This is an optimization exercise on Yosys and OpenROAD, whose aim is small area, not a production implementation.
In this exercise RTL edits were held to simulation tests only and were not proved equivalent to the original.
Some runs may be left out. An edit can pass the tests and still lose a function that they never use.

**Run 1: M1 wires**

Bar = 50 µm.
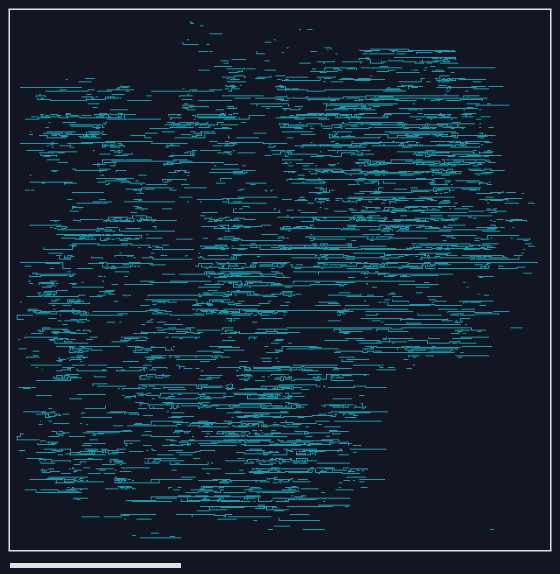
**Run 1: signal wires on met2**

Bar = 50 µm.
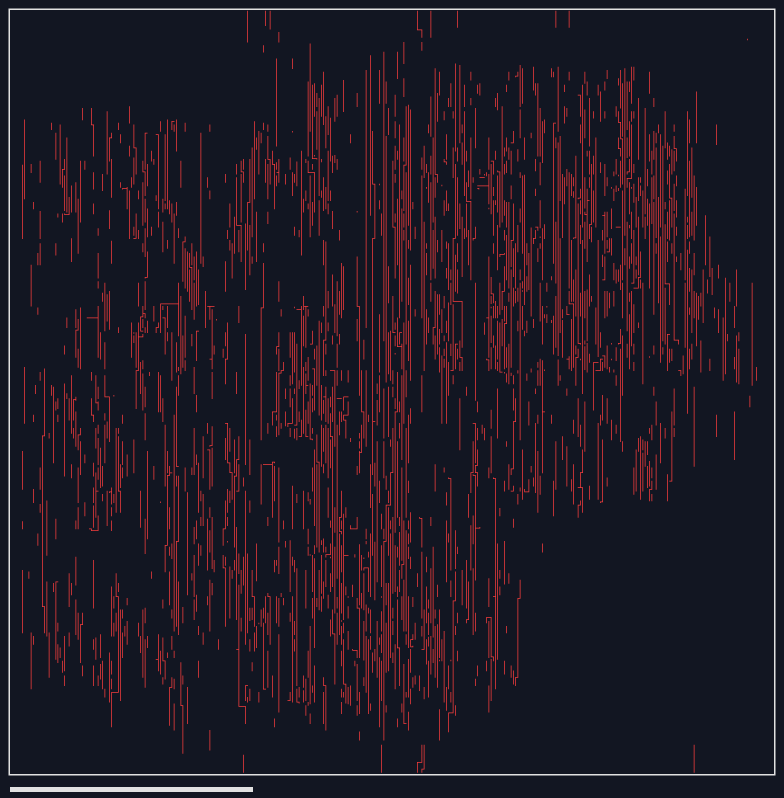
**Run 1: M3 wires**

Bar = 50 µm.
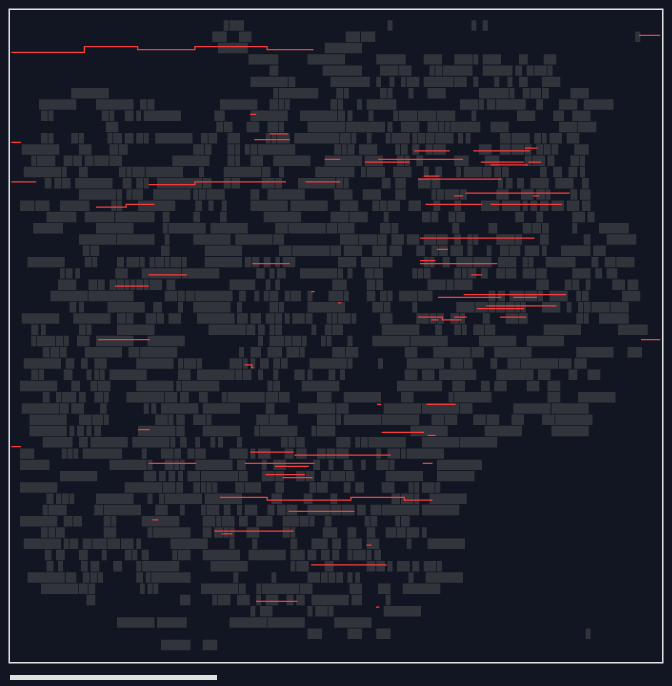
--- flow/design.v ---
module ChipInterface #(parameter FRE = 25000000, parameter DEBOUNCE = FRE / 100) (
    input logic clock,
    input logic confirm,
    input logic clear,
    input logic algorithm_select_mode,
    input reset,
    input logic enter0, enter1,
    output logic [5:0] led
  );
  logic confirm_sync, clear_sync, enter0_sync, enter1_sync, algorithm_select_mode_sync;
  logic enter0_valid_press, enter1_valid_press, clear_valid_press, confirm_valid_press, algorithm_select_mode_valid_press;
  logic [11:0] password_current, password_next;
  logic [11:0] password_ref;
  logic [5:0] OTP;
  logic change_current, change_next;
  logic [31:0] cnt_current, cnt_next;
  logic [1:0] wrong_password_time_current, wrong_password_time_next;
  logic algorithm_selet_current, algorithm_selet_next;
  logic [2:0] algorithm_mode_current, algorithm_mode_next;
  password_generator password_generator_inst(
    .clock(clock),
    .reset(reset),  
    .algorithm_select(algorithm_mode_current),
    .OTP(OTP), 
    .password(password_ref));
  FF2_Synchronizer confirm_sync_ (
    .clock(clock),
    .button(confirm),
    .sync_button(confirm_sync)
  );
  FF2_Synchronizer clear_sync_ (
    .clock(clock),
    .button(clear),
    .sync_button(clear_sync)
  );
  FF2_Synchronizer enter0_sync_ (
    .clock(clock),
    .button(enter0),
    .sync_button(enter0_sync)
  );
  FF2_Synchronizer enter1_sync_ (
    .clock(clock),
    .button(enter1),
    .sync_button(enter1_sync)
  );
  FF2_Synchronizer algorithm_select_mode_sync_ (
    .clock(clock),
    .button(algorithm_select_mode),
    .sync_button(algorithm_select_mode_sync)
  );
  button_handler #(.COUNT_MAX(DEBOUNCE)) confirm_valid(.clock(clock), .reset(reset), .btn(confirm_sync), .valid_press(confirm_valid_press));
  button_handler #(.COUNT_MAX(DEBOUNCE)) clear_valid(.clock(clock), .reset(reset), .btn(clear_sync), .valid_press(clear_valid_press));
  button_handler #(.COUNT_MAX(DEBOUNCE)) enter0_valid(.clock(clock), .reset(reset), .btn(enter0_sync), .valid_press(enter0_valid_press));
  button_handler #(.COUNT_MAX(DEBOUNCE)) enter1_valid(.clock(clock), .reset(reset), .btn(enter1_sync), .valid_press(enter1_valid_press));
  button_handler #(.COUNT_MAX(DEBOUNCE)) algorithm_select_mode_valid(.clock(clock), .reset(reset), .btn(algorithm_select_mode_sync), .valid_press(algorithm_select_mode_valid_press));
  OTP_generator inst_OTP_generator(.clock(clock), .reset(reset), .change(change_current), .OTP(OTP));
  typedef enum logic [2:0] {IDLE = 3'b000, 
                            TIMEOUT = 3'b001, 
                            INPUT = 3'b010, 
                            VERIFY = 3'b011, 
                            PASS = 3'b100, 
                            FAIL = 3'b101, 
                            LOCK = 3'b110,
                            ALGO_SELECT = 3'b111} state_t;
  state_t current_state, next_state;
  always_ff @(posedge clock or posedge reset) begin 
    if(reset) begin
      current_state <= IDLE;
      password_current <= 0;
      change_current <= 0;
      wrong_password_time_current <= 0;
      algorithm_selet_current <= 0;
      algorithm_mode_current <= 0;
      cnt_current <= 0;
    end
    else begin
      current_state <= next_state;
      password_current <= password_next;
      change_current <= change_next;
      wrong_password_time_current <= wrong_password_time_next;
      algorithm_selet_current <= algorithm_selet_next;
      algorithm_mode_current <= algorithm_mode_next;
      cnt_current <= cnt_next;
    end
  end
  always_comb begin
    case(current_state)
      IDLE: begin
        wrong_password_time_next = wrong_password_time_current;
        algorithm_mode_next = algorithm_mode_current;
        if(cnt_current == 60 * FRE -1) begin
          next_state = TIMEOUT;
          password_next = 0;
          change_next = 1;
          algorithm_selet_next = 0;
          cnt_next = 0;
        end
        else if(algorithm_select_mode_valid_press) begin
            algorithm_selet_next = 1;
            next_state = INPUT;
            change_next = 0;
            password_next = 0;
            cnt_next = 0;
        end
        else if(enter0_valid_press)begin
           cnt_next = 0;
           next_state = INPUT;
           password_next = {password_current[10:0],1'b0};
           change_next = 0;
           algorithm_selet_next = 0;
        end 
        else if(enter1_valid_press)begin
           cnt_next = 0;
           next_state = INPUT;
           password_next = {password_current[10:0],1'b1};
           change_next = 0;
           algorithm_selet_next = 0;
        end 
        else begin
          cnt_next = cnt_current + 1;
          next_state = IDLE;
          password_next = 0;
          change_next = 0;
          algorithm_selet_next = 0;
        end
      end
      TIMEOUT: begin
        next_state = IDLE;
        wrong_password_time_next = wrong_password_time_current;
        cnt_next = cnt_current + 1;
        password_next = 0;
        change_next = 0;
        algorithm_selet_next = 0;
        algorithm_mode_next = algorithm_mode_current;
      end
      INPUT:begin
        wrong_password_time_next = wrong_password_time_current;
        cnt_next = 0;
        change_next = 0;
        algorithm_selet_next = algorithm_selet_current;
        algorithm_mode_next = algorithm_mode_current;
        if(confirm_valid_press) begin
           next_state = VERIFY;
           password_next = password_current;
        end
        else if(clear_valid_press) begin
           next_state = INPUT;
           password_next = 0;
        end
        else if(enter0_valid_press) begin
           next_state = INPUT;
           password_next = {password_current[10:0],1'b0};
        end 
        else if(enter1_valid_press)begin
           next_state = INPUT;
           password_next = {password_current[10:0],1'b1};
        end
        else begin
          next_state = INPUT;
          password_next = password_current;
        end
      end
      VERIFY: begin
        cnt_next = 0;
        password_next = 0;
        change_next = 0;
        algorithm_selet_next = algorithm_selet_current;
        algorithm_mode_next = algorithm_mode_current;
        if(password_current == password_ref) begin
            next_state = PASS;
            wrong_password_time_next = wrong_password_time_current;
        end
        else begin
            next_state = FAIL;
            wrong_password_time_next = wrong_password_time_current + 1;
        end
      end
      PASS: begin
        wrong_password_time_next = wrong_password_time_current;
        password_next = 0;
        algorithm_selet_next = algorithm_selet_current;
        algorithm_mode_next = algorithm_mode_current;
        if(cnt_current == 6 * FRE) begin
          if(algorithm_selet_current == 1) begin
              next_state = ALGO_SELECT;
              change_next = 0;
          end
          else begin
              next_state = IDLE;
              change_next = 1;
          end
          cnt_next = 0;
        end 
        else begin
          cnt_next = cnt_current + 1;
          next_state = PASS;
          change_next = 0;
        end
      end
      ALGO_SELECT : begin
        password_next = 0;
        cnt_next = 0;
        algorithm_selet_next = 0;
        wrong_password_time_next = wrong_password_time_current;
        if(confirm_valid_press) begin
           next_state = IDLE;
           algorithm_mode_next = algorithm_mode_current;
           change_next = 1;
        end
        else if(clear_valid_press) begin
           next_state = ALGO_SELECT;
           algorithm_mode_next = 0;
           change_next = 0;
        end
        else if(enter0_valid_press) begin
           next_state = ALGO_SELECT;
           algorithm_mode_next = {algorithm_mode_current[1:0],1'b0};
           change_next = 0;
        end 
        else if(enter1_valid_press)begin
           next_state = ALGO_SELECT;
           algorithm_mode_next = {algorithm_mode_current[1:0],1'b1};
           change_next = 0;
        end
        else begin
           next_state = ALGO_SELECT;
           algorithm_mode_next = algorithm_mode_current;
           change_next = 0;
        end
      end
      FAIL: begin
        algorithm_mode_next = algorithm_mode_current;
        wrong_password_time_next = wrong_password_time_current;
        password_next = 0;
        algorithm_selet_next = 0;
        if(cnt_current == 6 * FRE) begin
          change_next = 1;
          cnt_next = 0;
          next_state = LOCK;
        end 
        else begin
          cnt_next = cnt_current + 1;
          next_state = FAIL;
          change_next = 0;
        end
      end
      LOCK: begin
         algorithm_mode_next = algorithm_mode_current;
         cnt_next = cnt_current + 1;
         wrong_password_time_next = wrong_password_time_current;
         password_next = 0;
         algorithm_selet_next = 0;
         if(wrong_password_time_current == 1) begin
            if(cnt_current == 15 * FRE) begin
              next_state = IDLE;
              change_next = 1;
              cnt_next = 0;
            end
            else begin
              next_state = LOCK;
              change_next = 0;
            end
         end
         else if (wrong_password_time_current == 2) begin
            if(cnt_current == 30 * FRE) begin
              next_state = IDLE;
              change_next = 1;
              cnt_next = 0;
            end
            else begin
               next_state = LOCK;
              change_next = 0;
            end 
         end
         else begin
            if(cnt_current == 60 * FRE) begin
                 next_state = IDLE;
                 change_next = 1;
                 cnt_next = 0;
            end
            else begin
              next_state = LOCK;
              change_next = 0;
            end
         end
      end
    endcase
  end
  always_ff @(posedge clock or posedge reset) begin
    if(reset) led <= 6'b0;
    else if(current_state == PASS) led <= 6'b111111;
    else if(current_state == ALGO_SELECT) begin
        led <= {4'b0, algorithm_mode_current};
    end
    else if(current_state == FAIL) begin
    if ((cnt_current >= FRE*1 && cnt_current < FRE*2) || 
        (cnt_current >= FRE*3 && cnt_current < FRE*4) || 
        (cnt_current >= FRE*5 && cnt_current < FRE*6))
        led <= 6'b0; 
    else
        led <= 6'b111111; 
    end
    else if(current_state == LOCK) led <= 6'b101010;
    else led <= OTP;
  end
endmodule
module password_generator(
    input logic clock,
    input logic reset,  
    input logic [2:0] algorithm_select,
    input logic [5:0] OTP,
    output logic [11:0] password
);
  always_ff @(posedge clock or posedge reset) begin
      if(reset) begin
          password <= 0;
      end
      else begin
        case(algorithm_select)
            3'd0: password <= OTP * 2 + 1;                    
            3'd1: password <= (OTP << 2) ^ 12'hA3; 
            3'd2: password <= (OTP * 3) + (OTP >> 1);         
            3'd3: password <= ~(OTP * 5) & 12'hFFF;           
            3'd4: password <= (OTP * OTP) % 4096;             
            3'd5: password <= ((OTP << 3) - OTP) ^ 12'h3C3;   
            3'd6: password <= {OTP[2:0], OTP[5:3]} + 12'h55A; 
            3'd7: password <= (OTP * 9) & 12'hFFF;            
        endcase
      end
  end
endmodule
module OTP_generator(
    input logic clock,
    input logic change,
    input reset,
    output logic [5:0] OTP 
);
    logic [5:0] lfsr;
    always_ff @(posedge clock or posedge reset) begin
        if (reset)
            lfsr <= 6'b101101;  
        else if (change)
            lfsr <= {lfsr[4:0], lfsr[5] ^ lfsr[3]};
    end
    assign OTP = lfsr;
endmodule
module button_handler (
    input  logic clock,        
    input  logic reset,
    input  logic btn,         
    output logic valid_press  
);
    parameter COUNT_MAX = 250_000;
    logic btn_pre;
    logic [$clog2(COUNT_MAX):0] count;
    logic armed;
    always_ff @(posedge clock or posedge reset) begin
        if (reset)
            btn_pre <= 0;
        else
            btn_pre <= btn;
    end
    always_ff @(posedge clock or posedge reset) begin
        if (reset) begin
            count <= 0;
            valid_press <= 0;
            armed <= 1;
        end else begin
            valid_press <= 0;  
            if (btn && btn_pre) begin  
                if (armed) begin
                    if (count < COUNT_MAX - 1) begin
                        count <= count + 1;
                    end else begin
                        valid_press <= 1;  
                        armed <= 0;        
                        count <= 0;
                    end
                end
            end else begin
                count <= 0;
                if (!btn) 
                    armed <= 1; 
            end
        end
    end
endmodule
module FF2_Synchronizer(
  input logic clock,
  input logic button,
  output logic sync_button
);
  logic [1:0] button_dff;
  always_ff @(posedge clock) begin
    button_dff[0] <= button;
    button_dff[1] <= button_dff[0];
  end
  assign sync_button = button_dff[1];
endmodule
`default_nettype none
module my_chip (
    input logic [11:0] io_in,  
    output logic [11:0] io_out,  
    input logic clock,
    input logic reset  
);
    ChipInterface #(.FRE(25000)) chipInterface_inst(
        .clock(clock),
        .confirm(io_in[0]),
        .clear(io_in[1]),
        .algorithm_select_mode(io_in[2]),
        .reset(reset),
        .enter0(io_in[3]), 
        .enter1(io_in[4]),
        .led(io_out[5:0])
    );
    assign io_out[11:6] = 6'b0;
endmodule
--- flow/run.sh ---
#!/bin/bash
# synth_recipe.tcl (not shown) runs the flow's synth.tcl, then flattens the netlist and writes it again
# the make line also repeats each setting of config.mk as NAME=value (left out here)
make -C /OpenROAD-flow-scripts/flow DESIGN_CONFIG=/design/flow/config.mk WORK_HOME=/design/flow/orfs CLKGATE_MAP_FILE= SYNTH_SCRIPT=/design/flow/synth_recipe.tcl finish
--- flow/config.mk ---
export PLATFORM = sky130hd
export DESIGN_NAME = my_chip
export DESIGN_NICKNAME = my_chip
export VERILOG_FILES = /design/flow/design.v
export SDC_FILE = /design/flow/constraint.sdc
export NUM_CORES = 4
export LEC_CHECK = 0
export CAP_MARGIN = 20
export CORE_MARGIN = 2
export CORE_UTILIZATION = 40
export SLEW_MARGIN = 20
--- flow/constraint.sdc ---
create_clock -name core_clock -period 10.0 [get_ports {clock}]
set_input_delay 2.0000 -clock core_clock [delete_from_list [all_inputs] [get_ports {clock}]]
set_output_delay 2.0000 -clock core_clock [all_outputs]
set_load 0.01 [all_outputs]
==> flow_summary.json, run 1 <==
{
  "synth_edf_count": 0,
  "first_iter_violations": 451,
  "synth_top_area_share_pct": 34.3,
  "design.core.area_um2": 23300,
  "multiInputGateArea_um2": 5320,
  "start_util_pct": 40.5,
  "cp_num_buf_inv": 3,
  "cts_hold_buf": 0,
  "worstPathRequired_ns": 10.30,
  "clk_path_buf_depth": 2,
  "synth_warnings": 5,
  "die_x_um": 157,
  "min-delay-start": "chipInterface_inst.confirm_sync_.button_dff[0]$_DFF_P_",
  "critPathSlowestCell": "dfstp_2",
  "setup_viol": 0,
  "die_height_um": 157,
  "synth_cell_type_count": 75,
  "gp_congestion": 0.850,
  "slew-limit-headroom_pct": 36.6,
  "dr.pass1.iters": 5,
  "gr-total-overflow": 0,
  "fin_crit_ns": 4.52,
  "final_util_pct": 44.7,
  "synth_top_cell_by_area": "dfrtp_1",
  "wire_per_inst_um": 15.5,
  "dp_hpwl_um": 14700,
  "cpPeakStageDelay_ns": 0.76,
  "fin_crit_sh_pct": 45.2,
  "syn_inst": 1040,
  "seqCellArea_um2": 3660,
  "finish.net_count": 1121,
  "max_freq_ghz": 0.221,
  "hold_viol_final": 0,
  "cp_data_arrival_time_ns": 4.82,
  "final_layout_size_suffix_gt1_share_pct": 5.28,
  "clk_latency_ns": 0.44,
  "ant_nets": 0,
  "clock-sinks": 148,
  "grt_max_degree": 76,
  "clk_pin_slew_ns": 0.06,
  "r2r_start": "chipInterface_inst.inst_OTP_generator.lfsr[0]$_DFFE_PP1P_",
  "status": "complete, no violations",
  "synth_common_cells": "dfrtp_1, nor2_1, nand2_1, o21ai_0, ha_1",
  "startpoint": "chipInterface_inst.inst_OTP_generator.lfsr[0]$_DFFE_PP1P_",
  "critPathLaunchType": "flop"
}
-- 'M1 wires' (at the start) --
- longest straight run: 42.8 µm
- wire length on this layer: 10100 µm
- nets with wire on the layer: 1032
met1 usage: 24.9%
via count: 7412
Routed WL: 21100 µm

-- 'signal wires on met2' (at the start) --
- wire length on this layer: 9880 µm
- share of all routed wire: 47%
met2 usage in global routing: 28.9%

-- 'M3 wires' (at the start) --
- wire length on this layer: 743 µm
- main direction: horizontal
- nets with wire on the layer: 43
- longest straight run: 27.4 µm
- share of all routed wire: 3.5%
GR Layer Usage met3: 3.06%

-- run 1: path summary, 6_finish.rpt --
check | slack, ns | cells past startpoint | to
worst max-delay path | 5.48 | 14 | flop
worst min-delay path | 0.33 | 0 | chipInterface_inst.confirm_sync_.button_dff[1]$_DFF_P_
worst max register to register | 5.48 | 14 | flop
worst min register to register | 0.33 | 0 | chipInterface_inst.confirm_sync_.button_dff[1]$_DFF_P_
max in group asynchronous | 6.64 | 3 | chipInterface_inst.enter0_valid.valid_press$_DFF_PP0_
min in group asynchronous | 2.07 | 2 | chipInterface_inst.confirm_valid.btn_pre$_DFF_PP0_
-- run 1: placed cells by master, fill, tap and decap left out, drive strengths merged, types with 14 or more instances in the layout --
| cell type | instances |
|---|---|
| inv | 55 |
| ha | 63 |
| o21ai | 83 |
| a21oi | 46 |
| xnor2 | 37 |
| xor2 | 32 |
| nand2 | 87 |
| nand3 | 32 |
| a22o | 14 |
| and2 | 16 |
| nand4 | 24 |
| nor2b | 17 |
| fa | 15 |
| clkbuf | 21 |
| dfrtp | 129 |
| nand2b | 17 |
| nor4 | 14 |
| nor3 | 23 |
| nor2 | 106 |
-- run 1: sequential cells by signal, summed over array words and instances, names as in the netlist, 3 cells and up --
register                                              cells
chipInterface_inst.algorithm_mode_current                 3
chipInterface_inst.current_state                          3
chipInterface_inst.password_current                      12
chipInterface_inst.password_generator_inst.password      12
chipInterface_inst.confirm_valid.count                    9
chipInterface_inst.cnt_current                           32
chipInterface_inst.enter1_valid.count                     9
chipInterface_inst.inst_OTP_generator.lfsr                6
chipInterface_inst.algorithm_select_mode_valid.count      9
chipInterface_inst.led                                    6
chipInterface_inst.enter0_valid.count                     9
chipInterface_inst.clear_valid.count                      9
-- run 1: kinds of logic after synthesis --
group,after synthesis,share of synthesized area [%]
XOR/XNOR,69,6.42
adder cells (fa/ha/maj),78,11.6
multiplexers,9,0.957
AND/OR/NAND/NOR,388,20.7
buffers and inverters,106,4.80
flip-flops,148,38.9
other,1,0.0398
AO/OA/AOI/OAI,241,16.6
-- run 1: layout make-up --
class / instances / share of cell area (%)
inverter: 54 / 2.00
sequential: 148 / 35.3
multi-input combinational: 791 / 51.2
clock inverter: 11 / 1.96
clock buffer: 21 / 4.24
timing repair buffer: 17 / 1.52
tap: 319 / 3.84
-- run 1: worst register-to-register path, cell delays in order, from the launching register on --
cell       delay (ns)
dfstp_2          0.76
inv_1            0.27
nor2_1           0.31
fa_1             0.46
inv_1            0.12
fa_1             0.42
inv_1            0.09
fa_1             0.40
ha_1             0.35
a21o_1           0.20
a21o_1           0.23
a2111oi_0        0.40
nor3_1           0.13
mux2i_1          0.18
o211ai_1         0.10
-- run 1: layer usage --
metal / vias to the layer above / track usage, % / wire (µm) / part of all wire (%)
met5: - / 0 / 0 / 0
met4: 0 / 5.41 / 337 / 1.6
met3: 25 / 3.06 / 742 / 3.5
met2: 125 / 28.9 / 9880 / 47
met1: 3603 / 24.9 / 10100 / 48
li1: 3659 / - / - / -
-- run 1: per-stage QoR --
stage | instances | setup WS (ns) | instance area (µm²) | hold slack (ns)
finish | 1361 | 5.48 | 10400 | 0.328
global route | 1361 | 5.15 | 10400 | 0.331
CTS | 1361 | 5.46 | 10400 | 0.330
detailed placement | 1329 | 5.47 | 9750 | 0.315
global placement | 1329 | 5.47 | 9750 | 0.312
floorplan | 1045 | 4.32 | 9440 | 0.310
**Run 1: the routed nets**

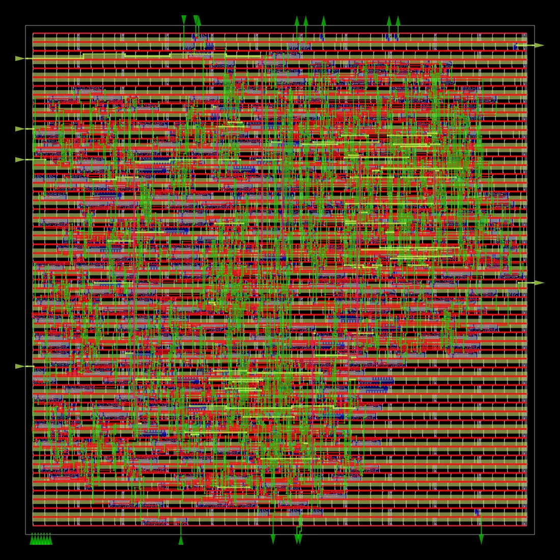

--- run 2 (changed files replaced; the others as in run 1) ---
==> flow/design.v <==
`default_nettype none
module debounce (
    input  logic clock,
    input  logic reset,
    input  logic btn,
    output logic press
);
  logic s1, s2;
  always_ff @(posedge clock) begin
    s1 <= btn;
    s2 <= s1;
  end
  localparam logic [7:0] Z = 8'hf7;
  logic [7:0] y, x, xn;
  assign x = y ^ Z;
  assign press = (x == 8'h7f);
  assign xn = {x[6:0], ~(x[7] ^ x[5] ^ x[4] ^ x[3]) | press};
  always_ff @(posedge clock or posedge reset) begin
    if (reset) y <= 8'h00;
    else if (s2) y <= xn ^ Z;
    else y <= 8'h00;
  end
endmodule
module ChipInterface (
    input  logic clock,
    input  logic reset,
    input  logic [4:0] btn,
    output logic [5:0] led
);
  logic confirm, clear, asel_p, e0, e1;
  debounce d0 (.clock(clock), .reset(reset), .btn(btn[0]), .press(confirm));
  debounce d1 (.clock(clock), .reset(reset), .btn(btn[1]), .press(clear));
  debounce d2 (.clock(clock), .reset(reset), .btn(btn[2]), .press(asel_p));
  debounce d3 (.clock(clock), .reset(reset), .btn(btn[3]), .press(e0));
  debounce d4 (.clock(clock), .reset(reset), .btn(btn[4]), .press(e1));
  typedef enum logic [2:0] {IDLE = 3'b000, TIMEOUT = 3'b001, INPUT = 3'b010, VERIFY = 3'b011,
                            PASS = 3'b100, FAIL = 3'b101, LOCK = 3'b110, ALGO = 3'b111} state_t;
  state_t st, st_n;
  logic [14:0] p, p_n;
  logic [5:0] s, s_n;
  logic p_end, p_zero, clr;
  assign p_end = (p == 15'h77b9);
  assign p_zero = (p == 15'h0000);
  logic [11:0] pw, pw_n;        
  logic asel, asel_n;           
  logic chg, chg_n;
  logic [1:0] wr, wr_n;
  logic [2:0] alg, alg_n;
  logic [5:0] otp;
  logic [11:0] o, ref_pw;
  assign o = {6'b0, otp};
  always_comb begin
    case (alg)
      3'd0: ref_pw = o * 2 + 1;
      3'd1: ref_pw = (o << 2) ^ 12'hA3;
      3'd2: ref_pw = (o * 3) + (o >> 1);
      3'd3: ref_pw = ~(o * 5);
      3'd4: ref_pw = o * o;
      3'd5: ref_pw = ((o << 3) - o) ^ 12'h3C3;
      3'd6: ref_pw = {6'b0, otp[2:0], otp[5:3]} + 12'h55A;
      default: ref_pw = o * 9;
    endcase
  end
  logic end6, endl, tmo, any_entry;
  assign end6 = s[2] & s[1] & p_zero;            
  assign tmo = s[5] & s[4] & s[3] & s[1] & s[0] & p_end;   
  always_comb begin
    case (wr)
      2'd1: endl = (s[3:0] == 4'hF) & p_zero;     
      2'd2: endl = (s[4:1] == 4'hF) & p_zero;     
      default: endl = (s[5:2] == 4'hF) & p_zero;  
    endcase
  end
  assign any_entry = asel_p | e0 | e1;
  always_comb begin
    st_n = st;
    chg_n = 1'b0;
    clr = 1'b0;
    wr_n = wr;
    alg_n = alg;
    case (st)
      IDLE: begin
        if (tmo) begin st_n = TIMEOUT; chg_n = 1'b1; clr = 1'b1; end
        else if (any_entry) begin st_n = INPUT; clr = 1'b1; end
      end
      TIMEOUT: st_n = IDLE;
      INPUT: begin
        clr = 1'b1;
        if (confirm) st_n = VERIFY;
      end
      VERIFY: begin
        clr = 1'b1;
        if (pw == ref_pw) st_n = PASS;
        else begin st_n = FAIL; wr_n = wr + 2'd1; end
      end
      PASS: if (end6) begin
        clr = 1'b1;
        if (asel) st_n = ALGO;
        else begin st_n = IDLE; chg_n = 1'b1; end
      end
      ALGO: begin
        clr = 1'b1;
        if (confirm) begin st_n = IDLE; chg_n = 1'b1; end
        else if (clear) alg_n = 3'd0;
        else if (e0) alg_n = {alg[1:0], 1'b0};
        else if (e1) alg_n = {alg[1:0], 1'b1};
      end
      FAIL: if (end6) begin st_n = LOCK; chg_n = 1'b1; clr = 1'b1; end
      LOCK: if (endl) begin st_n = IDLE; chg_n = 1'b1; clr = 1'b1; end
    endcase
  end
  always_comb begin
    if (clr) begin
      p_n = 15'h0000;
      s_n = 6'd0;
    end else if (p_end) begin
      p_n = 15'h0000;
      s_n = s + 6'd1;
    end else begin
      p_n = {p[13:0], ~(p[14] ^ p[13])};
      s_n = s;
    end
  end
  always_comb begin
    if (st == IDLE) pw_n = {11'b0, ~asel_p & ~e0};
    else if (confirm) pw_n = pw;
    else if (clear) pw_n = 12'h000;
    else if (e0) pw_n = {pw[10:0], 1'b0};
    else if (e1) pw_n = {pw[10:0], 1'b1};
    else pw_n = pw;
  end
  assign asel_n = (st == IDLE) ? asel_p : asel;
  always_ff @(posedge clock) begin
    pw <= pw_n;
    asel <= asel_n;
  end
  always_ff @(posedge clock or posedge reset) begin
    if (reset) begin
      st <= IDLE;
      chg <= 1'b0;
      wr <= 2'd0;
      alg <= 3'd0;
      p <= 15'h0000;
      s <= 6'd0;
      otp <= 6'b101101;
    end else begin
      st <= st_n;
      chg <= chg_n;
      wr <= wr_n;
      alg <= alg_n;
      p <= p_n;
      s <= s_n;
      if (chg) otp <= {otp[4:0], otp[5] ^ otp[3]};
    end
  end
  always_ff @(posedge clock or posedge reset) begin
    if (reset) led <= 6'b0;
    else case (st)
      PASS: led <= 6'b111111;
      ALGO: led <= {3'b0, alg};
      FAIL: led <= s[0] ? 6'b000000 : 6'b111111;
      LOCK: led <= 6'b101010;
      default: led <= otp;
    endcase
  end
endmodule
`default_nettype none
module my_chip (
    input  logic [11:0] io_in,
    output logic [11:0] io_out,
    input  logic clock,
    input  logic reset
);
  logic [5:0] led;
  ChipInterface chipInterface_inst (
      .clock(clock),
      .reset(reset),
      .btn(io_in[4:0]),
      .led(led)
  );
  assign io_out = {6'b0, led};
endmodule
==> flow/config.mk <==
export PLATFORM = sky130hd
export DESIGN_NAME = my_chip
export DESIGN_NICKNAME = my_chip
export VERILOG_FILES = /design/flow/design.v
export SDC_FILE = /design/flow/constraint.sdc
export NUM_CORES = 4
export LEC_CHECK = 0
export CAP_MARGIN = 20
export CORE_MARGIN = 2
export CORE_UTILIZATION = 40
export CTS_BUF_LIST = sky130_fd_sc_hd__clkbuf_8
export CTS_CLUSTER_DIAMETER = 100
export CTS_CLUSTER_SIZE = 30
export SLEW_MARGIN = 20
**Run 2: the routed nets**

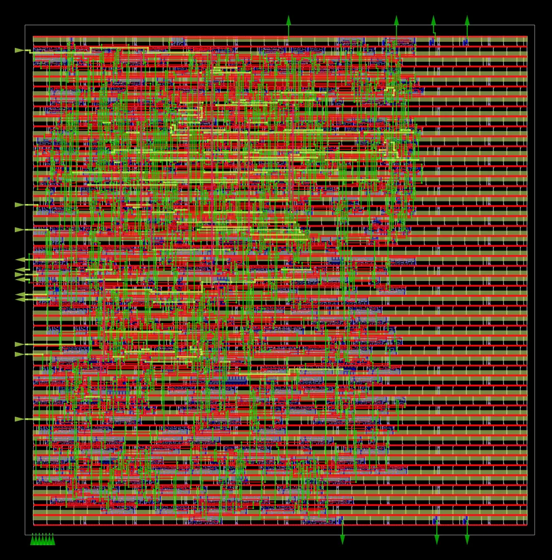
uppermost layer routed: met4
Routed WL: 17900 µm
routed wl met2: 7330 µm
met3 wire len: 1040 µm

**Run 2: signal wires on met2**

Bar = 50 µm.
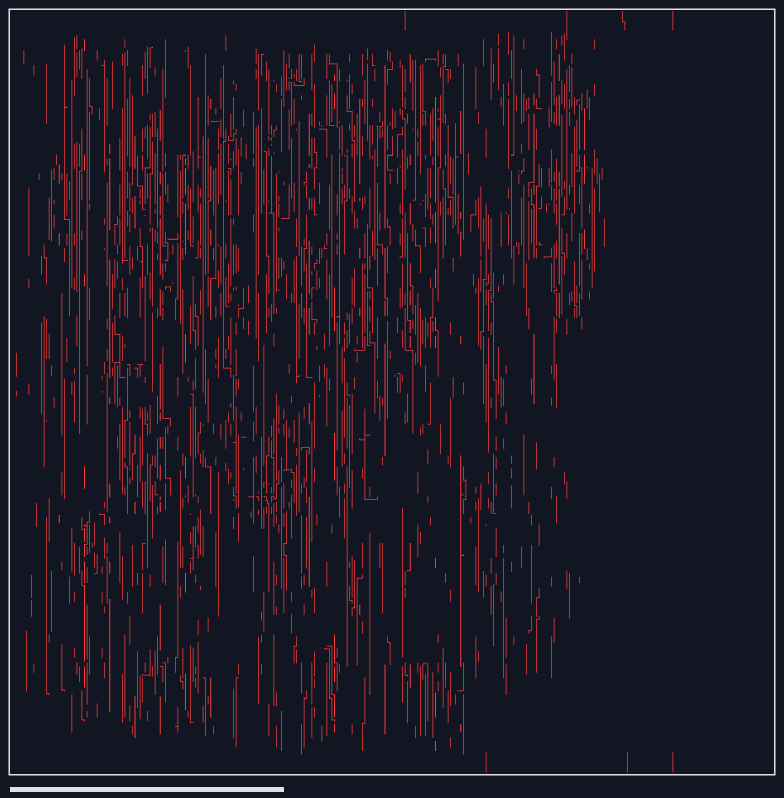
- main direction: vertical
- share of all routed wire: 41%
- wire length on this layer: 7330 µm
- nets with wire on the layer: 676
via count: 5812
met2 usage in global routing: 25.8%

==> flow_summary.json, run 2 <==
{
  "start_util_pct": 40.7,
  "critPathSlowestCell": "dfstp_2",
  "final_layout_size_suffix_gt1_share_pct": 5.98,
  "largest_reg_flops": 15,
  "critical-path-top-delay-family": "adder cells",
  "cp_num_buf_inv": 2,
  "synth_compound_area_share_pct": 18.3,
  "stdcell_area_um2": 7820,
  "reg_top3": "chipInterface_inst.p: 15 flops, chipInterface_inst.pw: 12 flops",
  "layout_common_cells": "dfrtp_1, ha_1, nand2_1, nor2_1, and2_1",
  "synth_common_cells": "dfrtp_1, ha_1, nand2_1, nor2_1, and2_1",
  "hold_viol_final": 0,
  "gp_congestion": 0.950,
  "synth_fa_ha_area_share_pct": 13.0,
  "place_area_um2": 7590,
  "max_freq_ghz": 0.171,
  "synth_cell_type_count": 85,
  "placed_cells": 999,
  "synth_edf_count": 2,
  "busiest_layer": "met1",
  "largest_register": "chipInterface_inst.p",
  "die_x_um": 139,
  "finalWorstSetupSlack_ns": 4.15,
  "synth_top_area_share_pct": 26.7,
  "fin_cells": 1015,
  "synth_mux_area_share_pct": 2.19,
  "fin_crit_sh_pct": 58.5,
  "grt_use_met3_pct": 3.97,
  "dpl_worst_slack_ns": 4.26,
  "hold_ws_ns": 0.342,
  "final_common_cell": "dfrtp_1",
  "clk_pin_slew_ns": 0.10,
  "synth_top_family_by_area": "simple AND/OR/NAND/NOR gates",
  "syn_inst": 784,
  "critPathLaunchType": "flop",
  "ant_nets": 0,
  "worstPathRequired_ns": 10.27,
  "cts_hold_buf": 0,
  "met1_usage_pct": 29.3,
  "setup_viol": 0,
  "fin_crit_ns": 5.85,
  "slew-limit-headroom_pct": 38.8,
  "clk_path_buf_depth": 2,
  "synth_top_cell_by_area": "dfrtp_1",
  "status": "complete, no violations",
  "die_height_um": 139,
  "first_iter_violations": 468,
  "clock-sinks": 105
}
run 2: cell count changes in the layout (fill, tap and decap cells not counted), sizes merged, moves of 11 or more:
cell and delta:
nand2 -36, o21ai -39, nor2 -56, dfxtp +11, inv -14, a21oi -13, and2 +27, dfrtp -51
xnor2 -17, clkbuf -12, nand3 -12
run 2: final cells by class:
cell class	instances	share of cell area, %
Tap cell	229	3.67
Timing Repair Buffer	16	1.97
Inverter	40	1.94
Multi-Input combinational cell	609	57.1
Clock inverter	7	1.28
Clock buffer	9	1.58
Sequential cell	105	32.5
run 2: per-stage QoR:
step | util (%)
floorplan | -
global placement | 42.2
detailed placement | 42.2
CTS | 43.5
global route | 43.5
finish | 43.5
run 2: cells by family (layout without fill, tap and decap cells):
group,after synthesis,in the layout
AOI/OAI and AO/OA,186,186
xor gates and xnor gates,44,44
adders and majority gates,68,68
buffers and inverters,75,72
DFF,105,105
muxes,15,15
other,1,6
and+or+nand+nor,290,290
run 2: final timing paths:
path | slack [ns] | cells after the start | endpoint | start
setup / recovery | 4.15 | 16 | chipInterface_inst.wr[1]$_DFFE_PP0P_ | chipInterface_inst.otp[2]$_DFFE_PP1P_
hold / removal | 0.34 | 0 | chipInterface_inst.d4.s2$_DFF_P_ | chipInterface_inst.d4.s1$_DFF_P_
setup reg to reg | 4.15 | 16 | chipInterface_inst.wr[1]$_DFFE_PP0P_ | chipInterface_inst.otp[2]$_DFFE_PP1P_
hold reg to reg | 0.34 | 0 | chipInterface_inst.d4.s2$_DFF_P_ | chipInterface_inst.d4.s1$_DFF_P_
max in group asynchronous | 7.38 | 3 | chipInterface_inst.d2.y[3]$_DFF_PP0_ | reset
min in group asynchronous | 2.10 | 3 | chipInterface_inst.led[1]$_DFF_PP0_ | reset
run 2: per-layer routing:
| layer | vias up | part of all wire, % | routed length [µm] |
|---|---|---|---|
| met5 | - | 0 | 0 |
| li1 | 2815 | - | - |
| met4 | 0 | 1.8 | 329 |
| met3 | 29 | 5.8 | 1040 |
| met2 | 164 | 41 | 7330 |
| met1 | 2804 | 51 | 9210 |
**Run 2: M1 wires**

Bar = 50 µm.
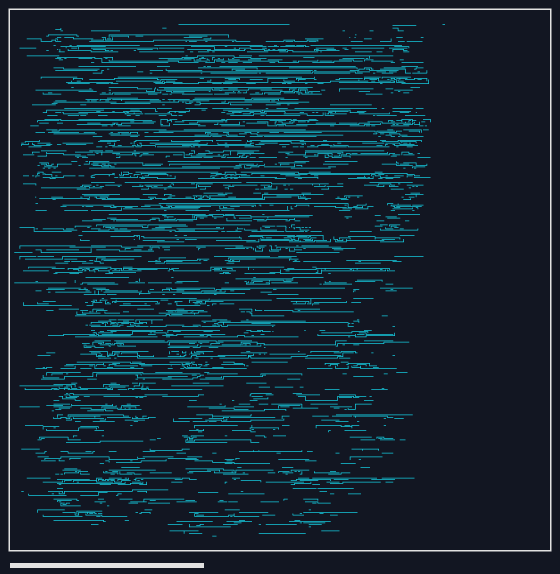

==> inputs of run 3 (changes only) <==
--- a/flow/config.mk
+++ b/flow/config.mk
@@ -8,7 +8,4 @@
 export CAP_MARGIN = 20
 export CORE_MARGIN = 2
 export CORE_UTILIZATION = 40
-export CTS_BUF_LIST = sky130_fd_sc_hd__clkbuf_8
-export CTS_CLUSTER_DIAMETER = 100
-export CTS_CLUSTER_SIZE = 30
 export SLEW_MARGIN = 20
**Run 3: M1 wires**

Bar = 50 µm.
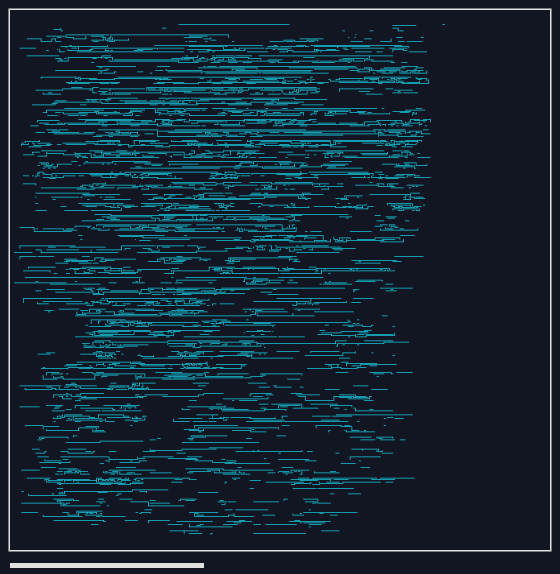
- longest straight run: 55.7 µm
- share of all routed wire: 51%
- main direction: horizontal
- nets with wire on the layer: 786
- wire length on this layer: 9210 µm
met1 usage: 29.4%
Routed WL: 17900 µm
via count: 5813

==> flow_summary.json, run 3 <==
{
  "start_util_pct": 40.7,
  "final_layout_size_suffix_gt1_share_pct": 5.98,
  "critical-path-top-delay-family": "adder cells",
  "dr.pass1.iters": 6,
  "cpPeakStageDelay_ns": 0.82,
  "first_iter_violations": 514,
  "synth_common_cells": "dfrtp_1, ha_1, nand2_1, nor2_1, and2_1",
  "clk_pin_slew_ns": 0.07,
  "critPathLaunchType": "flop",
  "clk_latency_ns": 0.35,
  "post-cts-setup-buffer-count": 0,
  "fin_cells": 1015,
  "syn_inst": 784,
  "finish.net_count": 863,
  "ant_nets": 0,
  "cp_num_buf_inv": 2,
  "hold_viol_final": 0,
  "dp_hpwl_um": 13200,
  "die_x_um": 139,
  "grt_max_degree": 83,
  "synth_cell_type_count": 85,
  "gr-total-overflow": 0,
  "largest_reg_flops": 15,
  "gp_congestion": 0.950,
  "layout_common_cells": "dfrtp_1, ha_1, nand2_1, nor2_1, and2_1",
  "fin_crit_ns": 5.84,
  "synth_top_area_share_pct": 26.7,
  "worst_path_most_repeated_cell": "fa_1",
  "tns_ns": 0,
  "wire_per_inst_um": 17.7,
  "clk_path_buf_depth": 2,
  "clock-sinks": 105,
  "slew-limit-headroom_pct": 40.1,
  "setup_viol": 0,
  "design.core.area_um2": 18000,
  "largest_register": "chipInterface_inst.p",
  "worstPathRequired_ns": 10.23,
  "fin_crit_sh_pct": 58.4,
  "synth_edf_count": 2,
  "max_freq_ghz": 0.171,
  "portBuffers": 12,
  "status": "complete, no violations",
  "reg_top3": "chipInterface_inst.p: 15 flops, chipInterface_inst.pw: 12 flops",
  "synth_warnings": 2,
  "cp_data_arrival_time_ns": 6.08,
  "die_height_um": 139,
  "cts-buffers-inserted": 9
}
**Run 3: M3 wires**

Bar = 50 µm.
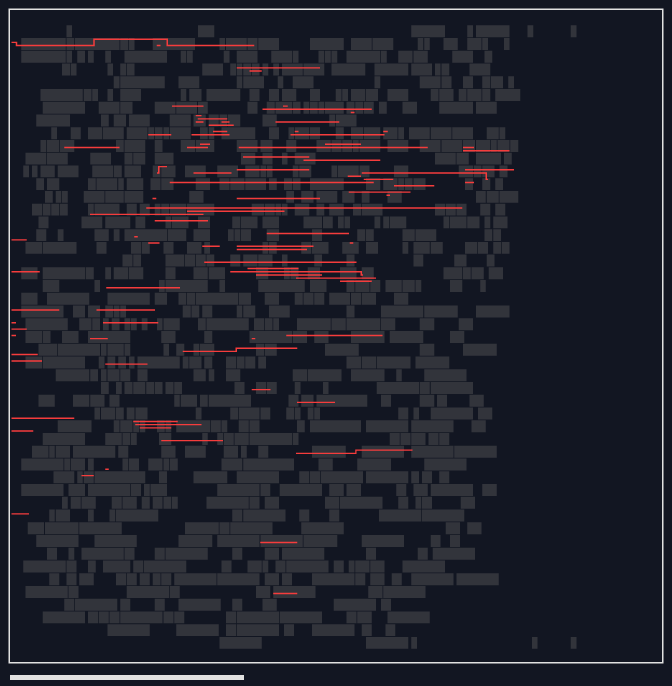
- nets with wire on the layer: 62
- share of all routed wire: 5.4%
- wire length on this layer: 964 µm
- longest straight run: 67.2 µm
GR Layer Usage met3: 3.90%

## run 3: cell counts after synthesis
No cell type changed its count.
## run 3: metrics by stage
stage	instance area, µm²	worst slack [ns]	util, %
floorplan	7330	4.98	-
CTS	7910	4.22	44.1
detailed placement	7590	4.26	42.2
finish	7920	4.16	44.1
global placement	7590	4.26	42.2
global route	7920	3.80	44.1
## run 3: worst register-to-register path, stage by stage, from the launching register on
cell       delay [ns]
dfstp_2          0.82
ha_1             0.35
inv_1            0.12
fa_1             0.55
fa_1             0.56
inv_1            0.05
fa_1             0.48
ha_1             0.39
a211oi_2         0.33
or4_1            0.16
a21oi_1          0.08
a2111oi_0        0.69
xor2_1           0.28
nand4_1          0.13
nor4_2           0.37
and3_1           0.27
a211oi_2         0.09
## run 3: cell type report
type                       instances  area (µm²)
multi-input combinational        609        4460
timing repair buffer              16         154
sequential                       105        2540
tap                              229         287
inverter                          40         151
clock inverter                     6        96.3
clock buffer                      10         229
fill                            1727       10000
## run 3: per-layer routing
| layer | vias up | GRT usage, % | share of wire, % |
|---|---|---|---|
| li1 | 2822 | - | - |
| met1 | 2812 | 29.4 | 51 |
| met2 | 150 | 25.8 | 41 |
| met3 | 29 | 3.90 | 5.4 |
| met4 | 0 | 6.27 | 2.1 |
| met5 | - | 0 | 0 |
## run 3: kinds of logic after synthesis
| kind of cell | Yosys count | synth area share [%] |
|---|---|---|
| simple gates | 290 | 22.0 |
| compound gates | 186 | 18.3 |
| flops | 105 | 34.7 |
| buf+inv | 75 | 4.47 |
| fa+ha+maj | 68 | 13.0 |
| xor+xnor | 44 | 5.27 |
| mux | 15 | 2.19 |
| other cells | 1 | 0.0513 |
## run 3: worst paths after layout
| kind | from | endpoint | slack [ns] | cells after the start |
|---|---|---|---|---|
| max | chipInterface_inst.otp[2]$_DFFE_PP1P_ | chipInterface_inst.wr[1]$_DFFE_PP0P_ | 4.16 | 16 |
| min | chipInterface_inst.d4.s1$_DFF_P_ | chipInterface_inst.d4.s2$_DFF_P_ | 0.33 | 0 |
| max reg2reg | chipInterface_inst.otp[2]$_DFFE_PP1P_ | chipInterface_inst.wr[1]$_DFFE_PP0P_ | 4.16 | 16 |
| min reg2reg | chipInterface_inst.d4.s1$_DFF_P_ | chipInterface_inst.d4.s2$_DFF_P_ | 0.33 | 0 |
| max in group asynchronous | reset | chipInterface_inst.d2.y[3]$_DFF_PP0_ | 7.33 | 3 |
| min in group asynchronous | reset | chipInterface_inst.led[1]$_DFF_PP0_ | 2.15 | 3 |
**Run 3: the routed nets**

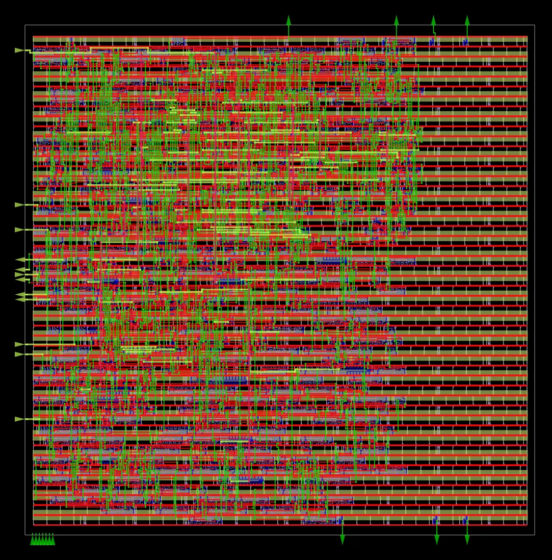

==> inputs of run 4 (changes only) <==
==> flow/flow/run.sh (new file) <==
#!/bin/bash
# Standard ORFS layout (standard.sh), with two changes:
#  - clock tree synthesis without dummy load cells, using clkbuf_8 buffers
#  - port buffers start as buf_1 (the resizer may still upsize them)
export CTS_ARGS="-sink_clustering_enable -repair_clock_nets -dont_use_dummy_load -buf_list sky130_fd_sc_hd__clkbuf_8 -sink_clustering_size 30 -sink_clustering_max_diameter 100"
export BUFFER_PORTS_ARGS="-buffer_cell sky130_fd_sc_hd__buf_1"
bash standard.sh > standard.log 2>&1
==> flow/standard.sh (new file) <==
#!/bin/bash
# synth_recipe.tcl (not shown) runs the flow's synth.tcl, then flattens the netlist and writes it again
# the make line also repeats each setting of config.mk as NAME=value (left out here)
make -C /OpenROAD-flow-scripts/flow DESIGN_CONFIG=/design/flow/config.mk WORK_HOME=/design/flow/orfs CLKGATE_MAP_FILE= SYNTH_SCRIPT=/design/flow/synth_recipe.tcl "${@:-finish}"
removed: flow/run.sh
**Run 4: the routed nets**

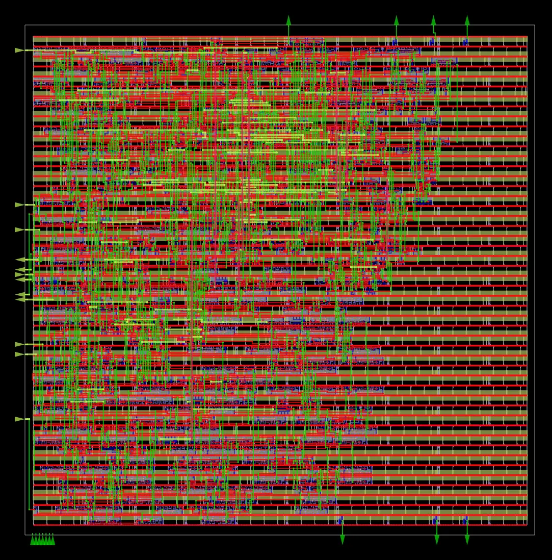
via count: 5661
DR WL/cell: 17.5 µm
Total GRT Usage: 18.5%
M1 WL: 8770 µm
routed wl met2: 7510 µm

**Run 4: signal wires on met2**

Bar = 50 µm.
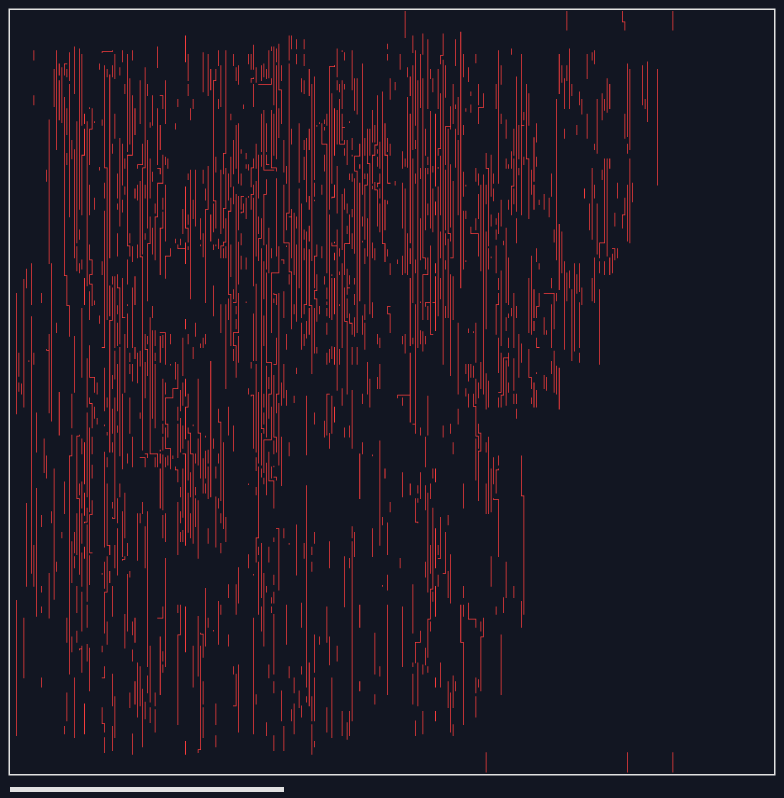
- main direction: vertical
- share of all routed wire: 43%
- longest straight run: 55.4 µm
met2 usage in global routing: 27.9%
Routed WL: 17600 µm

==> flow_summary.json, run 4 <==
{
  "clock-sinks": 105,
  "ff2ff_setup_slack_ns": 4.22,
  "min-delay-start": "chipInterface_inst.d0.s1$_DFF_P_",
  "largest_register": "chipInterface_inst.p",
  "status": "complete, no violations",
  "synth_cell_type_count": 85,
  "worstPathRequired_ns": 10.25,
  "synth_common_cells": "dfrtp_1, ha_1, nand2_1, nor2_1, and2_1",
  "tns_ns": 0,
  "die_height_um": 139,
  "slew-limit-headroom_pct": 37.9,
  "post-cts-setup-buffer-count": 0,
  "die_x_um": 139,
  "largest_reg_flops": 15,
  "max_freq_ghz": 0.173,
  "r2r-end": "chipInterface_inst.wr[0]$_DFFE_PP0P_",
  "startpoint": "chipInterface_inst.otp[4]$_DFFE_PP0P_",
  "finish.net_count": 863,
  "portBuffers": 12,
  "final_common_cell": "dfrtp_1",
  "clk_pin_slew_ns": 0.08,
  "layout_common_cells": "dfrtp_1, ha_1, nand2_1, nor2_1, and2_1",
  "dpl_worst_slack_ns": 4.34,
  "dp_hpwl_um": 13000,
  "r2r_start": "chipInterface_inst.otp[4]$_DFFE_PP0P_"
}
## run 4: cell counts after synthesis
Identical to the previous run, type by type.
## run 4: final cells by class
type / instances / area [µm²] / share of cell area [%]
multi-input combinational: 609 / 4460 / 58.4
sequential: 105 / 2540 / 33.2
tap: 229 / 287 / 3.75
inverter: 40 / 151 / 1.98
clock buffer: 9 / 124 / 1.62
timing repair buffer: 16 / 78.8 / 1.03
## run 4: cells by family after synthesis
kind of cell | Yosys count
xor+xnor | 44
fa+ha+maj | 68
buf+inv | 75
mux | 15
compound gates | 186
simple gates | 290
flops | 105
other cells | 1
## run 4: routing by layer
metal | vias to the layer above | track usage, % | wire length (µm) | part of all wire, %
met5 | - | 0 | 0 | 0
met4 | 0 | 5.00 | 348 | 2.0
met3 | 21 | 3.35 | 998 | 5.7
met2 | 158 | 27.9 | 7510 | 43
met1 | 2684 | 27.5 | 8770 | 50
li1 | 2798 | - | - | -
## run 4: critical path: stages, from the launching register on
cell and delay [ns]:
dfrtp_1 0.80, inv_1 0.46, nor2_1 0.47, ha_1 0.22, inv_1 0.05, fa_1 0.49
inv_1 0.05, fa_1 0.49, ha_1 0.39, a211oi_2 0.37, o21bai_1 0.15, a2111oi_2 0.53
o211ai_1 0.19, a21boi_0 0.23, o211ai_1 0.14, a211oi_1 0.40, a21o_1 0.16, nand3_1 0.05
## run 4: worst min path at each step
stage	end	depth (start not counted)
final	chipInterface_inst.d0.s2$_DFF_P_	0
after global routing	chipInterface_inst.d0.s2$_DFF_P_	0
after CTS	chipInterface_inst.d0.s2$_DFF_P_	0
after detailed placement	chipInterface_inst.d0.s2$_DFF_P_	0
after global placement	chipInterface_inst.d1.s2$_DFF_P_	0
after floorplan	chipInterface_inst.d0.s2$_DFF_P_	0
**Run 4: M1 wires**

Bar = 50 µm.
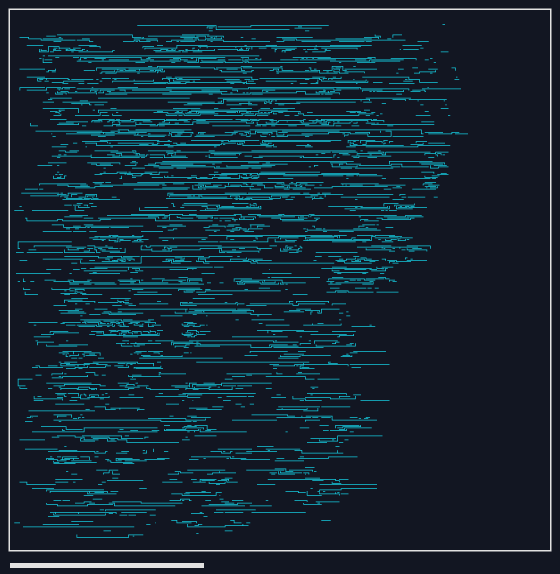

==> run 5: a larger rewrite; changed files in full <==
==> flow/design.v <==
`default_nettype none
module debounce (
    input  logic clock,
    input  logic reset,
    input  logic btn,
    output logic press
);
  logic s1, s2;
  always_ff @(posedge clock) begin
    s1 <= btn;
    s2 <= s1;
  end
  localparam logic [7:0] Z = 8'hf7;
  logic [7:0] y, x, xn;
  assign x = y ^ Z;
  assign press = (x == 8'h7f);
  assign xn = {x[6:0], ~(x[7] ^ x[5] ^ x[4] ^ x[3]) | press};
  always_ff @(posedge clock or posedge reset) begin
    if (reset) y <= 8'h00;
    else if (s2) y <= xn ^ Z;
    else y <= 8'h00;
  end
endmodule
module ChipInterface (
    input  logic clock,
    input  logic reset,
    input  logic [4:0] btn,
    output logic [5:0] led
);
  logic confirm, clear, asel_p, e0, e1;
  debounce d0 (.clock(clock), .reset(reset), .btn(btn[0]), .press(confirm));
  debounce d1 (.clock(clock), .reset(reset), .btn(btn[1]), .press(clear));
  debounce d2 (.clock(clock), .reset(reset), .btn(btn[2]), .press(asel_p));
  debounce d3 (.clock(clock), .reset(reset), .btn(btn[3]), .press(e0));
  debounce d4 (.clock(clock), .reset(reset), .btn(btn[4]), .press(e1));
  typedef enum logic [2:0] {IDLE = 3'b000, TIMEOUT = 3'b001, INPUT = 3'b010, VERIFY = 3'b011,
                            PASS = 3'b100, FAIL = 3'b101, LOCK = 3'b110, ALGO = 3'b111} state_t;
  state_t st, st_n;
  logic [14:0] p, p_n;
  logic [5:0] s, s_n;
  logic p_end, p_zero, clr;
  assign p_end = (p == 15'h77b9);
  assign p_zero = (p == 15'h0000);
  logic asel, asel_n;           
  logic chg, chg_n;
  logic [1:0] wr, wr_n;
  logic [2:0] alg, alg_n;
  logic [5:0] otp;
  logic [11:0] ref_pw;
  logic [5:0] o;
  assign o = otp;
  always_comb begin
    case (alg)
      3'd0: begin
        ref_pw[0] = 1'b1;
        ref_pw[1] = (o[0]);
        ref_pw[2] = (o[1]);
        ref_pw[3] = (o[2]);
        ref_pw[4] = (o[3]);
        ref_pw[5] = (o[4]);
        ref_pw[6] = (o[5]);
        ref_pw[7] = 1'b0;
        ref_pw[8] = 1'b0;
        ref_pw[9] = 1'b0;
        ref_pw[10] = 1'b0;
        ref_pw[11] = 1'b0;
      end
      3'd1: begin
        ref_pw[0] = 1'b1;
        ref_pw[1] = 1'b1;
        ref_pw[2] = (o[0]);
        ref_pw[3] = (o[1]);
        ref_pw[4] = (o[2]);
        ref_pw[5] = (~o[3]);
        ref_pw[6] = (o[4]);
        ref_pw[7] = (~o[5]);
        ref_pw[8] = 1'b0;
        ref_pw[9] = 1'b0;
        ref_pw[10] = 1'b0;
        ref_pw[11] = 1'b0;
      end
      3'd2: begin
        ref_pw[0] = (o[0] & ~o[1]) | (~o[0] & o[1]);
        ref_pw[1] = (o[0] & ~o[2]) | (o[1] & ~o[2]) | (~o[0] & ~o[4] & o[5]);
        ref_pw[2] = (o[0] & o[3]) | (~o[0] & ~o[3]) | (~o[1] & ~o[5]);
        ref_pw[3] = (~o[3]) | (o[2] & o[5]) | (o[1] & o[4]);
        ref_pw[4] = (~o[4]) | (o[2] & o[5]) | (~o[0] & ~o[2]);
        ref_pw[5] = (~o[3] & o[5]) | (o[2] & o[3] & ~o[5]);
        ref_pw[6] = (o[3] & o[4]) | (o[4] & ~o[5]) | (o[1] & ~o[2] & ~o[3]);
        ref_pw[7] = (o[4] & o[5]) | (o[3] & o[5]);
        ref_pw[8] = 1'b0;
        ref_pw[9] = 1'b0;
        ref_pw[10] = 1'b0;
        ref_pw[11] = 1'b0;
      end
      3'd3: begin
        ref_pw[0] = (~o[0]);
        ref_pw[1] = (~o[1]);
        ref_pw[2] = (o[0] & o[2]) | (~o[0] & ~o[2]);
        ref_pw[3] = (o[0] & o[3]) | (o[1] & o[3]) | (o[0] & ~o[5]) | (~o[2] & ~o[3] & o[4]);
        ref_pw[4] = (~o[0] & o[1]) | (~o[3] & ~o[4]) | (o[0] & o[2] & o[5]) | (o[1] & o[4]);
        ref_pw[5] = (~o[0] & o[5]) | (o[1] & o[3] & ~o[4]) | (~o[1] & o[2] & o[4]) | (~o[0] & o[1] & o[3]);
        ref_pw[6] = (~o[3] & ~o[4]) | (o[0] & o[3] & o[4]) | (o[2] & ~o[3] & o[5]) | (o[1] & ~o[2] & o[4]);
        ref_pw[7] = (o[1] & o[2]) | (o[2] & ~o[3]) | (~o[1] & ~o[2] & o[3]) | (o[3] & o[4] & o[5]);
        ref_pw[8] = (~o[4]) | (~o[5]) | (~o[2] & ~o[3]);
        ref_pw[9] = 1'b1;
        ref_pw[10] = 1'b1;
        ref_pw[11] = 1'b1;
      end
      3'd4: begin
        ref_pw[0] = (o[0]);
        ref_pw[1] = 1'b0;
        ref_pw[2] = (~o[0] & o[1]);
        ref_pw[3] = (o[0] & o[3]) | (~o[2] & ~o[4]) | (~o[1] & o[2] & ~o[3]);
        ref_pw[4] = (o[0] & o[2] & ~o[3]) | (~o[2] & o[3] & o[5]) | (~o[0] & o[3] & o[5]);
        ref_pw[5] = (~o[3] & o[4]) | (o[0] & o[2] & ~o[4]) | (~o[0] & o[1] & o[4]) | (~o[2] & o[3] & ~o[4]);
        ref_pw[6] = (o[0] & ~o[1]) | (~o[0] & o[1] & o[2]) | (~o[3] & o[5]) | (~o[1] & ~o[2]);
        ref_pw[7] = (~o[1] & o[2] & o[5]) | (~o[0] & o[1] & ~o[5]) | (o[3] & o[4] & o[5]) | (~o[2] & ~o[3] & ~o[4]);
        ref_pw[8] = (o[3] & o[5]) | (~o[0] & ~o[3]) | (o[0] & o[3]) | (~o[2] & ~o[3] & o[4]);
        ref_pw[9] = (o[2] & o[5]) | (o[3] & o[4] & ~o[5]) | (~o[2] & o[3] & ~o[4]);
        ref_pw[10] = (o[3] & o[5]) | (~o[2] & ~o[4]);
        ref_pw[11] = (o[4] & o[5]);
      end
      3'd5: begin
        ref_pw[0] = (~o[0]);
        ref_pw[1] = (o[0] & o[1]) | (~o[0] & ~o[1]);
        ref_pw[2] = (o[0] & ~o[2]) | (o[1] & ~o[2]) | (~o[0] & ~o[4] & o[5]);
        ref_pw[3] = (o[0] & o[3]) | (~o[0] & ~o[3]) | (~o[1] & ~o[5]);
        ref_pw[4] = (~o[3]) | (o[2] & o[5]) | (o[1] & o[4]);
        ref_pw[5] = (~o[4]) | (o[2] & o[5]) | (~o[0] & ~o[2]);
        ref_pw[6] = (o[3] & o[5]) | (~o[0] & o[4] & ~o[5]) | (~o[3] & ~o[5]);
        ref_pw[7] = (o[2] & o[5]) | (o[3] & ~o[4]) | (~o[1] & o[5]) | (~o[4] & ~o[5]);
        ref_pw[8] = (~o[5]) | (~o[3] & ~o[4]);
        ref_pw[9] = 1'b1;
        ref_pw[10] = 1'b0;
        ref_pw[11] = 1'b0;
      end
      3'd6: begin
        ref_pw[0] = (o[3]);
        ref_pw[1] = (~o[4]);
        ref_pw[2] = (o[4] & ~o[5]) | (~o[4] & o[5]);
        ref_pw[3] = (~o[0] & ~o[5]) | (o[0] & o[4] & o[5]) | (~o[0] & ~o[1]);
        ref_pw[4] = (o[0] & o[1]) | (~o[0] & ~o[1]) | (~o[0] & o[5]);
        ref_pw[5] = (o[0] & ~o[2]) | (o[1] & ~o[2]) | (~o[0] & ~o[4] & o[5]);
        ref_pw[6] = (~o[2]) | (~o[0] & ~o[1]);
        ref_pw[7] = (o[2] & o[4]) | (o[2] & ~o[5]) | (o[0] & o[2]);
        ref_pw[8] = 1'b1;
        ref_pw[9] = 1'b0;
        ref_pw[10] = 1'b1;
        ref_pw[11] = 1'b0;
      end
      3'd7: begin
        ref_pw[0] = (o[0]);
        ref_pw[1] = (o[1]);
        ref_pw[2] = (o[2]);
        ref_pw[3] = (o[0] & ~o[3]) | (~o[0] & o[3]);
        ref_pw[4] = (o[0] & ~o[3]) | (~o[1] & ~o[2]) | (~o[4] & ~o[5]) | (o[0] & o[2] & o[5]) | (o[3] & o[4] & o[5]);
        ref_pw[5] = (~o[3] & ~o[4]) | (~o[0] & o[1] & o[3]) | (~o[2] & ~o[3]) | (~o[0] & o[1] & o[5]);
        ref_pw[6] = (~o[0] & ~o[5]) | (o[2] & ~o[3] & o[4]);
        ref_pw[7] = (o[2] & o[5]) | (~o[0] & o[4]) | (~o[1] & ~o[2]) | (~o[2] & o[3] & ~o[4]);
        ref_pw[8] = (o[0] & ~o[1]) | (~o[4] & o[5]) | (o[2] & o[5]);
        ref_pw[9] = (o[3] & o[4] & o[5]);
        ref_pw[10] = 1'b0;
        ref_pw[11] = 1'b0;
      end
    endcase
  end
  logic end6, endl, tmo, any_entry;
  assign end6 = s[2] & s[1] & p_zero;            
  assign tmo = s[5] & s[4] & s[3] & s[1] & s[0] & p_end;   
  always_comb begin
    case (wr)
      2'd1: endl = (s[3:0] == 4'hF) & p_zero;     
      2'd2: endl = (s[4:1] == 4'hF) & p_zero;     
      default: endl = (s[5:2] == 4'hF) & p_zero;  
    endcase
  end
  assign any_entry = asel_p | e0 | e1;
  always_comb begin
    st_n = st;
    chg_n = 1'b0;
    clr = 1'b0;
    wr_n = wr;
    alg_n = alg;
    case (st)
      IDLE: begin
        if (tmo) begin st_n = TIMEOUT; chg_n = 1'b1; clr = 1'b1; end
        else if (any_entry) begin st_n = INPUT; clr = 1'b1; end
      end
      TIMEOUT: st_n = IDLE;
      INPUT: begin
        clr = 1'b1;
        if (confirm) st_n = VERIFY;
      end
      VERIFY: begin
        clr = 1'b1;
        if (p[11:0] == ref_pw) st_n = PASS;
        else begin st_n = FAIL; wr_n = wr + 2'd1; end
      end
      PASS: if (end6) begin
        clr = 1'b1;
        if (asel) st_n = ALGO;
        else begin st_n = IDLE; chg_n = 1'b1; end
      end
      ALGO: begin
        clr = 1'b1;
        if (confirm) begin st_n = IDLE; chg_n = 1'b1; end
        else if (clear) alg_n = 3'd0;
        else if (e0) alg_n = {alg[1:0], 1'b0};
        else if (e1) alg_n = {alg[1:0], 1'b1};
      end
      FAIL: if (end6) begin st_n = LOCK; chg_n = 1'b1; clr = 1'b1; end
      LOCK: if (endl) begin st_n = IDLE; chg_n = 1'b1; clr = 1'b1; end
    endcase
  end
  always_comb begin
    s_n = s;
    if (clr) s_n = 6'd0;
    else if (p_end) s_n = s + 6'd1;
    if (st == INPUT) begin
      if (confirm) p_n = p;
      else if (clear) p_n = 15'h0000;
      else if (e0) p_n = {p[13:0], 1'b0};
      else if (e1) p_n = {p[13:0], 1'b1};
      else p_n = p;
    end else if (st == IDLE && !tmo && any_entry) begin
      p_n = {14'b0, ~asel_p & ~e0};
    end else if (clr | p_end) begin
      p_n = 15'h0000;
    end else begin
      p_n = {p[13:0], ~(p[14] ^ p[13])};
    end
  end
  assign asel_n = (st == IDLE) ? asel_p : asel;
  always_ff @(posedge clock) asel <= asel_n;
  always_ff @(posedge clock or posedge reset) begin
    if (reset) begin
      st <= IDLE;
      chg <= 1'b0;
      wr <= 2'd0;
      alg <= 3'd0;
      p <= 15'h0000;
      s <= 6'd0;
      otp <= 6'b101101;
    end else begin
      st <= st_n;
      chg <= chg_n;
      wr <= wr_n;
      alg <= alg_n;
      p <= p_n;
      s <= s_n;
      if (chg) otp <= {otp[4:0], otp[5] ^ otp[3]};
    end
  end
  always_ff @(posedge clock or posedge reset) begin
    if (reset) led <= 6'b0;
    else case (st)
      PASS: led <= 6'b111111;
      ALGO: led <= {3'b0, alg};
      FAIL: led <= s[0] ? 6'b000000 : 6'b111111;
      LOCK: led <= 6'b101010;
      default: led <= otp;
    endcase
  end
endmodule
`default_nettype none
module my_chip (
    input  logic [11:0] io_in,
    output logic [11:0] io_out,
    input  logic clock,
    input  logic reset
);
  logic [5:0] led;
  ChipInterface chipInterface_inst (
      .clock(clock),
      .reset(reset),
      .btn(io_in[4:0]),
      .led(led)
  );
  assign io_out = {6'b0, led};
endmodule
==> flow/flow/run.sh <==
#!/bin/bash
# Layout flow: the standard ORFS flow (standard.sh) with three changes:
#  - synthesis maps logic with an area-oriented ABC script (flow/abc.script) in
#    place of ORFS's abc_speed.script; everything else in ORFS's scripts is unchanged
#  - clock tree synthesis without dummy load cells, using clkbuf_8 buffers
#  - port buffers are inserted as buf_1
set -euo pipefail
rm -rf scripts_mod
cp -r "$FLOW_HOME/scripts" scripts_mod
cp flow/abc.script scripts_mod/abc_speed.script
export SCRIPTS_DIR="$PWD/scripts_mod"
export CTS_ARGS="-sink_clustering_enable -repair_clock_nets -dont_use_dummy_load -buf_list sky130_fd_sc_hd__clkbuf_8 -sink_clustering_size 30 -sink_clustering_max_diameter 100"
export BUFFER_PORTS_ARGS="-buffer_cell sky130_fd_sc_hd__buf_1"
bash standard.sh > standard.log 2>&1
==> flow/flow/abc.script <==
strash
dc2
balance; rewrite; refactor; balance; rewrite; rewrite -z; balance; refactor -z; rewrite -z; balance
&get -n
&deepsyn -T 60
&put
dch -f
map -a
topo
**Run 5: M1 wires**

Bar = 20 µm.
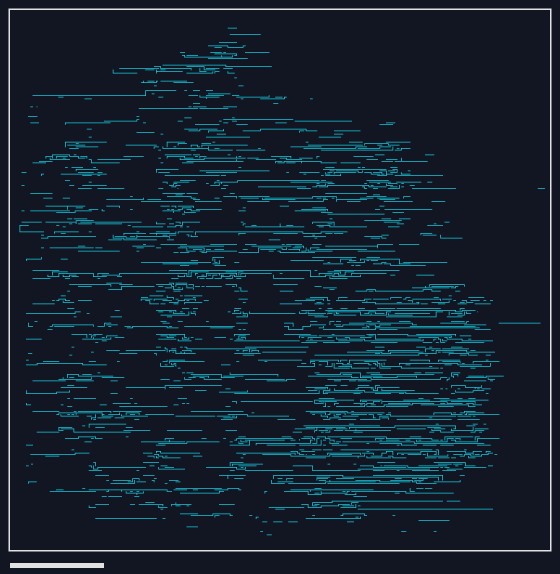
- longest straight run: 28.5 µm
- main direction: horizontal
- wire length on this layer: 5160 µm
via count: 4192
Routed WL: 11500 µm
met1 usage: 24.5%

**Run 5: M3 wires**

Bar = 20 µm.
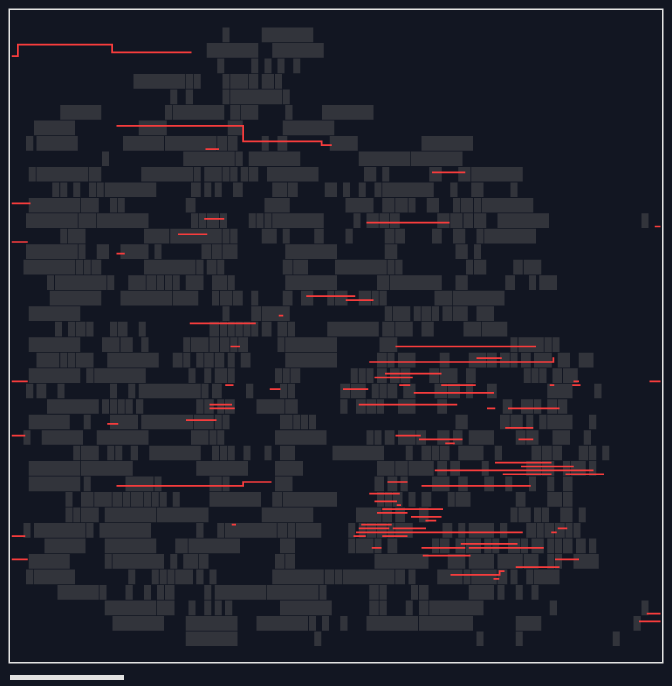
GR Layer Usage met3: 2.96%

==> flow_summary.json, run 5 <==
{
  "status": "complete, no violations",
  "portBuffers": 12,
  "multiInputGateArea_um2": 2190,
  "endpoint": "chipInterface_inst.st[0]$_DFFE_PP0P_",
  "tns_ns": 0,
  "synth_warnings": 2,
  "final_common_cell": "clkinv_1",
  "startpoint": "chipInterface_inst.otp[3]$_DFFE_PP1P_",
  "synth_cell_type_count": 35,
  "r2r_start": "chipInterface_inst.otp[3]$_DFFE_PP1P_",
  "dr.pass1.iters": 5,
  "h-tree-depth": 3,
  "wire_per_inst_um": 15.1,
  "synth_common_cells": "clkinv_1, nor2_1, dfrtp_1, nand2_1, a21oi_1",
  "synth_top_area_share_pct": 39.9,
  "layout_common_cells": "clkinv_1, nor2_1, dfrtp_1, nand2_1, a21oi_1",
  "design.core.area_um2": 12000,
  "critPathLaunchType": "flop",
  "fin_crit_sh_pct": 40.1,
  "clk_latency_ns": 0.35,
  "min-delay-start": "chipInterface_inst.d3.s1$_DFF_P_",
  "track_usage_pct": 18.6,
  "hold_viol_final": 0,
  "gr-total-overflow": 0,
  "ff2ff_setup_slack_ns": 5.99,
  "ant_nets": 0,
  "place_area_um2": 5120,
  "grt_max_degree": 83,
  "setup_viol": 0,
  "start_util_pct": 40.9,
  "clk_path_buf_depth": 2,
  "slew-limit-headroom_pct": 46.2,
  "final_layout_size_suffix_gt1_share_pct": 3.26,
  "final.fill_count": 1206,
  "largest_reg_flops": 15,
  "cts_hold_buf": 0,
  "synth_top_cell_by_area": "dfrtp_1",
  "cp_data_arrival_time_ns": 4.24,
  "syn_inst": 589,
  "die_x_um": 115,
  "stdcell_area_um2": 5250,
  "cts-buffers-inserted": 9,
  "min_path_cells": 0,
  "ff2ff_path_depth": 13
}
==> run 5: changes by cell type after synthesis, sizes merged, moves of 22 or more <==
cell / previous run / this run
clkinv: 2 / 103
and2: 43 / 0
nor2: 50 / 93
inv: 38 / 0
ha: 55 / 21
nor2b: 26 / 0
o22ai: 3 / 25
==> run 5: worst min path at each step <==
stage,to,slack (ns)
floorplan,chipInterface_inst.d0.s2$_DFF_P_,0.31
global placement,chipInterface_inst.d3.s2$_DFF_P_,0.31
detailed placement,chipInterface_inst.d3.s2$_DFF_P_,0.31
CTS,chipInterface_inst.d3.s2$_DFF_P_,0.33
global route,chipInterface_inst.d3.s2$_DFF_P_,0.34
finish,chipInterface_inst.d3.s2$_DFF_P_,0.33
==> run 5: logic make-up after synthesis <==
logic type      Yosys count  synth area share [%]
compound gates          134                  16.6
buf+inv                 109                  8.83
flops                    93                  46.8
other cells               1                0.0767
xor+xnor                 22                  3.94
simple gates            209                  18.4
fa+ha+maj                21                  5.38
==> run 5: metal layers <==
layer | wire length, µm | vias to the layer above | GRT usage (%) | share of wire [%]
met5 | 0 | - | 0 | 0
met4 | 341 | 0 | 8.86 | 3.0
met3 | 579 | 27 | 2.96 | 5.0
met2 | 5390 | 141 | 30.0 | 47
met1 | 5160 | 1969 | 24.5 | 45
li1 | - | 2055 | - | -
==> run 5: stage by stage <==
step	std cells	worst slack, ns	util (%)	hold slack [ns]
final	760	5.99	43.9	0.331
after global routing	760	5.64	43.9	0.338
after CTS	760	6.14	43.8	0.334
after detailed placement	751	6.23	42.8	0.315
after global placement	751	6.16	42.8	0.310
after floorplan	594	6.65	-	0.310
==> run 5: area by class of cell <==
class | count | share of cell area [%]
clock buffer | 9 | 2.36
sequential | 93 | 43.6
timing repair buffer | 16 | 1.50
tap | 147 | 3.50
multi-input combinational | 392 | 41.7
inverter | 103 | 7.39
==> run 5: critical path, cell delays in order (launching register included) <==
cell,delay (ns)
dfstp_2,0.83
clkinv_1,0.50
ha_1,0.36
nor2_1,0.10
a31oi_1,0.11
a2111oi_0,0.44
nand3_1,0.17
o21ai_0,0.14
xor2_1,0.10
a2111oi_0,0.31
nand4_1,0.22
nand2_1,0.19
o311ai_0,0.17
a22o_2,0.24
**Run 5: track usage over the die**

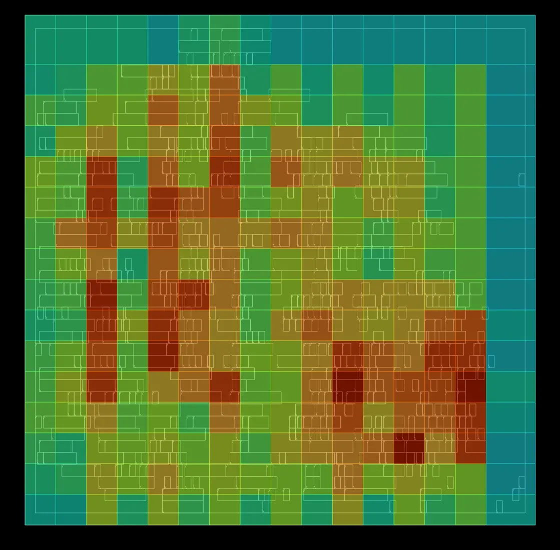

==> inputs of run 6 (changes only) <==
==> flow/flow/abc.script (replaced) <==
strash
dc2
balance; rewrite; refactor; balance; rewrite; rewrite -z; balance; refactor -z; rewrite -z; balance
dc2
balance; rewrite; refactor; balance; rewrite; rewrite -z; balance; refactor -z; rewrite -z; balance
dch -f
map -a
topo
**Run 6: track usage over the die**

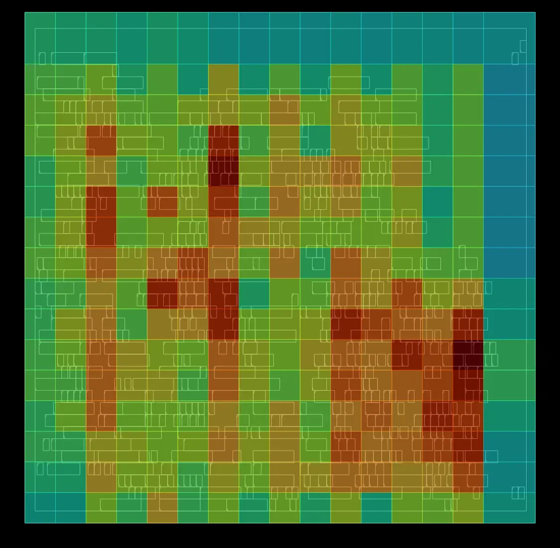
met1 usage: 25.2%
DR WL/cell: 14.7 µm

==> flow_summary.json, run 6 <==
{
  "synth_common_cells": "nor2_1, clkinv_1, dfrtp_1, nand2_1, a21oi_1",
  "largest_reg_flops": 15,
  "gp_congestion": 0.899,
  "hold_end": "chipInterface_inst.d2.s2$_DFF_P_",
  "dp_hpwl_um": 8460,
  "synth_top_cell_by_area": "dfrtp_1",
  "max_freq_ghz": 0.273,
  "dr.pass1.iters": 5,
  "r2r_start": "chipInterface_inst.otp[4]$_DFFE_PP0P_",
  "cp_data_arrival_time_ns": 3.90,
  "ff2ff_path_depth": 12,
  "start_util_pct": 41.0,
  "cts-buffers-inserted": 9,
  "clk_latency_ns": 0.36,
  "die_height_um": 115,
  "h-tree-depth": 3,
  "synth_warnings": 2,
  "clk_pin_slew_ns": 0.09,
  "cpPeakStageDelay_ns": 0.69,
  "first_iter_violations": 354,
  "cts_hold_buf": 0,
  "multiInputGateArea_um2": 2240,
  "design.core.area_um2": 12100,
  "synth_cell_type_count": 37,
  "min_path_cells": 0,
  "r2r-end": "chipInterface_inst.st[0]$_DFFE_PP0P_",
  "fin_cells": 791,
  "fin_crit_ns": 3.67,
  "status": "complete, no violations",
  "final_layout_size_suffix_gt1_share_pct": 2.89,
  "die_x_um": 115,
  "post-cts-setup-buffer-count": 0,
  "gr-total-overflow": 0,
  "clock-sinks": 93,
  "fin_crit_sh_pct": 36.7,
  "setup_viol": 0,
  "min-delay-start": "chipInterface_inst.d2.s1$_DFF_P_",
  "portBuffers": 12,
  "hold_viol_final": 0,
  "critPathSlowestCell": "dfrtp_1",
  "final_common_cell": "nor2_1",
  "seqCellArea_um2": 2290,
  "ant_nets": 0,
  "ff2ff_setup_slack_ns": 6.33,
  "placed_cells": 782
}
**Run 6: met4 routing**

Bar = 20 µm.
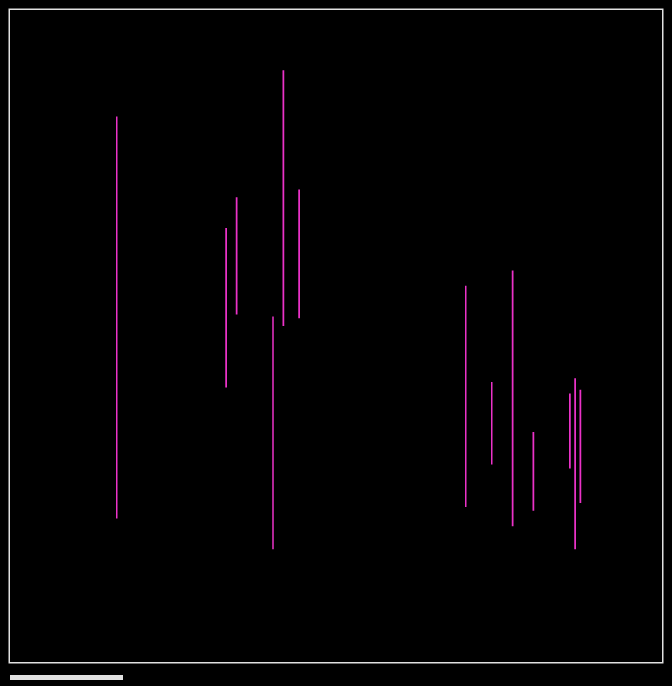
- share of all routed wire: 3.5%
- main direction: vertical
- nets with wire on the layer: 11
- longest straight run: 70.7 µm
- wire length on this layer: 401 µm
via count: 4238
Routed WL: 11600 µm

-- run 6: changes by cell type in the layout (fill, tap and decap cells not counted), sizes merged, moves of 3 or more --
cell,delta
nor3,+3
o22ai,-3
o2111ai,+5
o21ai,-3
o211ai,-3
nor2,+11
a2111oi,-4
a211oi,+4
-- run 6: final cells by class --
cell class	count	area share (%)
Clock buffer	9	2.33
Tap cell	168	3.95
Timing Repair Buffer	14	1.20
Sequential cell	93	43.0
Inverter	103	7.30
Multi-Input combinational cell	404	42.2
-- run 6: metal layers --
| layer | up-vias | routed length, µm | global-route usage (%) |
|---|---|---|---|
| met5 | - | 0 | 0 |
| met2 | 126 | 5450 | 30.4 |
| li1 | 2082 | - | - |
| met4 | 0 | 401 | 9.72 |
| met3 | 33 | 556 | 2.53 |
| met1 | 1997 | 5190 | 25.2 |
-- run 6: how the worst max path moves through the flow --
stage	from	end	slack, ns	depth (start not counted)
final	chipInterface_inst.otp[4]$_DFFE_PP0P_	chipInterface_inst.st[0]$_DFFE_PP0P_	6.33	12
after detailed placement	chipInterface_inst.otp[4]$_DFFE_PP0P_	chipInterface_inst.st[0]$_DFFE_PP0P_	6.39	12
after global placement	chipInterface_inst.otp[4]$_DFFE_PP0P_	chipInterface_inst.st[0]$_DFFE_PP0P_	6.33	12
after CTS	chipInterface_inst.otp[4]$_DFFE_PP0P_	chipInterface_inst.st[0]$_DFFE_PP0P_	6.36	12
after floorplan	reset	chipInterface_inst.alg[0]$_DFFE_PP0P_	6.65	1
after global routing	chipInterface_inst.otp[4]$_DFFE_PP0P_	chipInterface_inst.st[0]$_DFFE_PP0P_	6.04	12
-- run 6: cell families after synthesis --
logic type	after synthesis	share of synthesized area, %
AO/OA/AOI/OAI	131	16.2
XOR/XNOR	22	3.90
adder cells (fa/ha/maj)	21	5.32
buffers and inverters	109	8.73
flip-flops	93	46.3
other	1	0.0759
AND/OR/NAND/NOR	224	19.5
-- run 6: per-stage QoR --
| step | instance area, µm² | util, % | setup slack, ns | hold WS, ns |
|---|---|---|---|---|
| 2_1_floorplan | 4960 | - | 6.65 | 0.310 |
| 3_3_place_gp | 5190 | 43.0 | 6.33 | 0.311 |
| 3_5_place_dp | 5190 | 43.0 | 6.39 | 0.312 |
| 4_1_cts | 5310 | 44.0 | 6.36 | 0.332 |
| 5_1_grt | 5320 | 44.1 | 6.04 | 0.340 |
| 6_report | 5320 | 44.1 | 6.33 | 0.331 |
-- run 6: critical path, delay by kind of cell, from the launching register on --
kind / cells / cell delay (ns)
and+or+nand+nor: 7 / 1.40
buffers and inverters: 1 / 0.59
DFF: 1 / 0.69
AOI/OAI and AO/OA: 2 / 0.26
adders and majority gates: 1 / 0.42
xor gates and xnor gates: 1 / 0.19
**Run 6: M1 wires**

Bar = 20 µm.
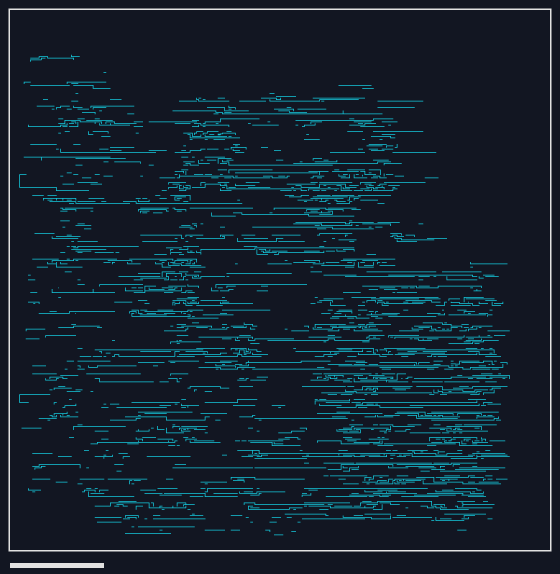

==> inputs of run 7 (changes only) <==
--- a/flow/design.v
+++ b/flow/design.v
@@ -41,7 +41,6 @@
   logic p_end, p_zero, clr;
   assign p_end = (p == 15'h77b9);
   assign p_zero = (p == 15'h0000);
-  logic asel, asel_n;           
   logic chg, chg_n;
   logic [1:0] wr, wr_n;
   logic [2:0] alg, alg_n;
@@ -199,7 +198,7 @@
       end
       PASS: if (end6) begin
         clr = 1'b1;
-        if (asel) st_n = ALGO;
+        if (s[5]) st_n = ALGO;
         else begin st_n = IDLE; chg_n = 1'b1; end
       end
       ALGO: begin
@@ -214,9 +213,11 @@
     endcase
   end
   always_comb begin
-    s_n = s;
-    if (clr) s_n = 6'd0;
+    if (st == IDLE && !tmo && any_entry) s_n = {asel_p, 5'd0};
+    else if (st == INPUT || st == VERIFY) s_n = {s[5], 5'd0};
+    else if (clr) s_n = 6'd0;
     else if (p_end) s_n = s + 6'd1;
+    else s_n = s;
     if (st == INPUT) begin
       if (confirm) p_n = p;
       else if (clear) p_n = 15'h0000;
@@ -231,8 +232,6 @@
       p_n = {p[13:0], ~(p[14] ^ p[13])};
     end
   end
-  assign asel_n = (st == IDLE) ? asel_p : asel;
-  always_ff @(posedge clock) asel <= asel_n;
   always_ff @(posedge clock or posedge reset) begin
     if (reset) begin
       st <= IDLE;
==> flow/flow/abc.script (replaced) <==
strash
dc2
balance; rewrite; refactor; balance; rewrite; rewrite -z; balance; refactor -z; rewrite -z; balance
dc2
balance; rewrite; refactor; balance; rewrite; rewrite -z; balance; refactor -z; rewrite -z; balance
&get -n
&dch -f
&nf -R 1000 -p
&put
topo
**Run 7: M1 wires**

Bar = 20 µm.
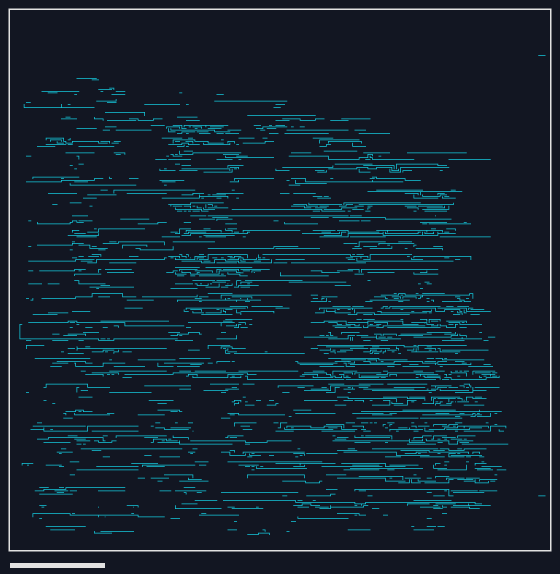
- nets with wire on the layer: 494
- main direction: horizontal
- longest straight run: 29.4 µm
Routed WL: 10900 µm
via count: 3876
met1 usage: 23.9%

==> flow_summary.json, run 7 <==
{
  "design.core.area_um2": 11600,
  "layout_common_cells": "dfrtp_1, nand2_1, o21ai_0, nor2_1, and2_0",
  "final_layout_size_suffix_gt1_share_pct": 3.28,
  "synth_top_cell_by_area": "dfrtp_1",
  "yosys.area_share.simple_pct": 19.7,
  "die_x_um": 113,
  "cp_data_arrival_time_ns": 4.50,
  "largest_reg_flops": 15,
  "dp_hpwl_um": 7570,
  "portBuffers": 12,
  "die_height_um": 113,
  "gp_congestion": 0.944,
  "clk_latency_ns": 0.35,
  "synth_fa_ha_area_share_pct": 5.48,
  "gr-total-overflow": 0,
  "finalWorstSetupSlack_ns": 5.73,
  "max_freq_ghz": 0.234,
  "synth_top_area_share_pct": 40.7,
  "slew-limit-headroom_pct": 33.1,
  "clk_pin_slew_ns": 0.08,
  "synth_mux_area_share_pct": 0.470,
  "clock-sinks": 92,
  "clk_path_buf_depth": 2,
  "syn_inst": 495,
  "finish.net_count": 555,
  "cts_hold_buf": 0,
  "dpl_worst_slack_ns": 5.81,
  "setup_viol": 0,
  "status": "complete, no violations",
  "critPathLaunchType": "flop",
  "dr.pass1.iters": 5,
  "largest_register": "chipInterface_inst.p",
  "final_util_pct": 44.5,
  "synth_compound_area_share_pct": 19.4,
  "synth_cell_type_count": 48,
  "worstPathRequired_ns": 10.23,
  "final.fill_count": 1127,
  "post-cts-setup-buffer-count": 0
}
**Run 7: the routed nets**

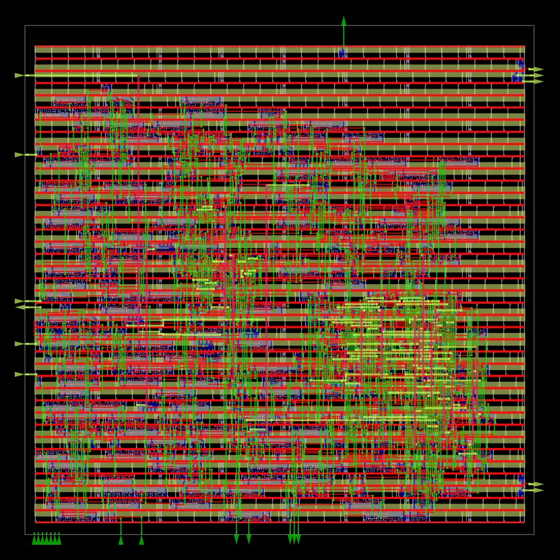
routed wl met2: 4970 µm
met3 wire len: 522 µm
DR WL/cell: 16.5 µm

[run 7: cell types whose count changed in the layout (fill, tap and decap cells not counted), moves of 13 or more]
cell and delta:
clkinv_1 -87, and2_0 +30, a21oi_1 -13, nor3_1 -21
o22ai_1 -16, nor2_1 -68, xnor2_1 +13, a22o_1 +17
[run 7: area by class of cell]
type | instances | area [µm²] | share of cell area, %
Timing Repair Buffer | 15 | 71.3 | 1.39
Inverter | 16 | 61.3 | 1.19
Clock buffer | 9 | 124 | 2.41
Sequential cell | 92 | 2260 | 43.9
Tap cell | 143 | 179 | 3.48
Multi-Input combinational cell | 386 | 2450 | 47.7
[run 7: metrics by stage]
stage	hold slack (ns)	std cells	area, µm²
finish	0.331	661	5140
global route	0.344	661	5140
CTS	0.335	661	5140
detailed placement	0.314	652	5020
global placement	0.311	652	5020
floorplan	0.310	500	4810
[run 7: worst max-delay path, cell delays in order, from the launching register on]
cell and delay [ns]:
dfrtp_1 0.83, clkinv_1 0.48, ha_1 0.35, a221o_1 0.27
a21oi_1 0.13, o21ai_0 0.11, o31ai_1 0.39, xnor2_1 0.11
nor4_1 0.27, nand3_1 0.12, o31ai_1 0.61, o221ai_1 0.24
a22o_1 0.24
[run 7: layer usage]
metal	wire, µm	global-route usage (%)	up-vias
met3	522	2.66	37
met4	368	8.29	0
li1	-	-	1843
met5	0	0	-
met2	4970	27.0	154
met1	5020	23.9	1842
[run 7: cell families after synthesis]
logic type | Yosys count
compound gates | 143
fa+ha+maj | 21
flops | 92
other cells | 1
buf+inv | 22
simple gates | 183
mux | 2
xor+xnor | 31
[run 7: worst paths after layout]
check                                                           start                                   end  slack (ns)  depth (start not counted)
worst max-delay path            chipInterface_inst.otp[4]$_DFFE_PP0P_  chipInterface_inst.st[0]$_DFFE_PP0P_        5.73                         12
worst min-delay path                 chipInterface_inst.d2.s1$_DFF_P_      chipInterface_inst.d2.s2$_DFF_P_        0.33                          0
worst max register to register  chipInterface_inst.otp[4]$_DFFE_PP0P_  chipInterface_inst.st[0]$_DFFE_PP0P_        5.73                         12
worst min register to register       chipInterface_inst.d2.s1$_DFF_P_      chipInterface_inst.d2.s2$_DFF_P_        0.33                          0
max in group asynchronous                                       reset   chipInterface_inst.p[2]$_DFFE_PP0P_        7.68                          3
min in group asynchronous                                       reset  chipInterface_inst.d4.y[7]$_DFF_PP0_        1.81                          3
**Run 7: M3 wires**

Bar = 20 µm.
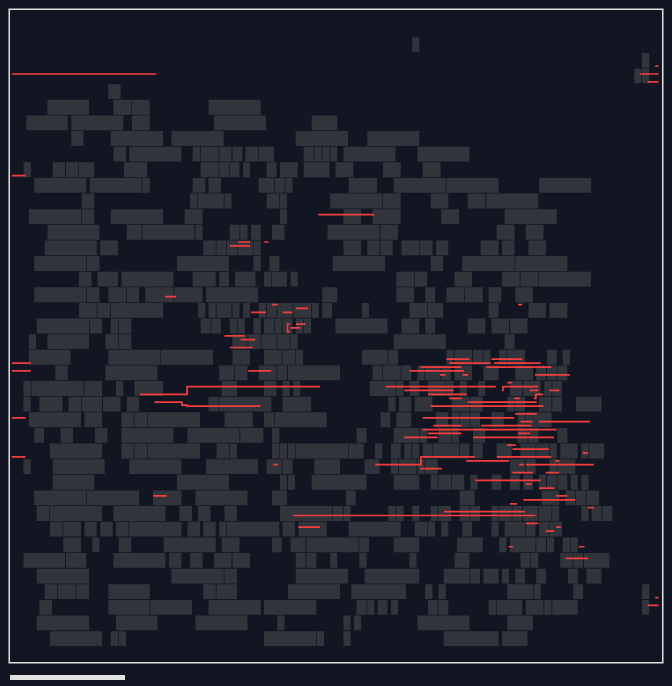

==> inputs of run 8 (changes only) <==
--- a/flow/flow/abc.script
+++ b/flow/flow/abc.script
@@ -5,6 +5,6 @@
 balance; rewrite; refactor; balance; rewrite; rewrite -z; balance; refactor -z; rewrite -z; balance
 &get -n
 &dch -f
-&nf -R 1000 -p
+&nf -R 1000 -p -E 50
 &put
 topo
**Run 8: M3 wires**

Bar = 20 µm.
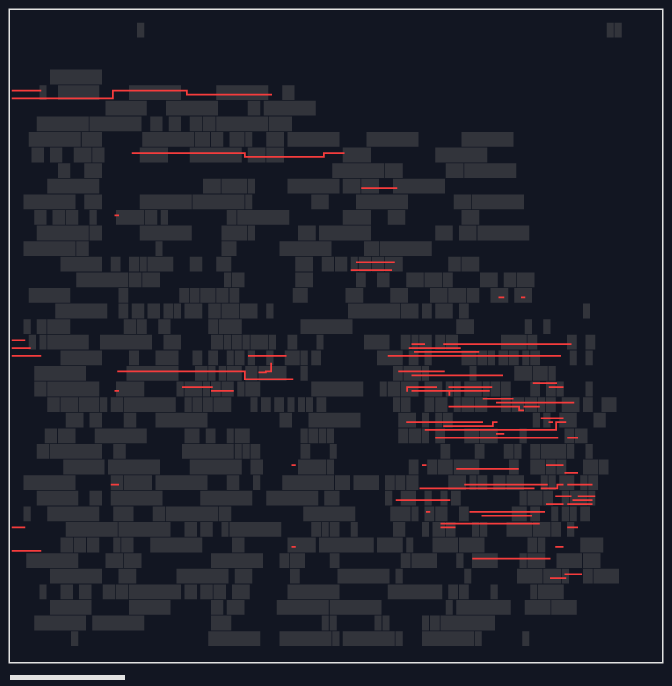
- share of all routed wire: 5.2%
- wire length on this layer: 567 µm
- main direction: horizontal
- longest straight run: 29.9 µm
- nets with wire on the layer: 42
GR Layer Usage met3: 3.67%
Routed WL: 10900 µm
via count: 3879

**Run 8: the routed nets**

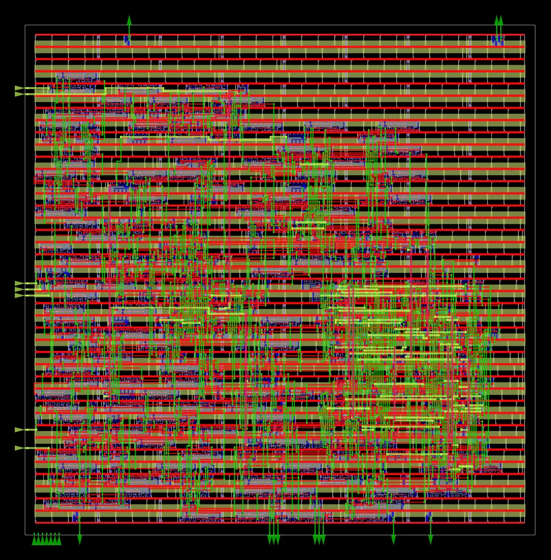
met3 wire len: 566 µm
routed wl met2: 5010 µm

==> flow_summary.json, run 8 <==
{
  "h-tree-depth": 3,
  "fin_crit_sh_pct": 37.3,
  "cp_data_arrival_time_ns": 3.97,
  "synth_cell_type_count": 51,
  "finish.net_count": 559,
  "fin_cells": 669,
  "dp_hpwl_um": 7600,
  "portBuffers": 12,
  "gp_congestion": 0.960,
  "worstPathRequired_ns": 10.24,
  "clk_latency_ns": 0.36,
  "tns_ns": 0,
  "critPathLaunchType": "flop",
  "cts-buffers-inserted": 9,
  "hold_ws_ns": 0.313,
  "dpl_worst_slack_ns": 6.29,
  "dr.pass1.iters": 5,
  "gr-total-overflow": 0,
  "clock-sinks": 92,
  "synth_common_cells": "dfrtp_1, nand2_1, o21ai_0, nor2_1, a21oi_1",
  "synth_top_area_share_pct": 40.6,
  "post-cts-setup-buffer-count": 0,
  "status": "complete, no violations",
  "r2r_start": "chipInterface_inst.otp[4]$_DFFE_PP0P_",
  "min-delay-start": "chipInterface_inst.d3.s1$_DFF_P_"
}
[run 8: cell types whose count changed after synthesis, sizes merged, moves of 4 or more]
cell	before	now
and2	30	26
and3	8	12
o2111ai	1	5
nor2b	12	16
o211ai	11	6
nand3	8	12
[run 8: worst min-delay path by stage]
stage	endpoint	depth (start not counted)
floorplan	chipInterface_inst.d0.s2$_DFF_P_	0
CTS	chipInterface_inst.d3.s2$_DFF_P_	0
global placement	chipInterface_inst.d4.s2$_DFF_P_	0
global route	chipInterface_inst.d3.s2$_DFF_P_	0
finish	chipInterface_inst.d3.s2$_DFF_P_	0
detailed placement	chipInterface_inst.d3.s2$_DFF_P_	0
[run 8: cells by family after synthesis]
kind of cell | after synthesis | synth area share, %
AOI/OAI and AO/OA | 139 | 18.8
muxes | 1 | 0.234
other | 1 | 0.0779
and+or+nand+nor | 196 | 21.0
adders and majority gates | 21 | 5.46
xor gates and xnor gates | 30 | 5.46
buffers and inverters | 20 | 2.03
DFF | 92 | 46.9
[run 8: critical path: stages, from the launching register on]
cell and delay (ns):
dfrtp_1 0.78, clkinv_1 0.50, ha_1 0.42, a22oi_1 0.17
o211ai_1 0.13, a211oi_1 0.23, o21ai_0 0.11, o21ai_0 0.17
xor2_1 0.18, nand3_1 0.09, nor4_1 0.19, a31oi_1 0.28
nor3_1 0.27, o21ai_0 0.11
[run 8: layer usage]
layer,up-vias,track usage (%)
met1,1875,24.7
met5,-,0
met2,118,28.3
met4,0,8.21
li1,1859,-
met3,27,3.67
[run 8: final cells by class]
| type | instances | area (µm²) | area share (%) |
|---|---|---|---|
| multi-input combinational | 393 | 2480 | 48.0 |
| sequential | 92 | 2260 | 43.8 |
| tap | 147 | 184 | 3.57 |
| clock buffer | 9 | 124 | 2.40 |
| timing repair buffer | 14 | 63.8 | 1.24 |
| inverter | 14 | 53.8 | 1.04 |
[run 8: per-stage QoR]
stage | utilization [%] | instance area, µm²
finish | 43.5 | 5160
global route | 43.5 | 5160
CTS | 43.5 | 5150
detailed placement | 42.4 | 5030
global placement | 42.4 | 5030
floorplan | - | 4830
**Run 8: signal wires on met2**

Bar = 20 µm.
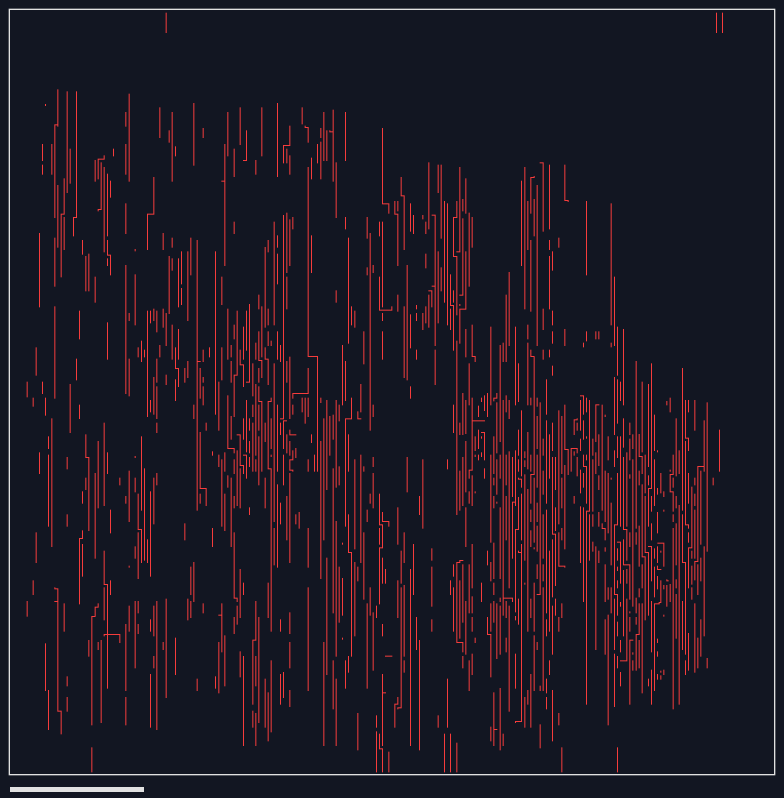

==> inputs of run 9 (changes only) <==
--- a/flow/design.v
+++ b/flow/design.v
@@ -10,11 +10,11 @@
     s1 <= btn;
     s2 <= s1;
   end
-  localparam logic [7:0] Z = 8'hf7;
+  localparam logic [7:0] Z = 8'hf0;
   logic [7:0] y, x, xn;
   assign x = y ^ Z;
   assign press = (x == 8'h7f);
-  assign xn = {x[6:0], ~(x[7] ^ x[5] ^ x[4] ^ x[3]) | press};
+  assign xn = {x[6:0], ~(x[7] ^ (x[0] & x[4])) | press};
   always_ff @(posedge clock or posedge reset) begin
     if (reset) y <= 8'h00;
     else if (s2) y <= xn ^ Z;
==> flow/flow/run.sh (replaced) <==
#!/bin/bash
# Layout flow: the standard ORFS flow (standard.sh) with three changes:
#  - synthesis maps logic with an area-oriented ABC script (flow/abc.script) in
#    place of ORFS's abc_speed.script; everything else in ORFS's scripts is unchanged
#  - no half/full adder extraction before ABC (ADDER_MAP_FILE empty)
#  - clock tree synthesis without dummy load cells, using clkbuf_8 buffers
#  - port buffers are inserted as buf_1
set -euo pipefail
rm -rf scripts_mod
cp -r "$FLOW_HOME/scripts" scripts_mod
cp flow/abc.script scripts_mod/abc_speed.script
export SCRIPTS_DIR="$PWD/scripts_mod"
export ADDER_MAP_FILE=
export CTS_ARGS="-sink_clustering_enable -repair_clock_nets -dont_use_dummy_load -buf_list sky130_fd_sc_hd__clkbuf_8 -sink_clustering_size 30 -sink_clustering_max_diameter 100"
export BUFFER_PORTS_ARGS="-buffer_cell sky130_fd_sc_hd__buf_1"
bash standard.sh > standard.log 2>&1
--- a/flow/flow/abc.script
+++ b/flow/flow/abc.script
@@ -5,6 +5,6 @@
 balance; rewrite; refactor; balance; rewrite; rewrite -z; balance; refactor -z; rewrite -z; balance
 &get -n
 &dch -f
-&nf -R 1000 -p -E 50
+&nf -R 1000 -p
 &put
 topo
**Run 9: signal wires on met2**

Bar = 20 µm.
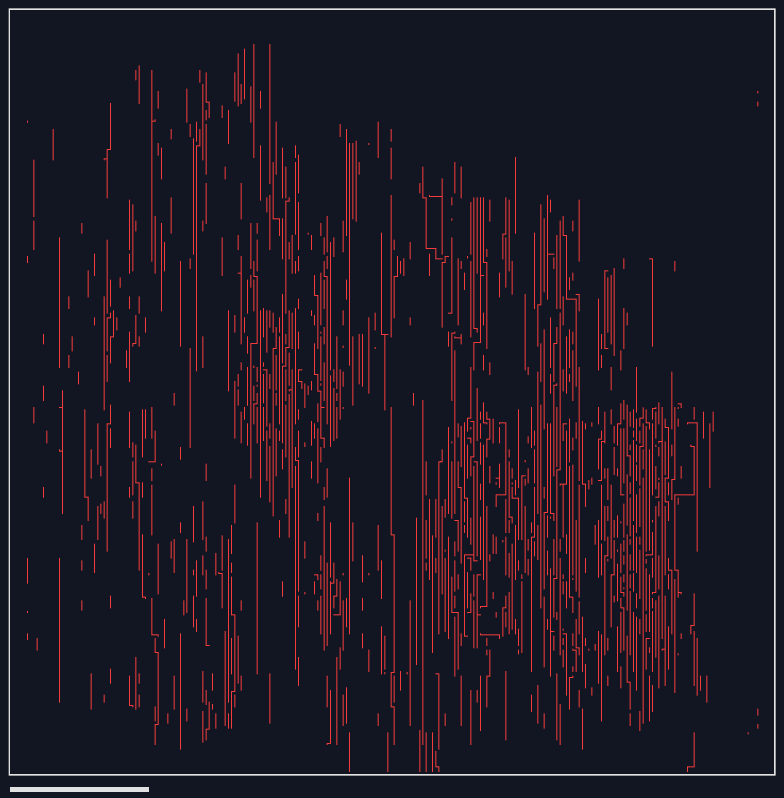
via count: 3726
met2 usage in global routing: 27.6%
Routed WL: 10500 µm

**Run 9: M1 wires**

Bar = 20 µm.
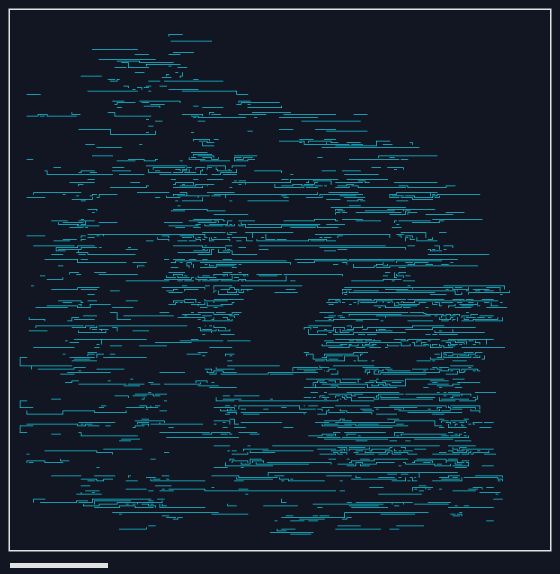
met1 usage: 26.5%

==> flow_summary.json, run 9 <==
{
  "status": "complete, no violations",
  "fin_cells": 636,
  "wire_per_inst_um": 16.5,
  "syn_inst": 475,
  "critPathSlowestCell": "dfrtp_1",
  "worst_path_most_repeated_cell": "o21ai_0",
  "clk_pin_slew_ns": 0.08,
  "cpPeakStageDelay_ns": 0.82,
  "clk_latency_ns": 0.35,
  "post-cts-setup-buffer-count": 0,
  "setup_viol": 0,
  "ant_nets": 0,
  "cts_hold_buf": 0,
  "first_iter_violations": 287,
  "start_util_pct": 41.3,
  "synth_warnings": 2,
  "largest_register": "chipInterface_inst.p",
  "crit_path_cell_trace": "clkinv_1 -> a21oi_1 -> o22ai_1 -> a211oi_1 -> o21ai_0 -> o32ai_1 -> xor2_1 -> nand4_1 -> o21a_1 -> o21ai_0 -> nand2_1",
  "dp_hpwl_um": 7060,
  "synth_common_cells": "dfrtp_1, nand2_1, and2_0, o21ai_0, nor2_1",
  "cp_data_arrival_time_ns": 3.82,
  "final_util_pct": 44.4,
  "fin_crit_sh_pct": 35.8,
  "clk_path_buf_depth": 2,
  "dr.pass1.iters": 5
}
## run 9: changes by cell type after synthesis, sizes merged, moves of 7 or more
cell,before,now
ha,21,0
and2,26,37
xnor2,22,13
a21boi,0,8
and3,12,5
## run 9: cell families (layout without fill, tap and decap cells)
group | Yosys count | after routing | synth area share (%)
XOR/XNOR | 22 | 22 | 4.27
multiplexers | 2 | 2 | 0.499
other | 1 | 6 | 0.0831
buffers and inverters | 15 | 31 | 1.75
AND/OR/NAND/NOR | 206 | 206 | 23.2
flip-flops | 92 | 92 | 50.0
AO/OA/AOI/OAI | 137 | 137 | 20.2
## run 9: cell type report
class / count / area, µm²
Fill cell: 1043 / 6080
Sequential cell: 92 / 2260
Multi-Input combinational cell: 373 / 2210
Tap cell: 140 / 175
Clock buffer: 9 / 124
Timing Repair Buffer: 13 / 56.3
Inverter: 9 / 35.0
## run 9: path summary, 6_finish.rpt
path	cells past startpoint	from	slack (ns)	end
max reg2reg	11	chipInterface_inst.otp[4]$_DFFE_PP0P_	6.42	chipInterface_inst.st[0]$_DFFE_PP0P_
min reg2reg	0	chipInterface_inst.d0.s1$_DFF_P_	0.33	chipInterface_inst.d0.s2$_DFF_P_
min	0	chipInterface_inst.d0.s1$_DFF_P_	0.33	chipInterface_inst.d0.s2$_DFF_P_
min in group asynchronous	3	reset	1.82	chipInterface_inst.d3.y[1]$_DFF_PP0_
max in group asynchronous	3	reset	7.69	chipInterface_inst.p[14]$_DFFE_PP0P_
max	11	chipInterface_inst.otp[4]$_DFFE_PP0P_	6.42	chipInterface_inst.st[0]$_DFFE_PP0P_
## run 9: layer usage
| metal | vias to the layer above | track usage, % | wire (µm) |
|---|---|---|---|
| li1 | 1760 | - | - |
| met1 | 1772 | 26.5 | 4750 |
| met2 | 162 | 27.6 | 4730 |
| met3 | 32 | 3.41 | 718 |
| met4 | 0 | 8.57 | 297 |
| met5 | - | 0 | 0 |
## run 9: stage by stage
| step | worst slack [ns] | hold slack [ns] |
|---|---|---|
| after global routing | 6.17 | 0.337 |
| after global placement | 6.43 | 0.311 |
| after floorplan | 6.65 | 0.310 |
| after CTS | 6.53 | 0.332 |
| after detailed placement | 6.56 | 0.312 |
| final | 6.42 | 0.331 |
## run 9: worst max-delay path: cells and delay by family (launching register included)
| kind | cells | cell delay [ns] |
|---|---|---|
| buf+inv | 1 | 0.53 |
| flops | 1 | 0.82 |
| xor+xnor | 1 | 0.19 |
| simple gates | 2 | 0.18 |
| compound gates | 7 | 1.76 |
**Run 9: M3 wires**

Bar = 20 µm.
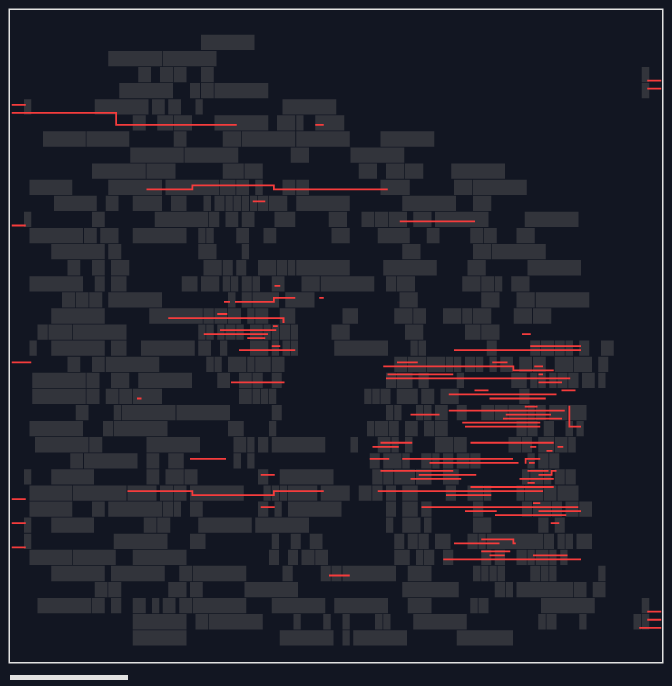

==> inputs of run 10 (changes only) <==
--- a/flow/design.v
+++ b/flow/design.v
@@ -36,9 +36,18 @@
   typedef enum logic [2:0] {IDLE = 3'b000, TIMEOUT = 3'b001, INPUT = 3'b010, VERIFY = 3'b011,
                             PASS = 3'b100, FAIL = 3'b101, LOCK = 3'b110, ALGO = 3'b111} state_t;
   state_t st, st_n;
+  logic rst_pending;
+  always_ff @(posedge clock or posedge reset) begin
+    if (reset) rst_pending <= 1'b1;
+    else rst_pending <= 1'b0;
+  end
   logic [14:0] p, p_n;
   logic [5:0] s, s_n;
   logic p_end, p_zero, clr;
+  always_ff @(posedge clock) begin
+    p <= p_n;
+    s <= s_n;
+  end
   assign p_end = (p == 15'h77b9);
   assign p_zero = (p == 15'h0000);
   logic chg, chg_n;
@@ -166,7 +175,7 @@
   end
   logic end6, endl, tmo, any_entry;
   assign end6 = s[2] & s[1] & p_zero;            
-  assign tmo = s[5] & s[4] & s[3] & s[1] & s[0] & p_end;   
+  assign tmo = ~rst_pending & s[5] & s[4] & s[3] & s[1] & s[0] & p_end;   
   always_comb begin
     case (wr)
       2'd1: endl = (s[3:0] == 4'hF) & p_zero;     
@@ -213,12 +222,15 @@
     endcase
   end
   always_comb begin
-    if (st == IDLE && !tmo && any_entry) s_n = {asel_p, 5'd0};
+    if (rst_pending) s_n = 6'd0;
+    else if (st == IDLE && !tmo && any_entry) s_n = {asel_p, 5'd0};
     else if (st == INPUT || st == VERIFY) s_n = {s[5], 5'd0};
     else if (clr) s_n = 6'd0;
     else if (p_end) s_n = s + 6'd1;
     else s_n = s;
-    if (st == INPUT) begin
+    if (rst_pending) begin
+      p_n = 15'h0001;   
+    end else if (st == INPUT) begin
       if (confirm) p_n = p;
       else if (clear) p_n = 15'h0000;
       else if (e0) p_n = {p[13:0], 1'b0};
@@ -238,16 +250,12 @@
       chg <= 1'b0;
       wr <= 2'd0;
       alg <= 3'd0;
-      p <= 15'h0000;
-      s <= 6'd0;
       otp <= 6'b101101;
     end else begin
       st <= st_n;
       chg <= chg_n;
       wr <= wr_n;
       alg <= alg_n;
-      p <= p_n;
-      s <= s_n;
       if (chg) otp <= {otp[4:0], otp[5] ^ otp[3]};
     end
   end
**Run 10: M3 wires**

Bar = 20 µm.
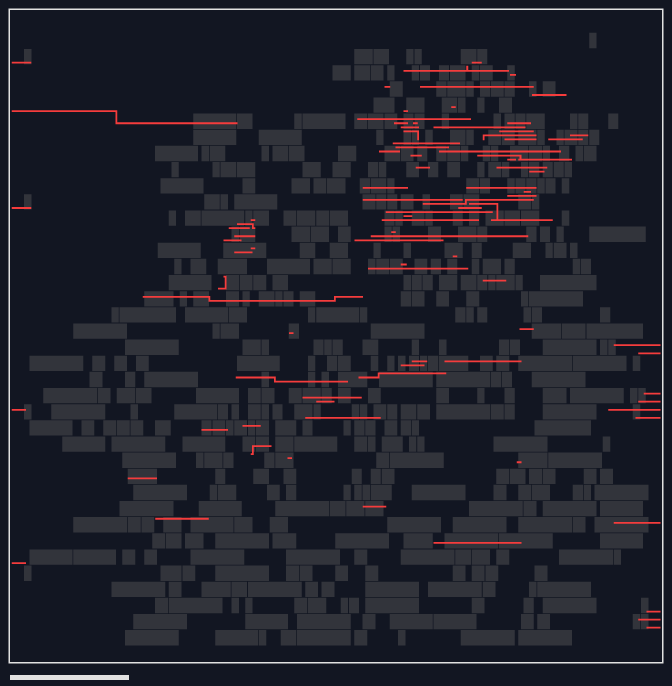
- wire length on this layer: 649 µm
- share of all routed wire: 6.3%
- main direction: horizontal
- nets with wire on the layer: 65
via count: 3826
Routed WL: 10300 µm
GR Layer Usage met3: 4.68%

==> flow_summary.json, run 10 <==
{
  "cts_hold_buf": 0,
  "finalWorstSetupSlack_ns": 6.29,
  "synth_cell_type_count": 49,
  "portBuffers": 12,
  "final_util_pct": 44.3,
  "synth_common_cells": "dfrtp_1, nor2_1, nand2_1, and2_0, o21ai_0",
  "fin_crit_ns": 3.71,
  "layout_common_cells": "dfrtp_1, nor2_1, nand2_1, and2_0, o21ai_0",
  "final_common_cell": "dfrtp_1",
  "dp_hpwl_um": 7150,
  "critPathLaunchType": "flop",
  "worstPathRequired_ns": 10.25,
  "clk_path_buf_depth": 2,
  "grt_max_degree": 63,
  "ff2ff_path_depth": 11,
  "final_layout_size_suffix_gt1_share_pct": 3.33,
  "min_path_cells": 0,
  "synth_edf_count": 0,
  "die_height_um": 110,
  "tns_ns": 0,
  "fin_cells": 651,
  "dpl_worst_slack_ns": 6.26,
  "met1_usage_pct": 25.7,
  "gr-total-overflow": 0,
  "hold_ws_ns": 0.330,
  "max_freq_ghz": 0.270,
  "h-tree-depth": 3,
  "die_x_um": 110,
  "syn_inst": 488,
  "busiest_layer": "met2",
  "clock-sinks": 93,
  "wire_per_inst_um": 15.9,
  "status": "complete, no violations",
  "synth_warnings": 2,
  "post-cts-setup-buffer-count": 0,
  "first_iter_violations": 338,
  "setup_viol": 0,
  "place_area_um2": 4700,
  "synthToLayoutAreaGrowth_pct": 7.51,
  "synth_top_cell_by_area": "dfrtp_1",
  "synth_top_area_share_pct": 31.8,
  "clk_latency_ns": 0.36,
  "synth-seq-cells": 93,
  "stdcell_area_um2": 4820,
  "track_usage_pct": 18.9,
  "hold_viol_final": 0,
  "gp_congestion": 0.921,
  "largest_reg_flops": 15,
  "cp_data_arrival_time_ns": 3.96,
  "clk_pin_slew_ns": 0.08,
  "placed_cells": 642
}
**Run 10: signal wires on met2**

Bar = 20 µm.
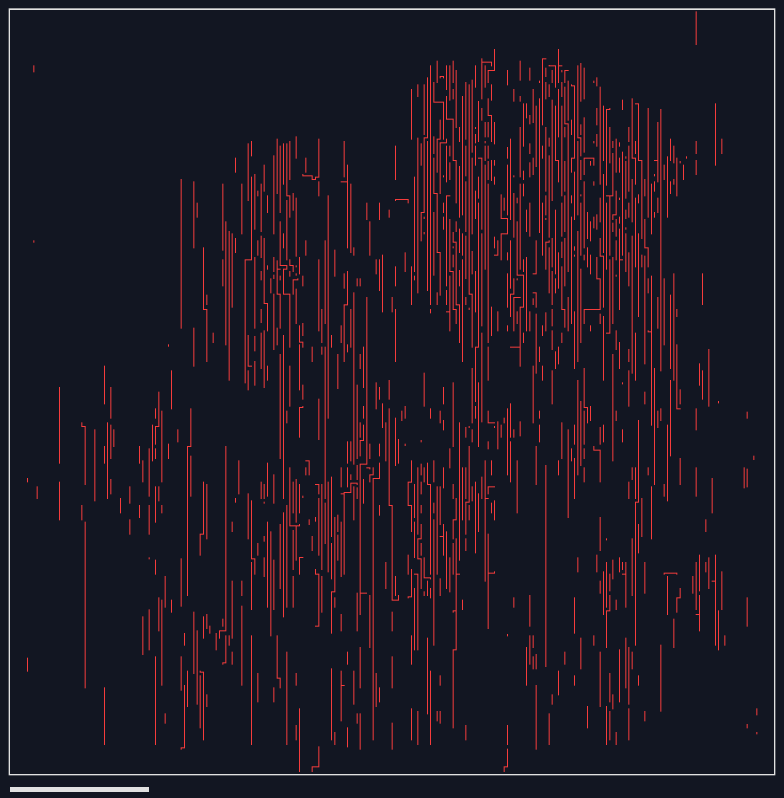
- share of all routed wire: 44%
- main direction: vertical
- nets with wire on the layer: 426
met2 usage in global routing: 28.3%

## run 10: changes by cell type in the layout (fill, tap and decap cells not counted), sizes merged, moves of 5 or more
cell / before / now
a22o: 15 / 3
a22oi: 1 / 15
a31oi: 8 / 13
dfrtp: 78 / 57
dfxtp: 10 / 31
nand2: 56 / 48
nand2b: 8 / 14
nor2: 35 / 52
o21ai: 37 / 32
xor2: 9 / 15
## run 10: final cells by class
cell class,instances,area [µm²]
fillers,1069,6070
repair buffers,14,60.1
well taps,140,175
flip-flops and latches,93,2180
inverters,7,26.3
multi-input cells,388,2260
clock buffers,9,124
## run 10: worst paths after layout
kind	startpoint	endpoint	slack (ns)
max	chipInterface_inst.otp[3]$_DFFE_PP1P_	chipInterface_inst.st[0]$_DFFE_PP0P_	6.29
min	chipInterface_inst.d4.s1$_DFF_P_	chipInterface_inst.d4.s2$_DFF_P_	0.33
max reg2reg	chipInterface_inst.otp[3]$_DFFE_PP1P_	chipInterface_inst.st[0]$_DFFE_PP0P_	6.29
min reg2reg	chipInterface_inst.d4.s1$_DFF_P_	chipInterface_inst.d4.s2$_DFF_P_	0.33
max in group asynchronous	reset	chipInterface_inst.led[3]$_DFF_PP0_	7.65
min in group asynchronous	reset	chipInterface_inst.d3.y[2]$_DFF_PP0_	1.82
## run 10: critical path: stages, from the launching register on
cell	delay (ns)
dfstp_2	0.72
clkinv_1	0.43
nor2_1	0.34
o21ai_0	0.14
a32oi_1	0.20
o31ai_1	0.09
o32ai_1	0.41
xor2_1	0.18
nand4_1	0.11
o31ai_1	0.53
o221ai_1	0.24
a22o_1	0.22
## run 10: logic make-up (layout without fill, tap and decap cells)
| group | Yosys count | count (layout) | synth area share (%) |
|---|---|---|---|
| AO/OA/AOI/OAI | 129 | 129 | 18.4 |
| other | 1 | 7 | 0.0836 |
| buffers and inverters | 13 | 30 | 1.59 |
| flip-flops | 93 | 93 | 48.6 |
| AND/OR/NAND/NOR | 224 | 224 | 25.7 |
| XOR/XNOR | 25 | 25 | 4.88 |
| multiplexers | 3 | 3 | 0.754 |
## run 10: routing by layer
| metal | share of wire [%] | vias to the layer above |
|---|---|---|
| met5 | 0 | - |
| met4 | 2.6 | 0 |
| met3 | 6.3 | 28 |
| met2 | 44 | 153 |
| met1 | 47 | 1833 |
| li1 | - | 1812 |
**Run 10: M1 wires**

Bar = 20 µm.
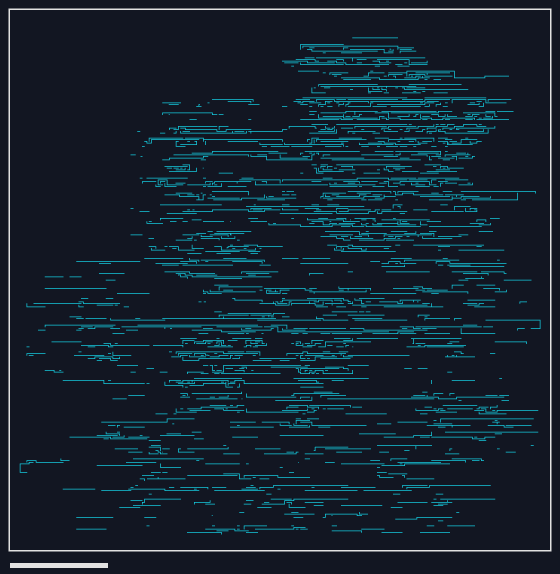

==> inputs of run 11 (changes only) <==
--- a/flow/design.v
+++ b/flow/design.v
@@ -1,7 +1,7 @@
 `default_nettype none
 module debounce (
     input  logic clock,
-    input  logic reset,
+    input  logic rst_pending,   
     input  logic btn,
     output logic press
 );
@@ -11,13 +11,16 @@
     s2 <= s1;
   end
   localparam logic [7:0] Z = 8'hf0;
+  localparam logic [7:0] K = 8'h10;
   logic [7:0] y, x, xn;
+  logic fresh;
   assign x = y ^ Z;
-  assign press = (x == 8'h7f);
-  assign xn = {x[6:0], ~(x[7] ^ (x[0] & x[4])) | press};
-  always_ff @(posedge clock or posedge reset) begin
-    if (reset) y <= 8'h00;
-    else if (s2) y <= xn ^ Z;
+  assign fresh = (x == 8'h7f);
+  assign press = fresh & ~rst_pending;
+  assign xn = {x[6:0], ~(x[7] ^ (x[0] & x[4])) | fresh};
+  always_ff @(posedge clock) begin
+    if (s2 & ~rst_pending) y <= xn ^ Z;
+    else if (s2) y <= K;
     else y <= 8'h00;
   end
 endmodule
@@ -27,20 +30,20 @@
     input  logic [4:0] btn,
     output logic [5:0] led
 );
-  logic confirm, clear, asel_p, e0, e1;
-  debounce d0 (.clock(clock), .reset(reset), .btn(btn[0]), .press(confirm));
-  debounce d1 (.clock(clock), .reset(reset), .btn(btn[1]), .press(clear));
-  debounce d2 (.clock(clock), .reset(reset), .btn(btn[2]), .press(asel_p));
-  debounce d3 (.clock(clock), .reset(reset), .btn(btn[3]), .press(e0));
-  debounce d4 (.clock(clock), .reset(reset), .btn(btn[4]), .press(e1));
-  typedef enum logic [2:0] {IDLE = 3'b000, TIMEOUT = 3'b001, INPUT = 3'b010, VERIFY = 3'b011,
-                            PASS = 3'b100, FAIL = 3'b101, LOCK = 3'b110, ALGO = 3'b111} state_t;
-  state_t st, st_n;
   logic rst_pending;
   always_ff @(posedge clock or posedge reset) begin
     if (reset) rst_pending <= 1'b1;
     else rst_pending <= 1'b0;
   end
+  logic confirm, clear, asel_p, e0, e1;
+  debounce d0 (.clock(clock), .rst_pending(rst_pending), .btn(btn[0]), .press(confirm));
+  debounce d1 (.clock(clock), .rst_pending(rst_pending), .btn(btn[1]), .press(clear));
+  debounce d2 (.clock(clock), .rst_pending(rst_pending), .btn(btn[2]), .press(asel_p));
+  debounce d3 (.clock(clock), .rst_pending(rst_pending), .btn(btn[3]), .press(e0));
+  debounce d4 (.clock(clock), .rst_pending(rst_pending), .btn(btn[4]), .press(e1));
+  typedef enum logic [2:0] {IDLE = 3'b000, TIMEOUT = 3'b001, INPUT = 3'b010, VERIFY = 3'b011,
+                            PASS = 3'b100, FAIL = 3'b101, LOCK = 3'b110, ALGO = 3'b111} state_t;
+  state_t st, st_n;
   logic [14:0] p, p_n;
   logic [5:0] s, s_n;
   logic p_end, p_zero, clr;
**Run 11: M1 wires**

Bar = 20 µm.
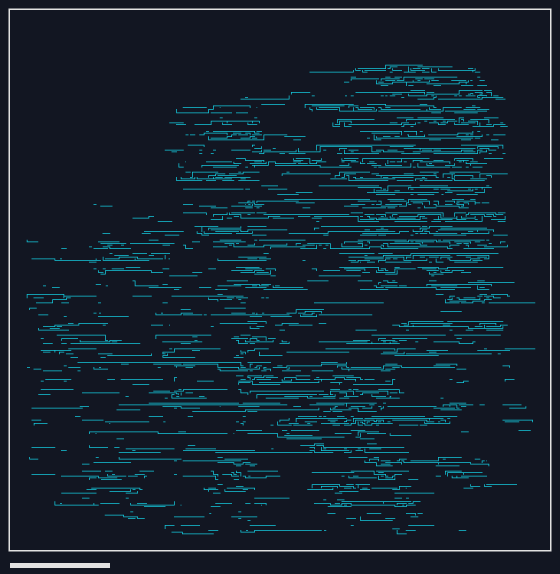
- share of all routed wire: 45%
- wire length on this layer: 4590 µm
- main direction: horizontal
- nets with wire on the layer: 505
- longest straight run: 33.6 µm
Routed WL: 10200 µm
via count: 3877

==> flow_summary.json, run 11 <==
{
  "maxUsedRoutingLayer": "met4",
  "syn_inst": 506,
  "finalWorstSetupSlack_ns": 6.03,
  "slew-limit-headroom_pct": 32.6,
  "post-cts-setup-buffer-count": 0,
  "synth_common_cells": "dfxtp_1, nor2_1, nand2_1, o21ai_0",
  "die_height_um": 108,
  "finish.net_count": 544,
  "largest_register": "chipInterface_inst.p",
  "synth_edf_count": 0,
  "dr.pass1.iters": 5,
  "status": "complete, no violations",
  "final_util_pct": 43.6,
  "synth_cell_type_count": 52,
  "critPathSlowestCell": "dfrtp_1",
  "critPathLaunchType": "flop",
  "tns_ns": 0,
  "clk_path_buf_depth": 2,
  "final_common_cell": "dfxtp_1",
  "dp_hpwl_um": 7200,
  "clock-sinks": 93,
  "die_x_um": 108,
  "worst_path_most_repeated_cell": "o21ai_0",
  "clk_pin_slew_ns": 0.08,
  "busiest_layer": "met2",
  "final.fill_count": 1097,
  "placed_cells": 659,
  "max_freq_ghz": 0.252,
  "portBuffers": 12,
  "layout_common_cells": "dfxtp_1, nor2_1, nand2_1, o21ai_0",
  "synth_top_cell_by_area": "dfxtp_1"
}
**Run 11: M3 wires**

Bar = 20 µm.
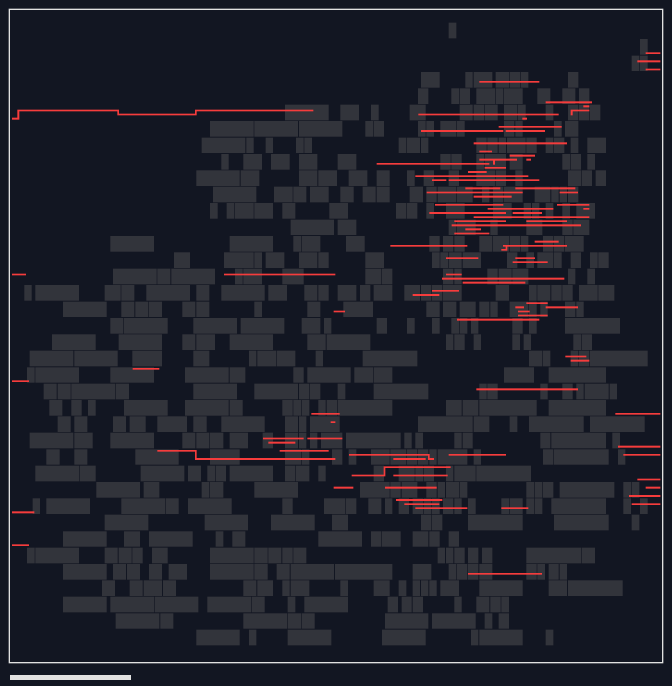
- main direction: horizontal
- nets with wire on the layer: 63
- share of all routed wire: 7.2%
- wire length on this layer: 733 µm
GR Layer Usage met3: 4.58%

==> run 11: cell count changes after synthesis, sizes merged, moves of 6 or more <==
cell and change:
a21boi +7, a21oi +6, a22oi -10, a32oi +12, clkinv +10, dfrtp -40, dfxtp +40, nand2b -7
o21ai +9, xor2 -10
==> run 11: cell type report <==
cell class,instances,area share [%]
Multi-Input combinational cell,396,48.7
Sequential cell,93,42.4
Tap cell,140,3.75
Clock buffer,9,2.65
Inverter,17,1.37
Timing Repair Buffer,13,1.13
==> run 11: logic make-up (layout without fill, tap and decap cells) <==
kind of cell              after synthesis  count (layout)  synth area share [%]
and+or+nand+nor                       216             216                  24.6
AOI/OAI and AO/OA                     153             153                  23.1
DFF                                    93              93                  45.6
buffers and inverters                  23              39                  2.51
xor gates and xnor gates               19              19                  3.84
other                                   1               7                0.0865
muxes                                   1               1                 0.260
==> run 11: worst reg2reg max path, delay by kind of cell (launching register included) <==
| kind | cells | cell delay (ns) |
|---|---|---|
| AO/OA/AOI/OAI | 7 | 2.14 |
| flip-flops | 1 | 0.67 |
| AND/OR/NAND/NOR | 2 | 0.59 |
| buffers and inverters | 1 | 0.26 |
| XOR/XNOR | 1 | 0.20 |
==> run 11: stage by stage <==
step	hold slack (ns)	cell area, µm²
2_1_floorplan	0.310	4360
6_report	0.332	4670
4_1_cts	0.335	4670
3_3_place_gp	0.310	4540
3_5_place_dp	0.315	4540
5_1_grt	0.339	4670
==> run 11: path summary, 6_finish.rpt <==
path	from	cells after the start	slack (ns)	end
setup / recovery	chipInterface_inst.alg[0]$_DFFE_PP0P_	11	6.03	chipInterface_inst.st[0]$_DFFE_PP0P_
hold / removal	chipInterface_inst.d4.s1$_DFF_P_	0	0.33	chipInterface_inst.d4.s2$_DFF_P_
setup reg to reg	chipInterface_inst.alg[0]$_DFFE_PP0P_	11	6.03	chipInterface_inst.st[0]$_DFFE_PP0P_
hold reg to reg	chipInterface_inst.d4.s1$_DFF_P_	0	0.33	chipInterface_inst.d4.s2$_DFF_P_
max in group asynchronous	reset	2	7.94	chipInterface_inst.otp[0]$_DFFE_PP1P_
min in group asynchronous	reset	2	1.67	chipInterface_inst.led[4]$_DFF_PP0_

-- re-timing with driven ports --
How much do the figures lean on ideal ports? The routed layouts below were timed once more, with nothing changed but the port constraints. Step 1: set_driving_cell puts a clkbuf_16 on clock and a buf_2 on each other input, an assumption about the parent block. Step 2 also shifts input and output timing later by t, the mid clock arrival at the registers, as if the neighbouring blocks saw the same clock. a / b / c = no drivers / after step 1 / after step 2; a / b = the first two.
run | t (ns) | setup slack, ns | worst setup path at the end | slew at the worst register clock pin (ns) | worst slew at a driven data input, ns
run 1 | 0.470 | 5.482 / 5.482 / 5.482 | register to register | 0.07 / 0.07 | 0.03
run 2 | 0.425 | 4.153 / 4.153 / 4.153 | register to register | 0.10 / 0.10 | 0.04
run 3 | 0.394 | 4.157 / 4.157 / 4.157 | register to register | 0.07 / 0.07 | 0.04
run 4 | 0.400 | 4.218 / 4.218 / 4.218 | register to register | 0.11 / 0.11 | 0.05
run 5 | 0.377 | 5.985 / 5.985 / 5.985 | register to register | 0.09 / 0.09 | 0.03
run 6 | 0.381 | 6.331 / 6.331 / 6.331 | register to register | 0.09 / 0.09 | 0.03
run 7 | 0.372 | 5.731 / 5.731 / 5.731 | register to register | 0.09 / 0.09 | 0.03
run 8 | 0.377 | 6.267 / 6.267 / 6.267 | register to register | 0.09 / 0.09 | 0.03
run 9 | 0.367 | 6.416 / 6.416 / 6.416 | register to register | 0.08 / 0.08 | 0.03
run 10 | 0.386 | 6.290 / 6.290 / 6.290 | register to register | 0.09 / 0.09 | 0.03
run 11 | 0.371 | 6.027 / 6.027 / 6.027 | register to register | 0.09 / 0.09 | 0.03
After both steps setup and hold are still met in every run listed.
